Context: an optimization exercise on an open-source flow, tuned for small area and a short achievable clock period. The choices shown serve that exercise and are no tape-out recipe.
Function was checked by simulation only, so behaviour that the tests miss may differ from the original.
The series may have gaps, and a smaller design here may also do less where the tests do not look.
Power is estimated from default activity; no workload was simulated.

==> design.v <==
module ArithmeticLogicUnit (
	input clock,
	input [5:0] funct,
	input [31:0] RSvalue,  
	input [31:0] RTvalue,  
	input [31:0] immediate,  
	output reg [31:0] RDvalue  
);
	localparam [5:0] ADD = 6'd0, ADDI = 6'd1, SUB = 6'd2, SUBI = 6'd3, AND = 6'd4, ANDI = 6'd5,
							OR = 6'd6, ORI = 6'd7, XOR = 6'd8, NOR = 6'd9, NOT = 6'd10,
							SLT = 6'd11, SLE = 6'd12, SGT = 6'd13, SGE = 6'd14, EQ = 6'd15,
							NEQ = 6'd16, MULT = 6'd17, DIV = 6'd18;
	always@ (*) begin
		case (funct)
			ADD: RDvalue = RSvalue + RTvalue;  
			ADDI: RDvalue = RSvalue + immediate;  
			SUB: RDvalue = RSvalue - RTvalue;  
			SUBI: RDvalue = RSvalue - immediate;  
			AND: RDvalue = RSvalue & RTvalue;  
			ANDI: RDvalue = RSvalue & immediate;  
			OR: RDvalue = RSvalue | RTvalue;  
			ORI: RDvalue = RSvalue | immediate;  
			XOR: RDvalue = RSvalue ^ RTvalue;  
			NOR: RDvalue = ~(RSvalue | RTvalue);  
			NOT: RDvalue = ~RSvalue;  
			SLT: begin  
				if (RSvalue < RTvalue) RDvalue = 32'd1;
				else RDvalue = 32'd0;
			end
			SLE: begin  
				if (RSvalue <= RTvalue) RDvalue = 32'd1;
				else RDvalue = 32'd0;
			end
			SGT: begin  
				if (RSvalue > RTvalue) RDvalue = 32'd1;
				else RDvalue = 32'd0;
			end
			SGE: begin  
				if (RSvalue >= RTvalue) RDvalue = 32'd1;
				else RDvalue = 32'd0;
			end
			EQ: begin  
				if (RSvalue == RTvalue) RDvalue = 32'd1;
				else RDvalue = 32'd0;
			end
			NEQ: begin  
				if (RSvalue != RTvalue) RDvalue = 32'd1;
				else RDvalue = 32'd0;
			end
			default: RDvalue = 32'd0;
		endcase
	end	
endmodule
module RegisterFile (
	input clock,
	input reset,
	input flagRF,  
	input [4:0] addrRW,  
	input [4:0] addrRD,  
	input [4:0] addrRS,  
	input [4:0] addrRT,  
	input [31:0] data,   
	output [31:0] readRW,   
	output [31:0] readRD,   
	output [31:0] readRS,   
	output [31:0] readRT,   
	output [31:0] regOUT,   
	output [31:0] regDest,  
	output [31:0] regData   
);
	reg [31:0] registers[31:0];  
	assign readRW = (addrRW == 5'd0) ? 32'd0 : registers[addrRW];
	assign readRD = (addrRD == 5'd0) ? 32'd0 : registers[addrRD];
	assign readRS = (addrRS == 5'd0) ? 32'd0 : registers[addrRS];
	assign readRT = (addrRT == 5'd0) ? 32'd0 : registers[addrRT];
	assign regOUT = registers[6];
	assign regDest = registers[1];
	assign regData = registers[2];
	always@ (posedge clock) begin
		if (flagRF == 1) begin  
			if(addrRW != 5'd0)
				registers[addrRW] <= data;
		end
	end	
endmodule
module ProgramCounter
#(parameter ADDR_WIDTH=12)
(
	input clock,
	input reset,
	input [2:0] flagPC,
	input [(ADDR_WIDTH-1):0] newAddress,
	output reg [(ADDR_WIDTH-1):0] address
);
	localparam [2:0] INCREASE = 3'd1, JUMP = 3'd2, DELAY = 3'd3;
	wire [31:0] delay;
	reg [31:0] count;
	assign delay = 32'd750000;
	always@ (posedge clock) begin
		if (reset == 1) begin 	 
			address <= 12'd0;
			count <= 32'd0;
		end
		else begin
			case(flagPC)
				INCREASE: address <= address + 12'd1;
				JUMP: address <= newAddress;
				DELAY: begin
					if(count < delay) count <= count + 32'd1;
					else begin
						count <= 32'd0;
						address <= address + 12'd1;
					end		
				end
			endcase	
		end
	end
endmodule
module ControlUnit (
	input reset,  
	input interruption,  
	input flagJB,  
	input flagCS,  
	input [5:0] opcode,  
	output reg LED,  
	output reg flagMI,  
	output reg flagMD,  
	output reg flagJR,  
	output reg flagLSR,  
	output reg flagRF,  
	output reg flagAddrRF,  
	output reg flagHALT,  
	output reg flagExecProc,  
	output reg flagHD,  
	output reg flagNumProg,  
	output reg [1:0] flagBQ,  
	output reg [1:0] flagSetValue,  
	output reg [2:0] flagPC,  
	output reg [2:0] flagMuxRF,  
	output reg flagSend,  
	output reg flagSOControl,  
	output reg flagReceive
);
	localparam [5:0] ALU = 6'd0, LW = 6'd1, LI = 6'd2, LR = 6'd3, SW = 6'd4, SR = 6'd5,
							BEQ = 6'd6, BNQ = 6'd7, JMP = 6'd8, JR = 6'd9, NOP = 6'd10,
							HLT = 6'd11, IN = 6'd12, OUT = 6'd13, DELAY = 6'd14,
							HD_TRANSFER_MI = 6'd15, SAVE_RF_HD = 6'd16, REC_RF_HD = 6'd17,
							SAVE_RF_HD_IND = 6'd18, REC_RF_HD_IND = 6'd19, SET_MULTIPROG = 6'd20,
							SET_QUANTUM = 6'd21, SET_ADDR_CS = 6'd22, SET_NUM_PROG = 6'd23,
							EXEC_PROCESS = 6'd24, GET_PC_PROCESS = 6'd25,
							SEND = 6'd26, RECEIVE = 6'd27, SEND_SO = 6'd28, RECEIVE_SO = 6'd29;
	always@(*) begin
		if((reset == 1) || (interruption == 1) || (flagCS == 1))
			flagSOControl = 0;
		else if((opcode == SEND) || (opcode == RECEIVE))
			flagSOControl = 1;
		else
			flagSOControl = 0;
	end
	always@(*) begin
		if((reset == 1) || (interruption == 1) || (flagCS == 1))
			flagSend = 0;
		else if(opcode == SEND_SO)
			flagSend = 1;
		else
			flagSend = 0;
	end
	always@(*) begin
		if((reset == 1) || (interruption == 1) || (flagCS == 1))
			flagReceive = 0;
		else if(opcode == RECEIVE_SO)
			flagReceive = 1;
		else
			flagReceive = 0;
	end
	always@(*) begin
		if((reset == 1) || (interruption == 1) || (flagCS == 1))
			flagMI = 0;
		else if(opcode == HD_TRANSFER_MI)
			flagMI = 1;
		else
			flagMI = 0;
	end
	always@(*) begin
		if((reset == 1) || (interruption == 1) || (flagCS == 1))
			flagHD = 0;
		else if((opcode == SAVE_RF_HD) || (opcode == SAVE_RF_HD_IND))
			flagHD = 1;
		else
			flagHD = 0;
	end
	always@(*) begin
		if((reset == 1) || (interruption == 1) || (flagCS == 1))
			flagHALT = 0;
		else if(opcode == HLT)
			flagHALT = 1;
		else
			flagHALT = 0;
	end
	always@(*) begin
		if((reset == 1) || (interruption == 1) || (flagCS == 1))
			flagExecProc = 0;
		else if(opcode == EXEC_PROCESS)
			flagExecProc = 1;
		else
			flagExecProc = 0;
	end
	always@(*) begin
		if((reset == 1) || (interruption == 1) || (flagCS == 1))
			flagSetValue = 2'd0;
		else if(opcode == SET_QUANTUM)
			flagSetValue = 2'd1;
		else if(opcode == SET_MULTIPROG)
			flagSetValue = 2'd2;
		else if(opcode == SET_ADDR_CS)
			flagSetValue = 2'd3;
		else
			flagSetValue = 2'd0;
	end
	always@(*) begin
		if((reset == 1) || (interruption == 1) || (flagCS == 1))
			flagNumProg = 0;
		else if(opcode == SET_NUM_PROG)
			flagNumProg = 1;
		else
			flagNumProg = 0;
	end
	always@ (*) begin
		if((reset == 1) || (interruption == 1)) begin
			LED = 0;
			flagMD = 0;
			flagJR = 0;
			flagLSR = 0;
			flagRF = 0;
			flagAddrRF = 0;
			flagPC = 3'd0;
			flagBQ = 2'd0;
			flagMuxRF = 3'd0;
		end
		else if(flagCS == 1) begin
			LED = 0;
			flagMD = 0;
			flagJR = 0;
			flagLSR = 0;
			flagRF = 0;
			flagAddrRF = 0;
			flagPC = 3'd2;
			flagBQ = 2'd0;
			flagMuxRF = 3'd0;
		end
		else begin
			case (opcode)
				ALU: begin  
					LED = 0;
					flagMD = 0;
					flagJR = 0;
					flagLSR = 0;
					flagRF = 1;
					flagAddrRF = 0;
					flagPC = 3'd1;
					flagBQ = 2'd0;
					flagMuxRF = 3'd1;
				end
				LW: begin  
					LED = 0;
					flagMD = 0;
					flagJR = 0;
					flagLSR = 0;
					flagRF = 1;
					flagAddrRF = 0;
					flagPC = 3'd1;
					flagBQ = 2'd0;
					flagMuxRF = 3'd2;
				end
				LI: begin  
					LED = 0;
					flagMD = 0;
					flagJR = 0;
					flagLSR = 0;
					flagRF = 1;
					flagAddrRF = 0;
					flagPC = 3'd1;
					flagBQ = 2'd0;
					flagMuxRF = 3'd4;
				end
				LR: begin  
					LED = 0;
					flagMD = 0;
					flagJR = 0;
					flagLSR = 1;
					flagRF = 1;
					flagAddrRF = 0;
					flagPC = 3'd1;
					flagBQ = 2'd0;
					flagMuxRF = 3'd2;
				end
				SW: begin  
					LED = 0;
					flagMD = 1;
					flagJR = 0;
					flagLSR = 0;
					flagRF = 0;
					flagAddrRF = 0;
					flagPC = 3'd1;
					flagBQ = 2'd0;
					flagMuxRF = 3'd0;
				end
				SR: begin  
					LED = 0;
					flagMD = 1;
					flagJR = 0;
					flagLSR = 1;
					flagRF = 0;
					flagAddrRF = 0;
					flagPC = 3'd1;
					flagBQ = 2'd0;
					flagMuxRF = 3'd0;
				end
				BEQ: begin  
					LED = 0;
					flagMD = 0;
					flagJR = 0;
					flagLSR = 0;
					flagRF = 0;
					flagAddrRF = 0;
					flagBQ = 2'd1;
					flagMuxRF = 3'd0;
					if(flagJB == 1)
						flagPC = 3'd2;
					else flagPC = 3'd1;
				end
				BNQ: begin  
					LED = 0;
					flagMD = 0;
					flagJR = 0;
					flagLSR = 0;
					flagRF = 0;
					flagAddrRF = 0;
					flagBQ = 2'd2;
					flagMuxRF = 3'd0;
					if(flagJB == 1)
						flagPC = 3'd2;
					else flagPC = 3'd1;
				end
				JMP: begin  
					LED = 0;
					flagMD = 0;
					flagJR = 0;
					flagLSR = 0;
					flagRF = 0;
					flagAddrRF = 0;
					flagPC = 3'd2;
					flagBQ = 2'd0;
					flagMuxRF = 3'd0;
				end
				JR: begin  
					LED = 0;
					flagMD = 0;
					flagJR = 1;
					flagLSR = 0;
					flagRF = 0;
					flagAddrRF = 0;
					flagPC = 3'd2;
					flagBQ = 2'd0;
					flagMuxRF = 3'd0;
				end
				NOP: begin  
					LED = 0;
					flagMD = 0;
					flagJR = 0;
					flagLSR = 0;
					flagRF = 0;
					flagAddrRF = 0;
					flagPC = 3'd1;
					flagBQ = 2'd0;
					flagMuxRF = 3'd0;
				end
				HLT: begin  
					LED = 1;
					flagMD = 0;
					flagJR = 0;
					flagLSR = 0;
					flagRF = 0;
					flagAddrRF = 0;
					flagPC = 3'd2;
					flagBQ = 2'd0;
					flagMuxRF = 3'd0;
				end
				IN: begin  
					LED = 1;
					flagMD = 0;
					flagJR = 0;
					flagLSR = 0;
					flagRF = 1;
					flagAddrRF = 0;
					flagPC = 3'd1;
					flagBQ = 2'd0;
					flagMuxRF = 3'd3;
				end
				OUT: begin  
					LED = 0;
					flagMD = 0;
					flagJR = 0;
					flagLSR = 0;
					flagRF = 0;
					flagAddrRF = 0;
					flagPC = 3'd1;
					flagBQ = 2'd0;
					flagMuxRF = 3'd0;
				end
				DELAY: begin
					LED = 0;
					flagMD = 0;
					flagJR = 0;
					flagLSR = 0;
					flagRF = 0;
					flagAddrRF = 0;
					flagPC = 3'd3;
					flagBQ = 2'd0;
					flagMuxRF = 3'd0;
				end
				HD_TRANSFER_MI: begin
					LED = 0;
					flagMD = 0;
					flagJR = 0;
					flagLSR = 0;
					flagRF = 0;
					flagAddrRF = 0;
					flagPC = 3'd1;
					flagBQ = 2'd0;
					flagMuxRF = 3'd0;
				end
				SAVE_RF_HD: begin
					LED = 0;
					flagMD = 0;
					flagJR = 0;
					flagLSR = 0;
					flagRF = 0;
					flagAddrRF = 0;
					flagPC = 3'd1;
					flagBQ = 2'd0;
					flagMuxRF = 3'd0;
				end
				REC_RF_HD: begin
					LED = 0;
					flagMD = 0;
					flagJR = 0;
					flagLSR = 0;
					flagRF = 1;
					flagAddrRF = 0;
					flagPC = 3'd1;
					flagBQ = 2'd0;
					flagMuxRF = 3'd6;
				end
				SAVE_RF_HD_IND: begin
					LED = 0;
					flagMD = 0;
					flagJR = 0;
					flagLSR = 0;
					flagRF = 0;
					flagAddrRF = 1;
					flagPC = 3'd1;
					flagBQ = 2'd0;
					flagMuxRF = 3'd0;
				end
				REC_RF_HD_IND: begin
					LED = 0;
					flagMD = 0;
					flagJR = 0;
					flagLSR = 0;
					flagRF = 1;
					flagAddrRF = 1;
					flagPC = 3'd1;
					flagBQ = 2'd0;
					flagMuxRF = 3'd6;
				end
				SET_MULTIPROG: begin
					LED = 0;
					flagMD = 0;
					flagJR = 0;
					flagLSR = 0;
					flagRF = 0;
					flagAddrRF = 0;
					flagPC = 3'd1;
					flagBQ = 2'd0;
					flagMuxRF = 3'd0;
				end
				SET_QUANTUM: begin
					LED = 0;
					flagMD = 0;
					flagJR = 0;
					flagLSR = 0;
					flagRF = 0;
					flagAddrRF = 0;
					flagPC = 3'd1;
					flagBQ = 2'd0;
					flagMuxRF = 3'd0;
				end
				SET_ADDR_CS: begin
					LED = 0;
					flagMD = 0;
					flagJR = 0;
					flagLSR = 0;
					flagRF = 0;
					flagAddrRF = 0;
					flagPC = 3'd1;
					flagBQ = 2'd0;
					flagMuxRF = 3'd0;
				end
				SET_NUM_PROG: begin
					LED = 0;
					flagMD = 0;
					flagJR = 0;
					flagLSR = 0;
					flagRF = 0;
					flagAddrRF = 0;
					flagPC = 3'd1;
					flagBQ = 2'd0;
					flagMuxRF = 3'd0;
				end
				EXEC_PROCESS: begin
					LED = 0;
					flagMD = 0;
					flagJR = 1;
					flagLSR = 0;
					flagRF = 0;
					flagAddrRF = 0;
					flagPC = 3'd2;
					flagBQ = 2'd0;
					flagMuxRF = 3'd0;
				end
				GET_PC_PROCESS: begin
					LED = 0;
					flagMD = 0;
					flagJR = 0;
					flagLSR = 0;
					flagRF = 1;
					flagAddrRF = 0;
					flagPC = 3'd1;
					flagBQ = 2'd0;
					flagMuxRF = 3'd5;
				end
				SEND: begin
					LED = 0;
					flagMD = 0;
					flagJR = 0;
					flagLSR = 0;
					flagRF = 0;
					flagAddrRF = 0;
					flagPC = 3'd0;
					flagBQ = 2'd0;
					flagMuxRF = 3'd0;
				end
				RECEIVE: begin
					LED = 0;
					flagMD = 0;
					flagJR = 0;
					flagLSR = 0;
					flagRF = 0;
					flagAddrRF = 0;
					flagPC = 3'd0;
					flagBQ = 2'd0;
					flagMuxRF = 3'd0;
				end
				SEND_SO: begin
					LED = 0;
					flagMD = 0;
					flagJR = 0;
					flagLSR = 0;
					flagRF = 0;
					flagAddrRF = 0;
					flagPC = 3'd1;
					flagBQ = 2'd0;
					flagMuxRF = 3'd0;
				end
				RECEIVE_SO: begin
					LED = 0;
					flagMD = 0;
					flagJR = 0;
					flagLSR = 0;
					flagRF = 1;
					flagAddrRF = 0;
					flagPC = 3'd1;
					flagBQ = 2'd0;
					flagMuxRF = 3'd7;
				end
				default: begin
					LED = 0;
					flagMD = 0;
					flagJR = 0;
					flagLSR = 0;
					flagRF = 0;
					flagAddrRF = 0;
					flagPC = 3'd0;
					flagBQ = 2'd0;
					flagMuxRF = 3'd0;
				end
			endcase
		end
	end
endmodule
module Datapath (
	input reset,
	input clock,
	input flagJR,  
	input flagLSR,  
	input flagRF,  
	input flagAddrRF,  
	input flagHALT,  
	input flagExecProc,  
	input [1:0] flagBQ,  
	input [1:0] flagSetValue,  
	input [2:0] flagPC,  
	input [2:0] flagMuxRF,  
	input [31:0] dataReadMD,  
	input [31:0] instruction,  
	input [31:0] IN,  
	input [31:0] dataHD,
	output reg flagJB,  
	output reg flagCS,  
	output reg [1:0] flagShift,  
	output [5:0] opcode,  
	output [11:0] addressMI,  
	output reg [11:0] addressMD,  
	output [15:0] outTest,  
	output [31:0] RWvalue,  
	output [31:0] RDvalue,
	output [31:0] RSvalue,
	output [31:0] RTvalue,
	output [31:0] OUT_LCD,  
	input [31:0] netDataArduino,
	output [31:0] netDest,
	output [31:0] netData
);
	wire [4:0] RD, RS, RT, addrRW;  
	wire [5:0] funct;  
	wire [9:0] imed_op;  
	wire [20:0] imed_load;  
	wire [31:0] resultALU;  
	reg multProg;  
	reg [11:0] newAddress;  
	reg [11:0] addrCS;  
	reg [11:0] processPC;  
	reg [31:0] quantum;  
	reg [31:0] imed_op_ext;  
	reg [31:0] imed_load_ext;  
	reg [31:0] data;  
	reg [31:0] contQ;  
	RegisterFile RegisterFile1 (
		.clock(clock),
		.reset(reset),
		.flagRF(flagRF),
		.addrRW(addrRW),
		.addrRD(RD),
		.addrRS(RS),
		.addrRT(RT),
		.data(data),
		.readRW(RWvalue),
		.readRD(RDvalue),
		.readRS(RSvalue),
		.readRT(RTvalue),
		.regOUT(OUT_LCD),
		.regDest(netDest),
		.regData(netData)
	);
	ProgramCounter ProgramCounter1 (
		.clock(clock),
		.reset(reset),
		.flagPC(flagPC),
		.newAddress(newAddress),
		.address(addressMI)
	);
	ArithmeticLogicUnit ArithmeticLogicUni1 (
		.clock(clock),
		.funct(funct),
		.RDvalue(resultALU),
		.RSvalue (RSvalue),
		.RTvalue(RTvalue),
		.immediate(imed_op_ext)
	);
	assign outTest = {10'd0, opcode};
	assign addrRW = (flagAddrRF == 1)? RDvalue[4:0] : RD;
	assign opcode = instruction [31:26];  
	assign RD = instruction [25:21];  
	assign RS = instruction [20:16];  
	assign RT = instruction [15:11];  
	assign funct = instruction [5:0];  
	assign imed_op = instruction [15:6];  
	assign imed_load = instruction[20:0];  
	always@ (posedge clock) begin
		if (reset == 1) begin 	 
			quantum <= 32'd500000;
			multProg <= 0;
			addrCS <= 12'd0;
			processPC <= 12'd0;
		end
		else begin
			if(flagSetValue == 2'd1)  
				quantum <= RDvalue;
			else if(flagSetValue == 2'd2)  
				multProg <= imed_load_ext[0];
			else if(flagSetValue == 2'd3)  
				addrCS <= RDvalue[11:0];
			if((flagCS == 1) || (flagHALT == 1))
				processPC <= addressMI;
		end
	end
	always@(*) begin
		if((flagHALT == 1) || (flagCS == 1))  
			flagShift = 2'd1;
		else if(flagExecProc == 1)  
			flagShift = 2'd2;
		else  
			flagShift = 2'd0;
	end
	always@ (posedge clock) begin
		if(reset == 1)
			contQ <= 32'd0;
		else if((multProg == 1) && (flagCS == 0)) begin  
			if((flagHALT == 1) || (flagPC == 3'd3))  
				contQ <= 32'd0;
			else if(contQ < quantum)  
				contQ <= contQ + 32'd1;
			else contQ <= 32'd0;
		end
		else contQ <= 32'd0;
	end
	always@(*) begin
		if(contQ == quantum)  
			flagCS = 1;  
		else flagCS = 0;
	end
	always@ (*) begin
		if(imed_op[9] == 1) imed_op_ext = {20'hfffff, 2'b11, imed_op};
		else imed_op_ext = {22'd0, imed_op};
		if(imed_load[20] == 1) imed_load_ext = {11'b11111111111, imed_load};
		else imed_load_ext = {11'd0, imed_load};
	end
	always@ (*) begin
		if (flagHALT == 1) begin  
			if(multProg == 1) newAddress = addrCS;
			else newAddress = 12'd0;
		end
		else if(flagCS == 1)  
			newAddress = addrCS;
		else if (flagJR == 1)  
			newAddress = RDvalue [11:0];
		else  
			newAddress = instruction [11:0];
	end
	always@ (*) begin	
		if(flagBQ == 2'd1) begin  
			if(RDvalue == RSvalue)
				flagJB = 1;  
			else flagJB = 0;  
		end
		else if (flagBQ == 2'd2) begin  
			if(RDvalue != RSvalue) 
				flagJB = 1;  
			else flagJB = 0;  
		end
		else flagJB = 0;  
	end
	always@ (*) begin
		if(flagLSR == 1)  
			addressMD = RSvalue [11:0];  
		else addressMD = instruction [11:0];  
	end
	always@ (*) begin
		if(flagMuxRF == 3'd1) data = resultALU;  
		else if(flagMuxRF == 3'd2) data = dataReadMD;  
		else if(flagMuxRF == 3'd3) data = IN;  
		else if(flagMuxRF == 3'd4) data = imed_load_ext;  
		else if(flagMuxRF == 3'd5) data = {20'd0, processPC};  
		else if(flagMuxRF == 3'd6) data = dataHD;
		else if(flagMuxRF == 3'd7) data = netDataArduino;
		else data = 32'd0;
	end
endmodule
module Processor (
	input reset,  
	input clock,  
	input interruption,  
	input [31:0] dataReadMD,  
	input [31:0] instruction,  
	input [31:0] IN_Data,  
	input [31:0] dataHD,  
	output flagMI,  
	output LED,  
	output flagMD,  
	output flagHALT,  
	output flagHD,  
	output flagNumProg,  
	output flagSend,
	output [1:0] flagShift,  
	output [11:0] addressMD,  
	output [11:0] addressMI,  
	output [15:0] outTest,  
	output [31:0] RWvalue,  
	output [31:0] RDvalue,
	output [31:0] RSvalue,
	output [31:0] RTvalue,
	output [31:0] outLCD,  
	input [31:0] netDataArduino,
	output flagSOControl,
	output flagReceive,
	output reg [1:0] addrSOControl,
	output [31:0] netDest,
	output [31:0] netData
);
	wire flagJR, flagLSR, flagRF, flagJB, flagAddrRF, flagSO;
	wire flagExecProc;
	wire flagCS;
	wire [1:0] flagBQ;
	wire [1:0] flagSetValue;
	wire [2:0] flagPC, flagMuxRF;
	wire [5:0] opcode;  
	Datapath Datapath1 (
		.reset(reset),
		.clock(clock),
		.flagJR(flagJR),
		.flagLSR(flagLSR),
		.flagRF(flagRF),
		.flagAddrRF(flagAddrRF),
		.flagHALT(flagHALT),
		.flagExecProc(flagExecProc),
		.flagBQ(flagBQ),
		.flagSetValue(flagSetValue),
		.flagPC(flagPC),
		.flagMuxRF(flagMuxRF),
		.dataReadMD(dataReadMD),
		.instruction(instruction),
		.IN(IN_Data),
		.dataHD(dataHD),
		.flagJB(flagJB),
		.flagCS(flagCS),
		.flagShift(flagShift),
		.opcode(opcode),
		.addressMI(addressMI),
		.addressMD(addressMD),
		.outTest(outTest),
		.RWvalue(RWvalue),
		.RDvalue(RDvalue),
		.RSvalue(RSvalue),
		.RTvalue(RTvalue),
		.OUT_LCD(outLCD),
		.netDataArduino(netDataArduino),
		.netDest(netDest),
		.netData(netData)
	);
	ControlUnit ControlUnit1 (
		.reset(reset),
		.interruption(interruption),
		.flagJB(flagJB),
		.flagCS(flagCS),
		.opcode(opcode),  
		.LED(LED),
		.flagMI(flagMI),
		.flagMD(flagMD),
		.flagJR(flagJR),
		.flagLSR(flagLSR),
		.flagRF(flagRF),
		.flagAddrRF(flagAddrRF),
		.flagHALT(flagHALT),
		.flagExecProc(flagExecProc),
		.flagHD(flagHD),
		.flagNumProg(flagNumProg),
		.flagBQ(flagBQ),
		.flagSetValue(flagSetValue),
		.flagPC(flagPC),
		.flagMuxRF(flagMuxRF),
		.flagSend(flagSend),
		.flagSOControl(flagSOControl),
		.flagReceive(flagReceive)
	);
	always@(posedge clock) begin
		if(reset == 1)
			addrSOControl <= 2'd0;
		else if(opcode == 6'd26) 
			addrSOControl <= 2'd0;  
		else if(opcode == 6'd27) 
			addrSOControl <= 2'd1;  
	end
endmodule
==> run.sh <==
#!/bin/bash
# synth_recipe.tcl (not shown) runs the flow's synth.tcl, then flattens the netlist and writes it again
# the make line also repeats each setting of config.mk as NAME=value (left out here)
make -C /OpenROAD-flow-scripts/flow DESIGN_CONFIG=/design/flow/config.mk WORK_HOME=/design/flow/orfs CLKGATE_MAP_FILE= SYNTH_SCRIPT=/design/flow/synth_recipe.tcl finish
==> config.mk <==
export PLATFORM = sky130hd
export DESIGN_NAME = Processor
export DESIGN_NICKNAME = Processor
export VERILOG_FILES = /design/flow/design.v
export SDC_FILE = /design/flow/constraint.sdc
export NUM_CORES = 4
export LEC_CHECK = 0
export CAP_MARGIN = 20
export CORE_MARGIN = 2
export CORE_UTILIZATION = 40
export PLACE_DENSITY = 0.6
export SLEW_MARGIN = 20
==> constraint.sdc <==
create_clock -name core_clock -period 12.0 [get_ports {clock}]
set_input_delay 2.4000 -clock core_clock [delete_from_list [all_inputs] [get_ports {clock}]]
set_output_delay 2.4000 -clock core_clock [all_outputs]
set_load 0.01 [all_outputs]
==> flow_summary.toml, run 1 <==
[detailed_routing]
drt_iter0_drc = 11800
vias_per_cell = 7.017
firstDrtPassIters = 8

[synth]
seq_area_frac_synth_pct = 41.63
yosys.area.top_type_share_pct = 38.29
ys_types = 100
synthCells = 7149
dominantRegCellSynth = "edfxtp_1"
yosysMostFrequentCell = "nand2_1"
ys.warnings.count = 6
yosys.area.top_type = "edfxtp_1"
synth_area_leaders = "edfxtp_1 38%, mux4_2 21%, nand2_1 6.1%"
syn_area_per_cell_um2 = 11.23
synth_edf_count = 1024
ys_seq_elements = 1158
syn_area_um2 = 80300
synth_common_cells = "1313 x nand2_1, 1024 x edfxtp_1, 750 x mux4_2, 450 x a21oi_1, 450 x nand3_1"
synth_async_sr_flop_share_pct = 0
synth_fa_ha_area_share_pct = 2.262

[pwr]
power-per-cell-area_nw_per_um2 = 112.2
p_total_mw = 10.43
seqPwrFrac_pct = 41.6
leakage_nw = 33.34

[clock_network]
clk_pin_slew_ps = 60

[critical_path]
rr_worst_depth = 22
critPathLaunch = "instruction[24]"
crit_arrival_ps = 8910
path_max_fanout = 81
path_buf_inv = 6
reg2reg_from = "Datapath1.RegisterFile1.registers[6][8]$_DFFE_PP_"
crit_family = "buffers and inverters"
cp_common_cell = "buf_4"
max_stage_delay_ps = 810
timing.rr.end = "Datapath1.RegisterFile1.registers[7][29]$_DFFE_PP_"

[placed_design]
dp_hpwl_um = 266700
dpl-instance-area_um2 = 88690
place_congestion = 0.9960

[job]
maxCapViolations = 0

[floorplanning]
fp.dieArea_um2 = 204400
die_x_um = 452.1
coreArea_um2 = 199700

[final_layout]
fillers = 17910
syn_to_final_growth_pct = 15.81
layout.nets = 7797

[global_routing]
grt_max_degree = 178
antenna_found_initial = 29

[sta]
worst_slack_ps = 688.2

[outcome]
status = "finished clean"
## run 1: power groups by stage
| stage | clock network, mW | registers, mW | logic, mW |
|---|---|---|---|
| 2_1_floorplan | 0 | 4.42 | 1.11 |
| 3_3_place_gp | 0 | 4.42 | 1.95 |
| 3_5_place_dp | 0 | 4.42 | 1.95 |
| 4_1_cts | 4.05 | 4.34 | 1.96 |
| 5_1_grt | 4.20 | 4.33 | 2.08 |
| 6_report | 4.06 | 4.34 | 2.04 |
## run 1: metal layers
layer | vias to the layer above | global-route usage, % | wire, um
li1 | 28410 | - | -
met3 | 1727 | 16.28 | 65420
met2 | 6590 | 53.49 | 162300
met4 | 26 | 28.72 | 37920
met5 | - | 0 | 287
met1 | 35330 | 44.77 | 129000
## run 1: cell type report
| cell class | instances | area, um^2 | share of cell area, % |
|---|---|---|---|
| repair buffers | 785 | 7312 | 7.863 |
| diodes | 26 | 65.06 | 0.06996 |
| clock buffers | 161 | 3550 | 3.817 |
| well taps | 2656 | 3323 | 3.573 |
| multi-input cells | 5265 | 44120 | 47.44 |
| flip-flops and latches | 1158 | 33430 | 35.95 |
| inverters | 149 | 565.5 | 0.6081 |
| clock inverters | 72 | 630.6 | 0.6781 |
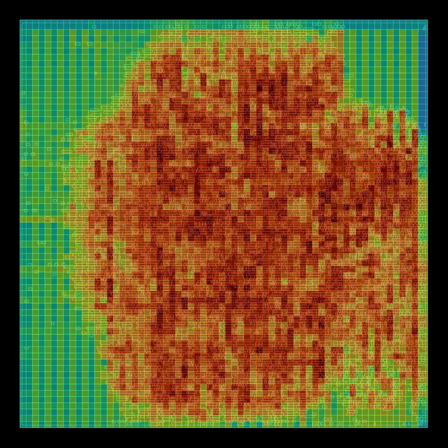
Fig. 1. Congestion heat map (run 1).
met3 Use GR: 16.28%
global route hottest layer: met2

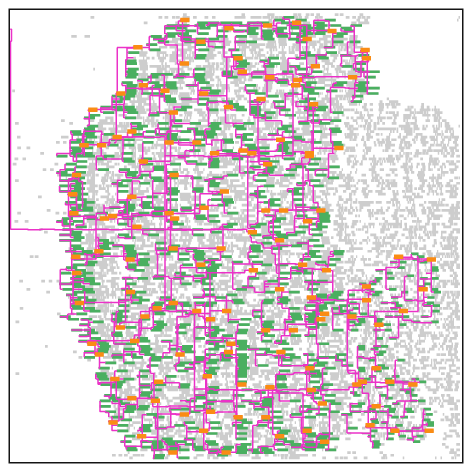
Fig. 2. Clock wires, drivers and flops (run 1).
Scale: 1 px per um.
cells driving clock nets -> orange  # count 131
clock wires -> magenta  # length 16200 um
flip-flops -> green  # count 1158
routed clock nets = 132
clk latency of the worst-skew pair: 840 ps
clock share of power: 38.9%
worst clock skew: 49.80 ps
Clk. pwr: 4.06 mW

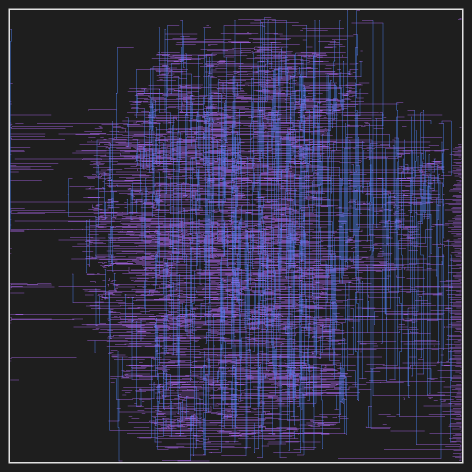
Fig. 3. Routed metal, one color a layer (run 1).
Scale: 1 px per um. Two of the layers only.
met4 -> blue  # wire length 37.9 mm
met3 -> purple  # wire length 65.4 mm
Routed WL: 394900 um
DR vias: 72080
DR WL/cell: 38.45 um
Tot GR Track Use: 37.61%

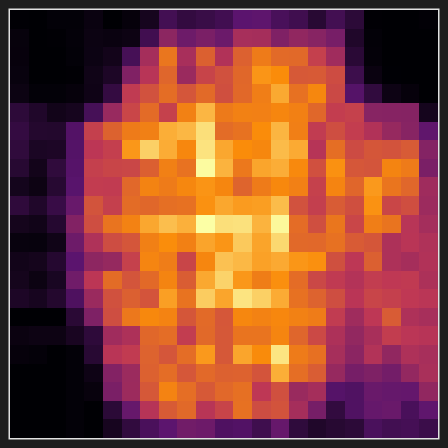
Fig. 4. Routed metal per tile (run 1).
The die is cut into 23 by 23 equal tiles; black is low, pale yellow is high, scaled to the fullest tile. Values are wire area over tile area, all layers added.
fullest tile = 0.84
densest ninth of the die = center
nearly empty tiles = 12%
mean over tiles = 0.36
tiles over half the peak = 50%

Fig. 5: run 1, sequential cells grouped by signal name
Scale: 1 px per um.
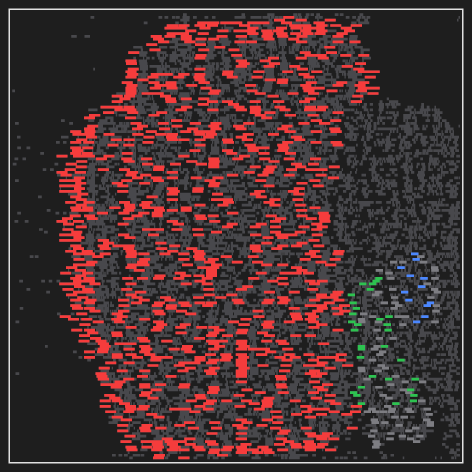

## Run 2: files that changed since run 1, shown whole
removed: run.sh
==> design.v <==
module ArithmeticLogicUnit (
	input [5:0] funct,
	input [31:0] RSvalue,
	input [31:0] RTvalue,
	input [31:0] immediate,
	output reg [31:0] result
);
	wire useImm = (funct == 6'd1) | (funct == 6'd3) | (funct == 6'd5) | (funct == 6'd7);
	wire isSub = (funct == 6'd2) | (funct == 6'd3) | (funct == 6'd11) | (funct == 6'd12) |
	             (funct == 6'd13) | (funct == 6'd14);
	wire [31:0] B = useImm ? immediate : RTvalue;
	wire [31:0] b = B ^ {32{isSub}};
	wire [31:0] a = RSvalue;
	wire [31:0] g0, p0, carry, sum;
	AluAnd32 gen (.x(a), .z(b), .y(g0));
	AluXor32 prop (.x(a), .z(b), .y(p0));
	AluCarry cla (.g(g0), .p(p0), .cin(isSub), .c(carry));
	AluXor32 add (.x(p0), .z({carry[30:0], isSub}), .y(sum));
	wire ge = carry[31];
	wire eqST = (RSvalue == RTvalue);
	always @(*) begin
		case (funct)
			6'd0, 6'd1, 6'd2, 6'd3: result = sum;
			6'd4, 6'd5: result = g0;
			6'd6, 6'd7: result = g0 | p0;
			6'd8:  result = p0;
			6'd9:  result = ~(g0 | p0);
			6'd10: result = ~a;
			6'd11: result = {31'd0, ~ge};
			6'd12: result = {31'd0, ~ge | eqST};
			6'd13: result = {31'd0, ge & ~eqST};
			6'd14: result = {31'd0, ge};
			6'd15: result = {31'd0, eqST};
			6'd16: result = {31'd0, ~eqST};
			default: result = 32'd0;
		endcase
	end
endmodule
module AluAnd32 (input [31:0] x, input [31:0] z, output [31:0] y);
	assign y = x & z;
endmodule
module AluXor32 (input [31:0] x, input [31:0] z, output [31:0] y);
	assign y = x ^ z;
endmodule
module AluCarry (
	input [31:0] g,
	input [31:0] p,
	input cin,
	output [31:0] c
);
	wire [31:0] G [0:5];
	wire [31:0] P [0:5];
	assign G[0] = {g[31:1], g[0] | (p[0] & cin)};
	assign P[0] = p;
	genvar l, i;
	generate
		for (l = 0; l < 5; l = l + 1) begin : LVL
			for (i = 0; i < 32; i = i + 1) begin : BIT
				if (i >= (1 << l)) begin : C
					assign G[l+1][i] = G[l][i] | (P[l][i] & G[l][i - (1 << l)]);
					assign P[l+1][i] = P[l][i] & P[l][i - (1 << l)];
				end else begin : N
					assign G[l+1][i] = G[l][i];
					assign P[l+1][i] = P[l][i];
				end
			end
		end
	endgenerate
	assign c = G[5];
endmodule
module RegisterFile (
	input [30:0] sel,
	input [31*32-1:0] regs,
	output [31:0] value
);
	genvar b, g;
	generate
		for (b = 0; b < 32; b = b + 1) begin : BIT
			wire [10:0] n;
			for (g = 0; g < 10; g = g + 1) begin : GRP
				Aoi222 aoi (
					.a1(sel[3*g]),     .b1(regs[(3*g)*32 + b]),
					.a2(sel[3*g + 1]), .b2(regs[(3*g + 1)*32 + b]),
					.a3(sel[3*g + 2]), .b3(regs[(3*g + 2)*32 + b]),
					.y(n[g]));
			end
			wire [2:0] m;
			Nand2 last (.a(sel[30]), .b(regs[30*32 + b]), .y(n[10]));
			And4 m0 (.a(n[0]), .b(n[1]), .c(n[2]), .d(n[3]), .y(m[0]));
			And4 m1 (.a(n[4]), .b(n[5]), .c(n[6]), .d(n[7]), .y(m[1]));
			And3 m2 (.a(n[8]), .b(n[9]), .c(n[10]), .y(m[2]));
			Nand3 fin (.a(m[0]), .b(m[1]), .c(m[2]), .y(value[b]));
		end
	endgenerate
endmodule
module RfReadFast #(parameter W = 32) (
	input [30:0] sel,
	input [31*W-1:0] regs,
	output [W-1:0] value
);
	genvar b, k;
	generate
		for (b = 0; b < W; b = b + 1) begin : BIT
			wire [15:0] n;
			wire [3:0] m;
			wire [1:0] o;
			for (k = 0; k < 15; k = k + 1) begin : P
				Aoi22 aoi (
					.a1(sel[2*k]),     .b1(regs[(2*k)*W + b]),
					.a2(sel[2*k + 1]), .b2(regs[(2*k + 1)*W + b]),
					.y(n[k]));
			end
			Nand2 last (.a(sel[30]), .b(regs[30*W + b]), .y(n[15]));
			for (k = 0; k < 4; k = k + 1) begin : Q
				Nand4 nd (.a(n[4*k]), .b(n[4*k + 1]), .c(n[4*k + 2]), .d(n[4*k + 3]), .y(m[k]));
			end
			Nor2 o0 (.a(m[0]), .b(m[1]), .y(o[0]));
			Nor2 o1 (.a(m[2]), .b(m[3]), .y(o[1]));
			Nand2 fin (.a(o[0]), .b(o[1]), .y(value[b]));
		end
	endgenerate
endmodule
module RfDecode (
	input [4:0] addr,
	output [30:0] sel
);
	wire [3:0] lo;
	wire [7:0] hi;
	genvar j;
	generate
		for (j = 0; j < 4; j = j + 1) begin : LO
			assign lo[j] = (addr[1:0] == j);
		end
		for (j = 0; j < 8; j = j + 1) begin : HI
			assign hi[j] = (addr[4:2] == j);
		end
		for (j = 1; j < 32; j = j + 1) begin : SEL
			assign sel[j-1] = hi[j >> 2] & lo[j & 3];
		end
	endgenerate
endmodule
module Aoi222 (input a1, b1, a2, b2, a3, b3, output y);
	assign y = ~((a1 & b1) | (a2 & b2) | (a3 & b3));
endmodule
module Aoi22 (input a1, b1, a2, b2, output y);
	assign y = ~((a1 & b1) | (a2 & b2));
endmodule
module Nand4 (input a, b, c, d, output y);
	assign y = ~(a & b & c & d);
endmodule
module Nor2 (input a, b, output y);
	assign y = ~(a | b);
endmodule
module Nand2 (input a, b, output y);
	assign y = ~(a & b);
endmodule
module Nand3 (input a, b, c, output y);
	assign y = ~(a & b & c);
endmodule
module And4 (input a, b, c, d, output y);
	assign y = a & b & c & d;
endmodule
module And3 (input a, b, c, output y);
	assign y = a & b & c;
endmodule
module Processor (
	input reset,
	input clock,
	input interruption,
	input [31:0] dataReadMD,
	input [31:0] instruction,
	input [31:0] IN_Data,
	input [31:0] dataHD,
	output flagMI,
	output LED,
	output flagMD,
	output flagHALT,
	output flagHD,
	output flagNumProg,
	output flagSend,
	output [1:0] flagShift,
	output [11:0] addressMD,
	output [11:0] addressMI,
	output [15:0] outTest,
	output [31:0] RWvalue,
	output [31:0] RDvalue,
	output [31:0] RSvalue,
	output [31:0] RTvalue,
	output [31:0] outLCD,
	input [31:0] netDataArduino,
	output flagSOControl,
	output flagReceive,
	output reg [1:0] addrSOControl,
	output [31:0] netDest,
	output [31:0] netData
);
	wire [5:0] opcode = instruction[31:26];
	wire [4:0] RD = instruction[25:21];
	wire [4:0] RS = instruction[20:16];
	wire [4:0] RT = instruction[15:11];
	wire [5:0] funct = instruction[5:0];
	reg [11:0] pc;
	reg [19:0] count;
	reg [31:0] quantum;
	reg [31:0] contQ;
	reg multProg;
	reg [11:0] addrCS;
	reg [11:0] processPC;
	wire flagCS = (contQ == quantum);
	wire en = ~reset & ~interruption & ~flagCS;
	wire op_alu  = opcode == 6'd0;
	wire op_lw   = opcode == 6'd1;
	wire op_li   = opcode == 6'd2;
	wire op_lr   = opcode == 6'd3;
	wire op_sw   = opcode == 6'd4;
	wire op_sr   = opcode == 6'd5;
	wire op_beq  = opcode == 6'd6;
	wire op_bnq  = opcode == 6'd7;
	wire op_jmp  = opcode == 6'd8;
	wire op_jr   = opcode == 6'd9;
	wire op_hlt  = opcode == 6'd11;
	wire op_in   = opcode == 6'd12;
	wire op_dly  = opcode == 6'd14;
	wire op_hdmi = opcode == 6'd15;
	wire op_svhd = opcode == 6'd16;
	wire op_rchd = opcode == 6'd17;
	wire op_svhi = opcode == 6'd18;
	wire op_rchi = opcode == 6'd19;
	wire op_smp  = opcode == 6'd20;
	wire op_sq   = opcode == 6'd21;
	wire op_scs  = opcode == 6'd22;
	wire op_snp  = opcode == 6'd23;
	wire op_exec = opcode == 6'd24;
	wire op_gpc  = opcode == 6'd25;
	wire op_send = opcode == 6'd26;
	wire op_recv = opcode == 6'd27;
	wire op_sso  = opcode == 6'd28;
	wire op_rso  = opcode == 6'd29;
	assign flagMI        = en & op_hdmi;
	assign flagHD        = en & (op_svhd | op_svhi);
	assign flagHALT      = en & op_hlt;
	assign flagNumProg   = en & op_snp;
	assign flagSOControl = en & (op_send | op_recv);
	assign flagSend      = en & op_sso;
	assign flagReceive   = en & op_rso;
	assign LED           = en & (op_hlt | op_in);
	assign flagMD        = en & (op_sw | op_sr);
	wire flagExecProc    = en & op_exec;
	wire flagJR          = op_jr | op_exec;
	wire flagLSR         = en & (op_lr | op_sr);
	wire flagAddrRF      = en & (op_svhi | op_rchi);
	wire flagRF          = en & (op_alu | op_lw | op_li | op_lr | op_in | op_rchd |
	                             op_rchi | op_gpc | op_rso);
	assign flagShift = {flagExecProc, flagHALT | flagCS};
	assign outTest = {10'd0, opcode};
	assign addressMI = pc;
	wire [32*32-1:0] rfv;
	assign rfv[31:0] = 32'd0;
	wire [4:0] rdLow;
	wire [30:0] selA;
	wire [31*5-1:0] lowBits;
	genvar ga;
	generate
		for (ga = 1; ga < 32; ga = ga + 1) begin : LOWB
			assign lowBits[(ga-1)*5 +: 5] = rfv[ga*32 +: 5];
		end
	endgenerate
	RfDecode decA (.addr(RD), .sel(selA));
	RfReadFast #(.W(5)) readA (.sel(selA), .regs(lowBits), .value(rdLow));
	wire [4:0] addrRW = flagAddrRF ? rdLow : RD;
	reg [31:0] wdata;
	wire [31:0] wen;
	genvar gi;
	generate
		for (gi = 1; gi < 32; gi = gi + 1) begin : R
			reg [31:0] q;
			assign wen[gi] = flagRF & (addrRW == gi);
			always @(posedge clock)
				if (wen[gi]) q <= wdata;
			assign rfv[gi*32 +: 32] = q;
		end
	endgenerate
	assign wen[0] = 1'b0;
	wire [30:0] selD, selS, selT, selW;
	RfDecode decD (.addr(RD), .sel(selD));
	RfDecode decS (.addr(RS), .sel(selS));
	RfDecode decT (.addr(RT), .sel(selT));
	RfDecode decW (.addr(rdLow), .sel(selW));
	RegisterFile readD (.sel(selD), .regs(rfv[32*32-1:32]), .value(RDvalue));
	RegisterFile readS (.sel(selS), .regs(rfv[32*32-1:32]), .value(RSvalue));
	RegisterFile readT (.sel(selT), .regs(rfv[32*32-1:32]), .value(RTvalue));
	wire [31:0] rdInd;
	RfReadFast #(.W(32)) readW (.sel(selW), .regs(rfv[32*32-1:32]), .value(rdInd));
	assign RWvalue = flagAddrRF ? rdInd : RDvalue;
	assign outLCD  = rfv[6*32 +: 32];
	assign netDest = rfv[1*32 +: 32];
	assign netData = rfv[2*32 +: 32];
	assign addressMD = flagLSR ? RSvalue[11:0] : instruction[11:0];
	wire [31:0] imm = {{22{instruction[15]}}, instruction[15:6]};
	wire [31:0] aluR;
	ArithmeticLogicUnit alu (.funct(funct), .RSvalue(RSvalue), .RTvalue(RTvalue),
		.immediate(imm), .result(aluR));
	always @(*) begin
		case (opcode)
			6'd0: wdata = aluR;
			6'd1, 6'd3: wdata = dataReadMD;
			6'd12: wdata = IN_Data;
			6'd2: wdata = {{11{instruction[20]}}, instruction[20:0]};
			6'd25: wdata = {20'd0, processPC};
			6'd17, 6'd19: wdata = dataHD;
			default: wdata = netDataArduino;
		endcase
	end
	always @(posedge clock) begin
		if (reset) begin
			quantum <= 32'd500000;
			multProg <= 1'b0;
			addrCS <= 12'd0;
			processPC <= 12'd0;
		end else begin
			if (en & op_sq) quantum <= RDvalue;
			if (en & op_smp) multProg <= instruction[0];
			if (en & op_scs) addrCS <= RDvalue[11:0];
			if (flagCS | flagHALT) processPC <= pc;
		end
	end
	wire kill = reset | interruption;
	always @(posedge clock) begin
		if (reset)
			contQ <= 32'd0;
		else if (multProg & ~flagCS & ~(~interruption & (op_hlt | op_dly)) & (contQ < quantum))
			contQ <= contQ + 32'd1;
		else
			contQ <= 32'd0;
	end
	wire eqDS = (RDvalue == RSvalue);
	wire taken = (op_beq & eqDS) | (op_bnq & ~eqDS);
	wire pcJump = flagCS | op_jmp | op_jr | op_hlt | op_exec | taken;
	wire pcInc = op_alu | op_lw | op_li | op_lr | op_sw | op_sr | (opcode == 6'd10) |
	             op_in | (opcode == 6'd13) | op_hdmi | op_svhd | op_rchd | op_svhi | op_rchi |
	             op_smp | op_sq | op_scs | op_snp | op_gpc | op_sso | op_rso |
	             ((op_beq | op_bnq) & ~taken);
	reg [11:0] newAddress;
	always @(*) begin
		if (flagCS) newAddress = addrCS;
		else if (op_hlt) newAddress = multProg ? addrCS : 12'd0;
		else if (flagJR) newAddress = RDvalue[11:0];
		else newAddress = instruction[11:0];
	end
	wire dlyDone = (count == 20'd750000);
	always @(posedge clock) begin
		if (reset) begin
			pc <= 12'd0;
			count <= 20'd0;
		end else if (~interruption) begin
			if (pcJump) pc <= newAddress;
			else if (pcInc | (op_dly & dlyDone)) pc <= pc + 12'd1;
			if (~flagCS & op_dly) count <= dlyDone ? 20'd0 : count + 20'd1;
		end
	end
	always @(posedge clock) begin
		if (reset)
			addrSOControl <= 2'd0;
		else if (op_send)
			addrSOControl <= 2'd0;
		else if (op_recv)
			addrSOControl <= 2'd1;
	end
endmodule
==> flow/run.sh <==
#!/bin/bash
# Layout flow: the standard ORFS flow (standard synthesis unchanged), with
# port buffers built from sky130_fd_sc_hd__buf_2 instead of the default choice,
# and sizing allowed to change a cell's footprint. The make output is logged
# to flow_make.log here; each ORFS step keeps its own log under orfs/logs/.
set -euo pipefail
bash standard.sh MATCH_CELL_FOOTPRINT=0 \
  "BUFFER_PORTS_ARGS=-buffer_cell sky130_fd_sc_hd__buf_2" \
  finish > flow_make.log 2>&1
==> standard.sh <==
#!/bin/bash
# synth_recipe.tcl (not shown) runs the flow's synth.tcl, then flattens the netlist and writes it again
# the make line also repeats each setting of config.mk as NAME=value (left out here)
make -C /OpenROAD-flow-scripts/flow DESIGN_CONFIG=/design/flow/config.mk WORK_HOME=/design/flow/orfs CLKGATE_MAP_FILE= SYNTH_SCRIPT=/design/flow/synth_recipe.tcl "${@:-finish}"
==> config.mk <==
export PLATFORM = sky130hd
export DESIGN_NAME = Processor
export DESIGN_NICKNAME = Processor
export VERILOG_FILES = /design/flow/design.v
export SDC_FILE = /design/flow/constraint.sdc
export NUM_CORES = 4
export LEC_CHECK = 0
export CAP_MARGIN = 20
export CELL_PAD_IN_SITES_DETAIL_PLACEMENT = 1
export CELL_PAD_IN_SITES_GLOBAL_PLACEMENT = 1
export CORE_MARGIN = 2
export CORE_UTILIZATION = 30
export CTS_BUF_LIST = sky130_fd_sc_hd__clkbuf_8
export PLACE_DENSITY = 0.45
export SETUP_SLACK_MARGIN = 4
export SLEW_MARGIN = 20
export SYNTH_HIERARCHICAL = 1
export SYNTH_MINIMUM_KEEP_SIZE = 0
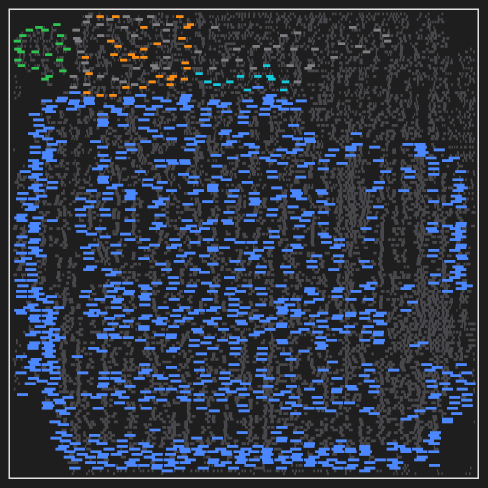
Fig. 6. Sequential cells grouped by signal name (run 2).
Scale: 1 px per um.
`count` -> green  # flops 20, where upper left
`quantum` -> orange  # flops 32
`R.q` -> blue  # flops 992, where spread over the die
`addrCS` -> cyan  # flops 12, where top center
Seq/total area: 38.37%
Layout Utilization: 39.22%
P_seq: 4.27 mW
Register Area: 32230 um^2

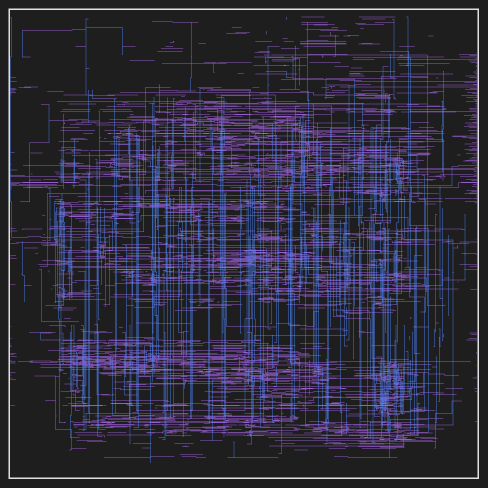
Fig. 7. Routed metal, one color a layer (run 2).
Scale: 1 px per um. Two of the layers only.
met4 -> blue  # wire length 33.1 mm
met3 -> purple  # wire length 54.9 mm
Routed WL: 439300 um
DR vias: 67700
Tot GR Track Use: 38.40%
DR WL/cell: 46.56 um

==> run 2 against run 1 <==
Effect of this change: global-route usage grew 0.79 points; setup slack gained 2900 ps; hold slack gained 17 ps; critical endpoint is now RWvalue[13]; largest power group unchanged; highest routed layer unchanged.
==> flow_summary.toml, run 2 <==
[synth]
syn_area_um2 = 64480
synth_fa_ha_area_share_pct = 0.6986
synth_async_sr_flop_share_pct = 0
synthCells = 5193
ys.warnings.count = 9
synth_common_cells = "992 x edfxtp_1, 970 x a222oi_1, 555 x a22oi_2, 404 x nand2_1, 393 x nor2_1"
dominantRegCellSynth = "edfxtp_1"
seq_area_frac_synth_pct = 49.99
ys_seq_elements = 1114
yosysMostFrequentCell = "edfxtp_1"
yosys.area.top_type_share_pct = 46.20
synth_edf_count = 992
yosys.area.top_type = "edfxtp_1"
syn_area_per_cell_um2 = 12.42
synth_area_leaders = "edfxtp_1 46%, a222oi_1 15%, a22oi_2 11%"

[placed_design]
dp_hpwl_um = 302900
place_congestion = 0.9930
dpl-instance-area_um2 = 73530

[final_layout]
syn_to_final_growth_pct = 30.30
final_cells = 9435
buf_share_pct = 11.12
antenna_cells = 11
inv_count = 69
multi_input_cells = 3911
fin_area_um2 = 84010
drive_gt1_share_pct = 37.40
multi_input_area_share_pct = 40.80
nClkBuffers = 210
nonClockBufferCount = 1109
clkCellAreaFrac_pct = 5.149
layout.nets = 6611
fillers = 22670

[critical_path]
path_max_fanout = 32
path_buf_inv = 5
crit_arrival_ps = 5970
crit_family = "simple AND/OR/NAND/NOR gates"
timing.rr.end = "R[11].q[19]$_DFFE_PP_"
rr_worst_depth = 19
reg2reg_from = "R[1].q[1]$_DFFE_PP_"

[global_routing]
grt_max_degree = 52
antenna_found_initial = 32

[detailed_routing]
firstDrtPassIters = 15
vias_per_cell = 7.176

[sta]
worst_slack_ps = 3628

[floorplanning]
fp.dieArea_um2 = 218600
coreArea_um2 = 214200
rows = 170
taps = 2838
die_x_um = 467.6

[clock_network]
clk_pin_slew_ps = 60

[pwr]
comb-power_mw = 2.52
power-per-cell-area_nw_per_um2 = 128.9
p_sw_share_pct = 33.53
p_total_mw = 10.83
seqPwrFrac_pct = 39.4
leakage_nw = 26.76

[job]
maxCapViolations = 0

[outcome]
status = "finished clean"
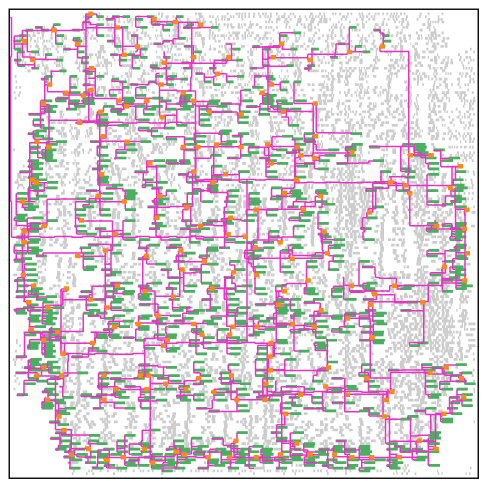
Fig. 8. Clock wires, drivers and flops (run 2).
Scale: 1 px per um.
cells driving clock nets -> orange  # count 207
clock wires -> magenta  # length 19100 um
flip-flops -> green  # count 1114
routed clock nets = 208
clock share of power: 37.4%
Clk. pwr: 4.04 mW
worst clock skew: 57.86 ps
clk latency of the worst-skew pair: 1020 ps

-- run 2: per-module statistics from Yosys, one instance, submodules excluded, a selection --
module	cells inside	copies in the design	flip-flops and latches
Nand4	1	148	0
Nor2	1	74	0
And3	1	96	0
Aoi222	1	960	0
Processor	2146	1	1114
AluXor32	32	2	0
Nand3	1	96	0
Nand2	1	170	0
RfDecode	46	5	0
Aoi22	1	555	0
AluCarry	138	1	0
And4	1	192	0
AluAnd32	32	1	0
-- run 2: worst max-delay path by stage --
stage	endpoint	from	slack [ps]
floorplan	R[10].q[0]$_DFFE_PP_	instruction[20]	4000
global placement	R[2].q[22]$_DFFE_PP_	instruction[15]	1830
detailed placement	R[7].q[22]$_DFFE_PP_	instruction[15]	1870
CTS	RWvalue[23]	instruction[24]	3750
global route	RWvalue[6]	instruction[22]	3700
finish	RWvalue[13]	instruction[24]	3630
-- run 2: repair_timing --
action | CTS | global route
cloned | 34 | 1
endpoints found under the setup margin | 740 | 535
gates resized for setup | 478 | 125
buffers inserted | 224 | 88
pin swaps | 254 | 149
-- run 2: metal layers --
metal | part of all wire [%] | track usage [%]
met5 | 0.031 | 0
met4 | 7.5 | 23.24
met3 | 12 | 11.09
met2 | 40 | 54.07
met1 | 40 | 51.66
Fig. 9: run 2, routed metal per tile
The die is cut into 23 by 23 equal tiles; black is low, pale yellow is high, scaled to the fullest tile. Values are wire area over tile area, all layers added.
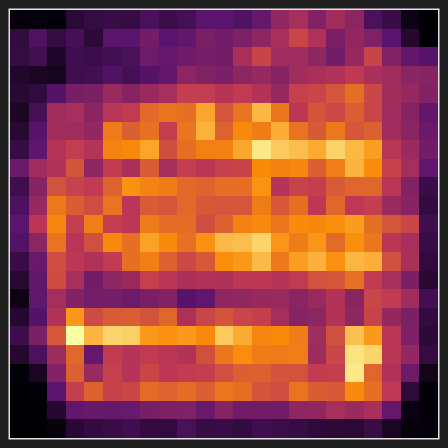

--- run 3 (diff from run 2) ---
--- a/config.mk
+++ b/config.mk
@@ -10,7 +10,7 @@
 export CELL_PAD_IN_SITES_GLOBAL_PLACEMENT = 1
 export CORE_MARGIN = 2
-export CORE_UTILIZATION = 30
+export CORE_UTILIZATION = 33
 export CTS_BUF_LIST = sky130_fd_sc_hd__clkbuf_8
-export PLACE_DENSITY = 0.45
+export PLACE_DENSITY = 0.5
 export SETUP_SLACK_MARGIN = 4
 export SLEW_MARGIN = 20
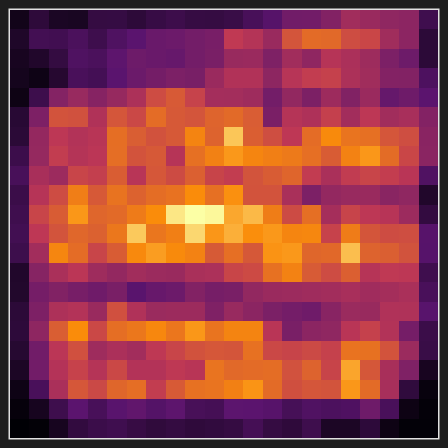
Fig. 10. Routed metal per tile (run 3).
The die is cut into 22 by 22 equal tiles; black is low, pale yellow is high, scaled to the fullest tile. Values are wire area over tile area, all layers added.
nearly empty tiles = 1.2%
mean over tiles = 0.39
tiles over half the peak = 41%
Tot GR Track Use: 41.18%
DR vias: 67350
DR WL/cell: 47.43 um

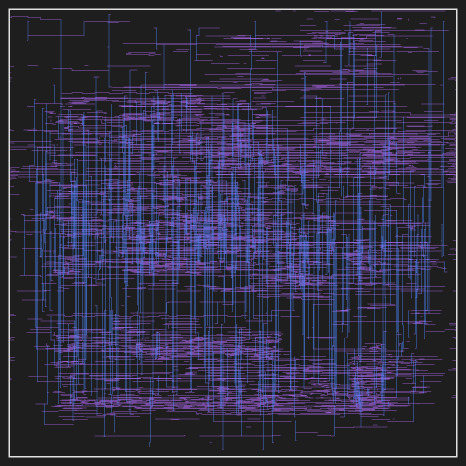
Fig. 11. Routed metal, one color a layer (run 3).
Scale: 1 px per um. Two of the layers only.
met4 -> blue  # wire length 35.5 mm
met3 -> purple  # wire length 58.1 mm
Routed WL: 429300 um

==> run 3 against run 2 <==
Effect of this change: still clean on timing, DRC and antenna; sequential power barely moved; via count decreased by 0.53%; sequential share of layout area up 0.82 points; register-to-register slack gained 50 ps; clock skew increased by 33 ps; maximum frequency decreased by 1.2%; critical endpoint is now RWvalue[31]; highest routed layer unchanged.
==> flow_summary.toml, run 3 <==
[outcome]
status = "finished clean"

[sta]
worst_slack_ps = 3528

[floorplanning]
rows = 162
fp.dieArea_um2 = 198900

[global_routing]
antenna_found_initial = 29
met1_usage_pct = 54.33
gr-max-usage-layer = "met2"
use_met3_pct = 13.00
grt_max_degree = 52

[pwr]
comb-power_mw = 2.50
p_total_mw = 10.41
sequentialPower_mw = 4.27
seqPwrFrac_pct = 41.0
clkPwrFrac_pct = 35.0

[clock_network]
post_cts_buffers = 222
cts_resized = 447

[critical_path]
crit_family = "simple AND/OR/NAND/NOR gates"
cp_common_cell = "nor2_4"
path_max_fanout = 6
path_buf_inv = 4

[final_layout]
nClkBuffers = 215
inv_count = 69
final_cells = 9052
fin_area_um2 = 82250
drive_gt1_share_pct = 35.87
clkCellAreaFrac_pct = 4.737
antenna_cells = 9
buf_share_pct = 10.69

[placed_design]
place_congestion = 0.9922
dpl-instance-area_um2 = 72590
dp_hpwl_um = 286400

[detailed_routing]
top_layer_used = "met5"
dr_wl_met3_um = 58080
vias_per_cell = 7.440
wl_met1_um = 164500

[synth]
synth_async_sr_flop_share_pct = 0
synth_fa_ha_area_share_pct = 0.6986
synth_edf_count = 992
seq_area_frac_synth_pct = 49.99

[job]
maxCapViolations = 0
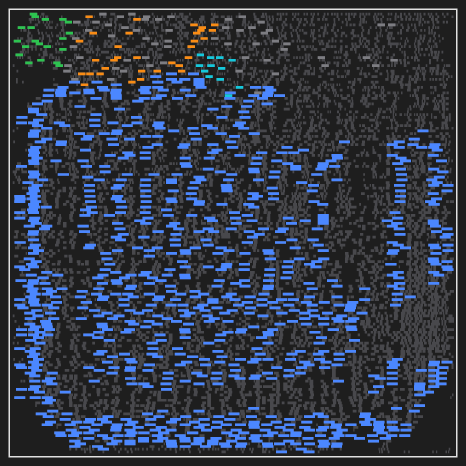
Fig. 12. Sequential cells grouped by signal name (run 3).
Scale: 1 px per um.
`addrCS` -> cyan  # flops 12, where top center
`count` -> green  # flops 20, where upper left
`R.q` -> blue  # flops 992, where spread over the die
`quantum` -> orange  # flops 32
Seq/total area: 39.19%
Layout Utilization: 42.27%

-- run 3: cell count changes in the layout (fill, tap and decap cells not counted), sizes merged --
cell / delta
clkbuf: +7
nor2: -3
clkinv: -15
inv: +24
or2: -1
bufinv: -17
buf: -77
clkinvlp: -3
diode: -2
-- run 3: worst paths after layout --
path | slack [ps] | startpoint | to | cells after the start
worst max register to register | 5970 | R[4].q[4]$_DFFE_PP_ | R[6].q[19]$_DFFE_PP_ | 19
worst max-delay path | 3530 | instruction[24] | RWvalue[31] | 17
worst min register to register | 460 | addrSOControl[0]$_SDFFE_PP0N_ | addrSOControl[0]$_SDFFE_PP0N_ | 2
worst min-delay path | 460 | addrSOControl[0]$_SDFFE_PP0N_ | addrSOControl[0]$_SDFFE_PP0N_ | 2
-- run 3: modules after synthesis (local to each module, per instance), excerpt --
module	area [um^2]	times used
Processor	38580	1
ArithmeticLogicUnit	2074	1
AluCarry	817.0	1
AluXor32	280.3	2
RfDecode	217.7	5
AluAnd32	200.2	1
Aoi22	12.51	555
Aoi222	10.01	960
And4	8.758	192
And3	6.256	96
Nand4	6.256	148
Nand3	5.005	96
Nand2	3.754	170
Nor2	3.754	74
Fig. 13: run 3, congestion heat map
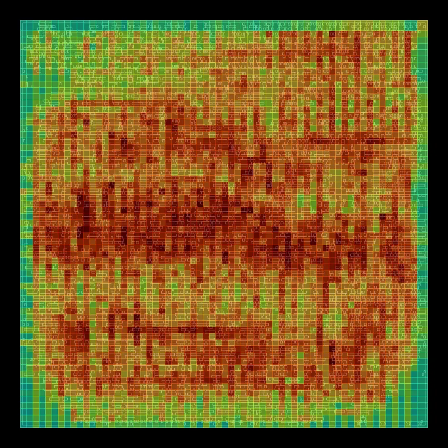

--- run 4 (diff from run 3) ---
--- a/design.v
+++ b/design.v
@@ -4,36 +4,48 @@
 	input [31:0] RTvalue,
 	input [31:0] immediate,
-	output reg [31:0] result
+	input opAlu,               
+	input [31:0] otherData,    
+	output [31:0] wdata
 );
 	wire useImm = (funct == 6'd1) | (funct == 6'd3) | (funct == 6'd5) | (funct == 6'd7);
 	wire isSub = (funct == 6'd2) | (funct == 6'd3) | (funct == 6'd11) | (funct == 6'd12) |
 	             (funct == 6'd13) | (funct == 6'd14);
+	wire isArith = (funct[5:2] == 4'd0);
 	wire [31:0] B = useImm ? immediate : RTvalue;
 	wire [31:0] b = B ^ {32{isSub}};
 	wire [31:0] a = RSvalue;
-	wire [31:0] g0, p0, carry, sum;
+	wire [31:0] g0, p0, carry;
 	AluAnd32 gen (.x(a), .z(b), .y(g0));
 	AluXor32 prop (.x(a), .z(b), .y(p0));
 	AluCarry cla (.g(g0), .p(p0), .cin(isSub), .c(carry));
-	AluXor32 add (.x(p0), .z({carry[30:0], isSub}), .y(sum));
-	wire ge = carry[31];
 	wire eqST = (RSvalue == RTvalue);
+	reg [31:0] logicRes;
 	always @(*) begin
 		case (funct)
-			6'd0, 6'd1, 6'd2, 6'd3: result = sum;
-			6'd4, 6'd5: result = g0;
-			6'd6, 6'd7: result = g0 | p0;
-			6'd8:  result = p0;
-			6'd9:  result = ~(g0 | p0);
-			6'd10: result = ~a;
-			6'd11: result = {31'd0, ~ge};
-			6'd12: result = {31'd0, ~ge | eqST};
-			6'd13: result = {31'd0, ge & ~eqST};
-			6'd14: result = {31'd0, ge};
-			6'd15: result = {31'd0, eqST};
-			6'd16: result = {31'd0, ~eqST};
-			default: result = 32'd0;
+			6'd4, 6'd5: logicRes = g0;
+			6'd6, 6'd7: logicRes = g0 | p0;
+			6'd8:  logicRes = p0;
+			6'd9:  logicRes = ~(g0 | p0);
+			6'd10: logicRes = ~a;
+			default: logicRes = 32'd0;
 		endcase
 	end
+	wire sum0 = p0[0] ^ isSub;
+	wire cmpGe = (funct == 6'd14) | ((funct == 6'd13) & ~eqST) | ((funct == 6'd12) & eqST) |
+	             ((funct == 6'd15) & eqST) | ((funct == 6'd16) & ~eqST);
+	wire cmpLt = (funct == 6'd11) | (funct == 6'd12) | ((funct == 6'd15) & eqST) |
+	             ((funct == 6'd16) & ~eqST);
+	wire r0ge = isArith ? sum0 : (cmpGe | logicRes[0]);
+	wire r0lt = isArith ? sum0 : (cmpLt | logicRes[0]);
+	Mux2 fin0 (.s(carry[31]), .a1(opAlu ? r0ge : otherData[0]), .a0(opAlu ? r0lt : otherData[0]),
+		.y(wdata[0]));
+	genvar i;
+	generate
+		for (i = 1; i < 32; i = i + 1) begin : W
+			wire x1 = opAlu ? (isArith ? ~p0[i] : logicRes[i]) : otherData[i];
+			wire x0 = opAlu ? (isArith ? p0[i] : logicRes[i]) : otherData[i];
+			Mux2 fin (.s(carry[i-1]), .a1(x1), .a0(x0), .y(wdata[i]));
+		end
+	endgenerate
 endmodule
 module AluAnd32 (input [31:0] x, input [31:0] z, output [31:0] y);
@@ -94,41 +106,76 @@
 	endgenerate
 endmodule
-module RfReadFast #(parameter W = 32) (
-	input [30:0] sel,
-	input [31*W-1:0] regs,
-	output [W-1:0] value
+module RfDecode (
+	input [4:0] addr,
+	output [30:0] sel
 );
-	genvar b, k;
+	wire [3:0] lo;
+	wire [7:0] hi;
+	genvar j;
 	generate
-		for (b = 0; b < W; b = b + 1) begin : BIT
-			wire [15:0] n;
-			wire [3:0] m;
-			wire [1:0] o;
-			for (k = 0; k < 15; k = k + 1) begin : P
-				Aoi22 aoi (
-					.a1(sel[2*k]),     .b1(regs[(2*k)*W + b]),
-					.a2(sel[2*k + 1]), .b2(regs[(2*k + 1)*W + b]),
-					.y(n[k]));
-			end
-			Nand2 last (.a(sel[30]), .b(regs[30*W + b]), .y(n[15]));
-			for (k = 0; k < 4; k = k + 1) begin : Q
-				Nand4 nd (.a(n[4*k]), .b(n[4*k + 1]), .c(n[4*k + 2]), .d(n[4*k + 3]), .y(m[k]));
+		for (j = 0; j < 4; j = j + 1) begin : LO
+			assign lo[j] = (addr[1:0] == j);
+		end
+		for (j = 0; j < 8; j = j + 1) begin : HI
+			assign hi[j] = (addr[4:2] == j);
+		end
+		for (j = 1; j < 32; j = j + 1) begin : SEL
+			assign sel[j-1] = hi[j >> 2] & lo[j & 3];
+		end
+	endgenerate
+endmodule
+module RfAddrRead (
+	input [4:0] addr,
+	input [31*5-1:0] regs,
+	output [4:0] value
+);
+	wire [7:0] hi;
+	wire [3:0] lo;
+	genvar j, b, l, k;
+	generate
+		for (j = 0; j < 8; j = j + 1) begin : HI
+			assign hi[j] = (addr[4:2] == j);
+		end
+		for (j = 0; j < 4; j = j + 1) begin : LO
+			assign lo[j] = (addr[1:0] == j);
+		end
+		for (b = 0; b < 5; b = b + 1) begin : BIT
+			wire [3:0] inner;
+			for (l = 0; l < 4; l = l + 1) begin : L
+				wire [7:0] r;
+				for (k = 0; k < 8; k = k + 1) begin : R
+					if (4*k + l == 0) begin : Z
+						assign r[k] = 1'b0;
+					end else begin : V
+						assign r[k] = regs[(4*k + l - 1)*5 + b];
+					end
+				end
+				wire [3:0] n;
+				for (k = 0; k < 4; k = k + 1) begin : P
+					Aoi22 aoi (.a1(hi[2*k]), .b1(r[2*k]), .a2(hi[2*k + 1]), .b2(r[2*k + 1]), .y(n[k]));
+				end
+				Nand4 nd (.a(n[0]), .b(n[1]), .c(n[2]), .d(n[3]), .y(inner[l]));
 			end
-			Nor2 o0 (.a(m[0]), .b(m[1]), .y(o[0]));
-			Nor2 o1 (.a(m[2]), .b(m[3]), .y(o[1]));
-			Nand2 fin (.a(o[0]), .b(o[1]), .y(value[b]));
+			wire [1:0] m;
+			Aoi22 o0 (.a1(lo[0]), .b1(inner[0]), .a2(lo[1]), .b2(inner[1]), .y(m[0]));
+			Aoi22 o1 (.a1(lo[2]), .b1(inner[2]), .a2(lo[3]), .b2(inner[3]), .y(m[1]));
+			Nand2 fin (.a(m[0]), .b(m[1]), .y(value[b]));
 		end
 	endgenerate
 endmodule
-module RfDecode (
+module RfReadInd (
 	input [4:0] addr,
-	output [30:0] sel
+	input en,
+	input [31*32-1:0] regs,
+	input [31:0] bypass,
+	output [31:0] value
 );
 	wire [3:0] lo;
 	wire [7:0] hi;
-	genvar j;
+	wire [30:0] sel;
+	genvar j, b, k;
 	generate
 		for (j = 0; j < 4; j = j + 1) begin : LO
-			assign lo[j] = (addr[1:0] == j);
+			assign lo[j] = en & (addr[1:0] == j);
 		end
 		for (j = 0; j < 8; j = j + 1) begin : HI
@@ -138,4 +185,24 @@
 			assign sel[j-1] = hi[j >> 2] & lo[j & 3];
 		end
+		for (b = 0; b < 32; b = b + 1) begin : BIT
+			wire [15:0] n;
+			wire [3:0] m;
+			wire [1:0] o;
+			wire nb;
+			for (k = 0; k < 15; k = k + 1) begin : P
+				Aoi22 aoi (
+					.a1(sel[2*k]),     .b1(regs[(2*k)*32 + b]),
+					.a2(sel[2*k + 1]), .b2(regs[(2*k + 1)*32 + b]),
+					.y(n[k]));
+			end
+			Nand2 last (.a(sel[30]), .b(regs[30*32 + b]), .y(n[15]));
+			for (k = 0; k < 4; k = k + 1) begin : Q
+				Nand4 nd (.a(n[4*k]), .b(n[4*k + 1]), .c(n[4*k + 2]), .d(n[4*k + 3]), .y(m[k]));
+			end
+			Nor2 o0 (.a(m[0]), .b(m[1]), .y(o[0]));
+			Nor2 o1 (.a(m[2]), .b(m[3]), .y(o[1]));
+			Nand2 byp (.a(~en), .b(bypass[b]), .y(nb));
+			Nand3 fin (.a(o[0]), .b(o[1]), .c(nb), .y(value[b]));
+		end
 	endgenerate
 endmodule
@@ -164,4 +231,7 @@
 	assign y = a & b & c;
 endmodule
+module Mux2 (input s, a1, a0, output y);
+	assign y = s ? a1 : a0;
+endmodule
 module Processor (
 	input reset,
@@ -258,5 +328,4 @@
 	assign rfv[31:0] = 32'd0;
 	wire [4:0] rdLow;
-	wire [30:0] selA;
 	wire [31*5-1:0] lowBits;
 	genvar ga;
@@ -266,8 +335,7 @@
 		end
 	endgenerate
-	RfDecode decA (.addr(RD), .sel(selA));
-	RfReadFast #(.W(5)) readA (.sel(selA), .regs(lowBits), .value(rdLow));
+	RfAddrRead readA (.addr(RD), .regs(lowBits), .value(rdLow));
 	wire [4:0] addrRW = flagAddrRF ? rdLow : RD;
-	reg [31:0] wdata;
+	wire [31:0] wdata;
 	wire [31:0] wen;
 	genvar gi;
@@ -282,15 +350,13 @@
 	endgenerate
 	assign wen[0] = 1'b0;
-	wire [30:0] selD, selS, selT, selW;
+	wire [30:0] selD, selS, selT;
 	RfDecode decD (.addr(RD), .sel(selD));
 	RfDecode decS (.addr(RS), .sel(selS));
 	RfDecode decT (.addr(RT), .sel(selT));
-	RfDecode decW (.addr(rdLow), .sel(selW));
 	RegisterFile readD (.sel(selD), .regs(rfv[32*32-1:32]), .value(RDvalue));
 	RegisterFile readS (.sel(selS), .regs(rfv[32*32-1:32]), .value(RSvalue));
 	RegisterFile readT (.sel(selT), .regs(rfv[32*32-1:32]), .value(RTvalue));
-	wire [31:0] rdInd;
-	RfReadFast #(.W(32)) readW (.sel(selW), .regs(rfv[32*32-1:32]), .value(rdInd));
-	assign RWvalue = flagAddrRF ? rdInd : RDvalue;
+	RfReadInd readW (.addr(rdLow), .en(flagAddrRF), .regs(rfv[32*32-1:32]), .bypass(RDvalue),
+		.value(RWvalue));
 	assign outLCD  = rfv[6*32 +: 32];
 	assign netDest = rfv[1*32 +: 32];
@@ -298,18 +364,17 @@
 	assign addressMD = flagLSR ? RSvalue[11:0] : instruction[11:0];
 	wire [31:0] imm = {{22{instruction[15]}}, instruction[15:6]};
-	wire [31:0] aluR;
-	ArithmeticLogicUnit alu (.funct(funct), .RSvalue(RSvalue), .RTvalue(RTvalue),
-		.immediate(imm), .result(aluR));
+	reg [31:0] otherData;
 	always @(*) begin
 		case (opcode)
-			6'd0: wdata = aluR;
-			6'd1, 6'd3: wdata = dataReadMD;
-			6'd12: wdata = IN_Data;
-			6'd2: wdata = {{11{instruction[20]}}, instruction[20:0]};
-			6'd25: wdata = {20'd0, processPC};
-			6'd17, 6'd19: wdata = dataHD;
-			default: wdata = netDataArduino;
+			6'd1, 6'd3: otherData = dataReadMD;
+			6'd12: otherData = IN_Data;
+			6'd2: otherData = {{11{instruction[20]}}, instruction[20:0]};
+			6'd25: otherData = {20'd0, processPC};
+			6'd17, 6'd19: otherData = dataHD;
+			default: otherData = netDataArduino;
 		endcase
 	end
+	ArithmeticLogicUnit alu (.funct(funct), .RSvalue(RSvalue), .RTvalue(RTvalue),
+		.immediate(imm), .opAlu(op_alu), .otherData(otherData), .wdata(wdata));
 	always @(posedge clock) begin
 		if (reset) begin
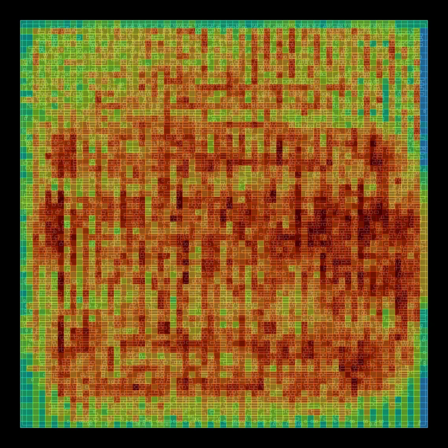
Fig. 14. Congestion heat map (run 4).
Layout Utilization: 41.42%
met2 Use GR: 57.36%
GRT met1 Usage: 51.57%

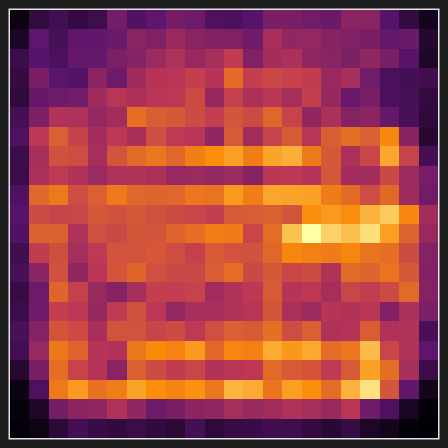
Fig. 15. Routed metal per tile (run 4).
The die is cut into 22 by 22 equal tiles; black is low, pale yellow is high, scaled to the fullest tile. Values are wire area over tile area, all layers added.
fullest tile = 0.78
nearly empty tiles = 0.80%
mean over tiles = 0.36
tiles over half the peak = 46%
DR vias: 67270
Tot GR Track Use: 39.15%
DR WL/cell: 45.78 um
Routed WL: 418000 um

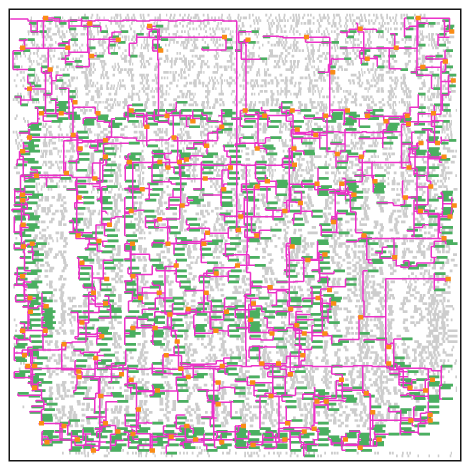
Fig. 16. Clock wires, drivers and flops (run 4).
Scale: 1 px per um.
clock wires -> magenta  # length 19000 um
flip-flops -> green  # count 1114
cells driving clock nets -> orange  # count 210
routed clock nets = 211
Clk. pwr: 3.80 mW
clock share of power: 37.1%
clk latency of the worst-skew pair: 1030 ps

==> run 4 against run 3 <==
Effect of this change: die area is 1.8% higher; cell area fell by 0.58%; clock-buffer cell count is 7 higher; critical path type unchanged; critical endpoint is now RWvalue[15]; still clean; total power is 1.7% lower; highest routed layer unchanged; hold slack better by 19 ps.
==> flow_summary.toml, run 4 <==
[final_layout]
drive_gt1_share_pct = 34.00
fin_area_um2 = 81770
fillers = 21070
antenna_cells = 6
buf_share_pct = 8.849
layout.nets = 6506

[pwr]
maxPowerGroup = "registers"
leakage_nw = 25.62
sequentialPower_mw = 4.47
seqPwrFrac_pct = 43.7
power-per-cell-area_nw_per_um2 = 125.1
comb-power_mw = 1.96

[critical_path]
crit_arrival_ps = 5930
worstSetupPathDepth = 17
reg2reg_from = "R[13].q[2]$_DFFE_PP_"
path_max_fanout = 8
timing.rr.end = "R[8].q[0]$_DFFE_PP_"
path_buf_inv = 6

[detailed_routing]
firstDrtPassIters = 15
dr_wl_met3_um = 46360
dr_wl_met2_um = 174600
vias_per_cell = 7.367

[global_routing]
antenna_found_initial = 15
grt_max_degree = 65
use_met3_pct = 8.240
gr-max-usage-layer = "met2"

[sta]
worst_slack_ps = 3673
fin_worst_skew_ps = 66.05

[synth]
synthCells = 5284
synth_area_leaders = "edfxtp_1 45%, a222oi_1 15%, a22oi_2 11%"
yosys.area.top_type = "edfxtp_1"
syn_area_um2 = 65630
syn_area_per_cell_um2 = 12.42
synth_edf_count = 992
yosysMostFrequentCell = "edfxtp_1"
ys.warnings.count = 9

[placed_design]
dp_hpwl_um = 293500
place_congestion = 0.9930

[floorplanning]
rows = 163
die_x_um = 449.9
coreArea_um2 = 197400

[clock_network]
cts_resized = 219
clk_pin_slew_ps = 60

[worst_hold_path]
min_to = "quantum[14]$_SDFFE_PP0P_"

[outcome]
status = "finished clean"
## run 4: cell types whose count changed after synthesis, moves of 30 or more
cell,change
a221oi_1,-32
mux2_4,+32
nand2_1,-47
nand3_1,+30
nor2_1,-50
o22a_1,+50
o32ai_1,-39
xnor2_1,+36
xor2_1,-69
## run 4: cell families (layout without fill, tap and decap cells)
| logic type | count (synthesis) | after routing | share of synthesized area [%] |
|---|---|---|---|
| AO/OA/AOI/OAI | 1933 | 1933 | 30.11 |
| AND/OR/NAND/NOR | 1691 | 1703 | 14.09 |
| flip-flops | 1114 | 1114 | 49.11 |
| buffers and inverters | 202 | 1377 | 1.371 |
| XOR/XNOR | 178 | 178 | 2.376 |
| multiplexers | 128 | 128 | 2.246 |
| adder cells (fa/ha/maj) | 36 | 36 | 0.6864 |
| other | 2 | 22 | 0.01144 |
## run 4: worst max path at each step
stage                        endpoint            start
after floorplan            RWvalue[0]  instruction[24]
after global routing      RWvalue[15]  instruction[23]
final                     RWvalue[15]  instruction[23]
after CTS                  RWvalue[8]  instruction[25]
after global placement     RWvalue[9]  instruction[25]
after detailed placement  RWvalue[21]  instruction[25]
Fig. 17: run 4, routed metal, one color a layer
Scale: 1 px per um. Two of the layers only.
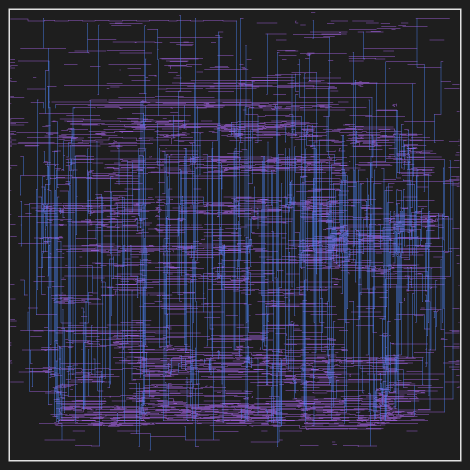

--- run 5 (diff from run 4) ---
--- a/config.mk
+++ b/config.mk
@@ -10,7 +10,7 @@
 export CELL_PAD_IN_SITES_GLOBAL_PLACEMENT = 1
 export CORE_MARGIN = 2
-export CORE_UTILIZATION = 33
+export CORE_UTILIZATION = 30
 export CTS_BUF_LIST = sky130_fd_sc_hd__clkbuf_8
-export PLACE_DENSITY = 0.5
+export PLACE_DENSITY = 0.45
 export SETUP_SLACK_MARGIN = 4
 export SLEW_MARGIN = 20
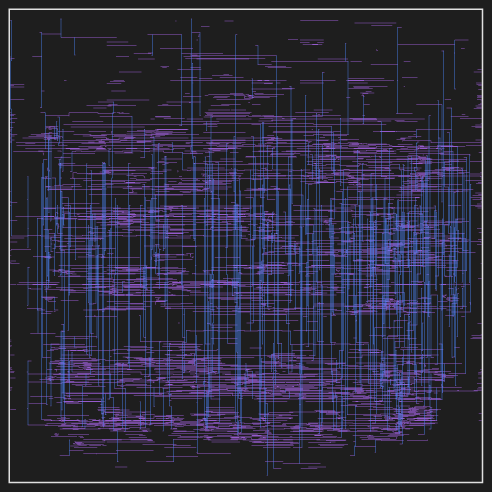
Fig. 18. Routed metal, one color a layer (run 5).
Scale: 1 px per um. Two of the layers only.
met4 -> blue  # wire length 33.9 mm
met3 -> purple  # wire length 48.5 mm
DR WL/cell: 46.44 um
Routed WL: 435000 um
Tot GR Track Use: 37.00%
DR vias: 67490

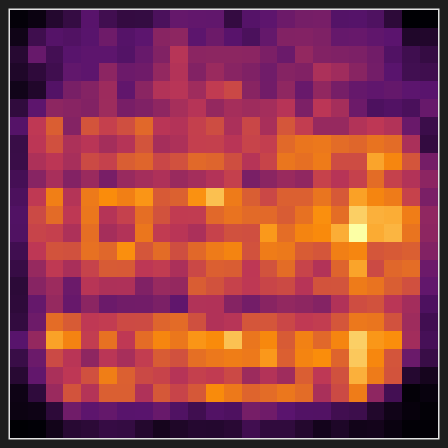
Fig. 19. Routed metal per tile (run 5).
The die is cut into 24 by 24 equal tiles; black is low, pale yellow is high, scaled to the fullest tile. Values are wire area over tile area, all layers added.
nearly empty tiles = 1.7%
fullest tile = 0.78
mean over tiles = 0.34
tiles over half the peak = 42%

==> run 5 against run 4 <==
Effect of this change: die area is 9.9% higher; register-to-register slack better by 80 ps; critical path depth stayed put; first-iteration DRC count up 0.50%; total power grew 1.3%; setup slack gained 130 ps; via count increased by 0.33%; clock-buffer cell count is 4 lower; maximum frequency increased by 1.6%; cell area up 0.71%; hold slack improved by 7.4 ps; critical path type is now primary input to register; highest routed layer is now met4.
==> flow_summary.toml, run 5 <==
[outcome]
status = "finished clean"

[placed_design]
dp_hpwl_um = 299000
place_congestion = 0.9884
dpl-instance-area_um2 = 73980

[final_layout]
final_cells = 9367
fin_area_um2 = 82350
largest_class = "multi-input gates"
ff_latch_area_um2 = 32230
nClkBuffers = 218
buf_share_pct = 8.922
final_util_pct = 37.88
antenna_cells = 15
seq-cell-share_pct = 39.14
fillers = 23110
multi_input_area_um2 = 34780
nonClockBufferCount = 945
multi_input_area_share_pct = 42.24

[pwr]
comb-power_mw = 2.00
maxPowerGroup = "registers"
seqPwrFrac_pct = 43.1
p_sw_share_pct = 32.24
leakage_nw = 25.69
p_total_mw = 10.36

[synth]
synth-xor-area-share_pct = 2.376
seq_area_frac_synth_pct = 49.11
synthMuxAreaShare_pct = 2.246
synth_area_leaders = "edfxtp_1 45%, a222oi_1 15%, a22oi_2 11%"
syn_area_um2 = 65630
syn_area_per_cell_um2 = 12.42
ys.warnings.count = 9
yosys.area.top_type = "edfxtp_1"
yosysMostFrequentCell = "edfxtp_1"
synth_compound_area_share_pct = 30.11
ys_seq_elements = 1114
synth_common_cells = "992 x edfxtp_1, 984 x a222oi_1, 570 x a22oi_2, 357 x nand2_1, 343 x nor2_1"
synth_async_sr_flop_share_pct = 0
dominantRegCellSynth = "edfxtp_1"
yosys.area.top_type_share_pct = 45.39

[clock_network]
clk_pin_slew_ps = 50

[detailed_routing]
drt_iter0_drc = 15090
dr_wl_met2_um = 179900
wl_met1_um = 172600
top_layer_used = "met4"
dr_wl_met3_um = 48540

[worst_hold_path]
min_from = "quantum[6]$_SDFFE_PP0P_"

[floorplanning]
coreArea_um2 = 217400
rows = 171
die_x_um = 471.7

[critical_path]
max_stage_delay_ps = 620
cp_common_cell = "xor2_1"
path_max_fanout = 31
rr_worst_depth = 14
worstSetupPathDepth = 17
path_buf_inv = 2

[sta]
worst_slack_ps = 3800
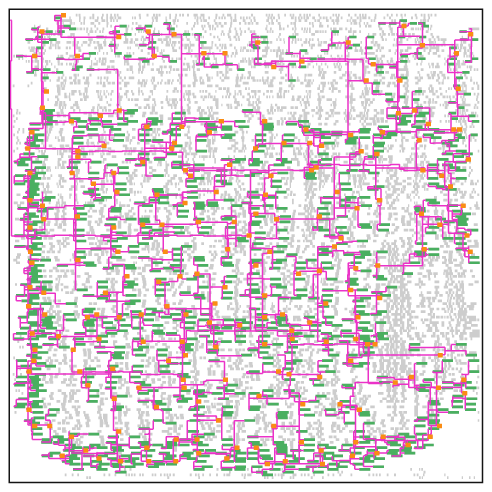
Fig. 20. Clock wires, drivers and flops (run 5).
Scale: 1 px per um.
clock wires -> magenta  # length 19200 um
flip-flops -> green  # count 1114
cells driving clock nets -> orange  # count 213
routed clock nets = 214
flops lie = spread over the die
Clk. pwr: 3.89 mW
worst clock skew: 73.53 ps
clock share of power: 37.6%

-- run 5: cell count changes in the layout (fill, tap and decap cells not counted), sizes merged --
cell,before,now
clkinv,82,100
clkinvlp,6,5
bufinv,10,16
and3b,8,7
inv,129,107
nor2,351,353
buf,917,935
nand2b,29,28
and3,118,117
clkbuf,233,228
diode,6,15
-- run 5: per-module statistics from Yosys, one instance, submodules excluded, excerpt --
module | cell area, um^2 | flip-flops and latches | times used
AluCarry | 817.0 | 0 | 1
Aoi22 | 12.51 | 0 | 570
Nand4 | 6.256 | 0 | 148
Nand2 | 3.754 | 0 | 165
And3 | 6.256 | 0 | 96
Nor2 | 3.754 | 0 | 64
Aoi222 | 10.01 | 0 | 960
RfReadInd | 234.0 | 0 | 1
-- run 5: per-layer routing --
layer  global-route usage [%]  vias to the layer above
met5                        0                        -
li1                         -                    26210
met4                    23.98                        0
met1                    50.07                    34730
met3                    7.658                     1049
met2                    53.36                     5501
-- run 5: timing repair --
| item | CTS | global route |
|---|---|---|
| cloned | 16 | 8 |
| setup endpoints to repair | 554 | 464 |
| setup buffers | 174 | 52 |
| pin swaps | 112 | 104 |
| gates resized for setup | 233 | 128 |
| hold buffers | 0 | 0 |

[what the ideal ports hide]
The flow's constraints put no driver on any port. The routed layouts listed below were extracted and timed again, unchanged, in two steps.
Step 1, drivers: a clkbuf_16 drives clock and a buf_2 each remaining input, both assumed.
Step 2 also shifts input and output timing later by t, the mid clock arrival at the registers, as if the neighbouring blocks saw the same clock.
a / b / c = no drivers / after step 1 / after step 2; a / b = the first two.
| run | shift t [ns] | slack for setup (ns) | worst setup path after step 2 | cell pins on the clock port's net |
|---|---|---|---|---|
| run 1 | 0.906 | 0.688 / 0.433 / 0.433 | input to output | 1 |
| run 2 | 1.081 | 3.628 / 3.519 / 2.972 | input to register | 1 |
| run 3 | 1.103 | 3.528 / 3.387 / 2.814 | input to register | 1 |
| run 4 | 1.093 | 3.673 / 3.522 / 2.848 | input to register | 1 |
| run 5 | 1.081 | 3.800 / 3.765 / 2.790 | input to register | 1 |
After both steps setup and hold are still met in every run listed. For run 5, which loses most, drivers alone change the setup slack by -0.035 ns; drivers and shift together by -1.010 ns.
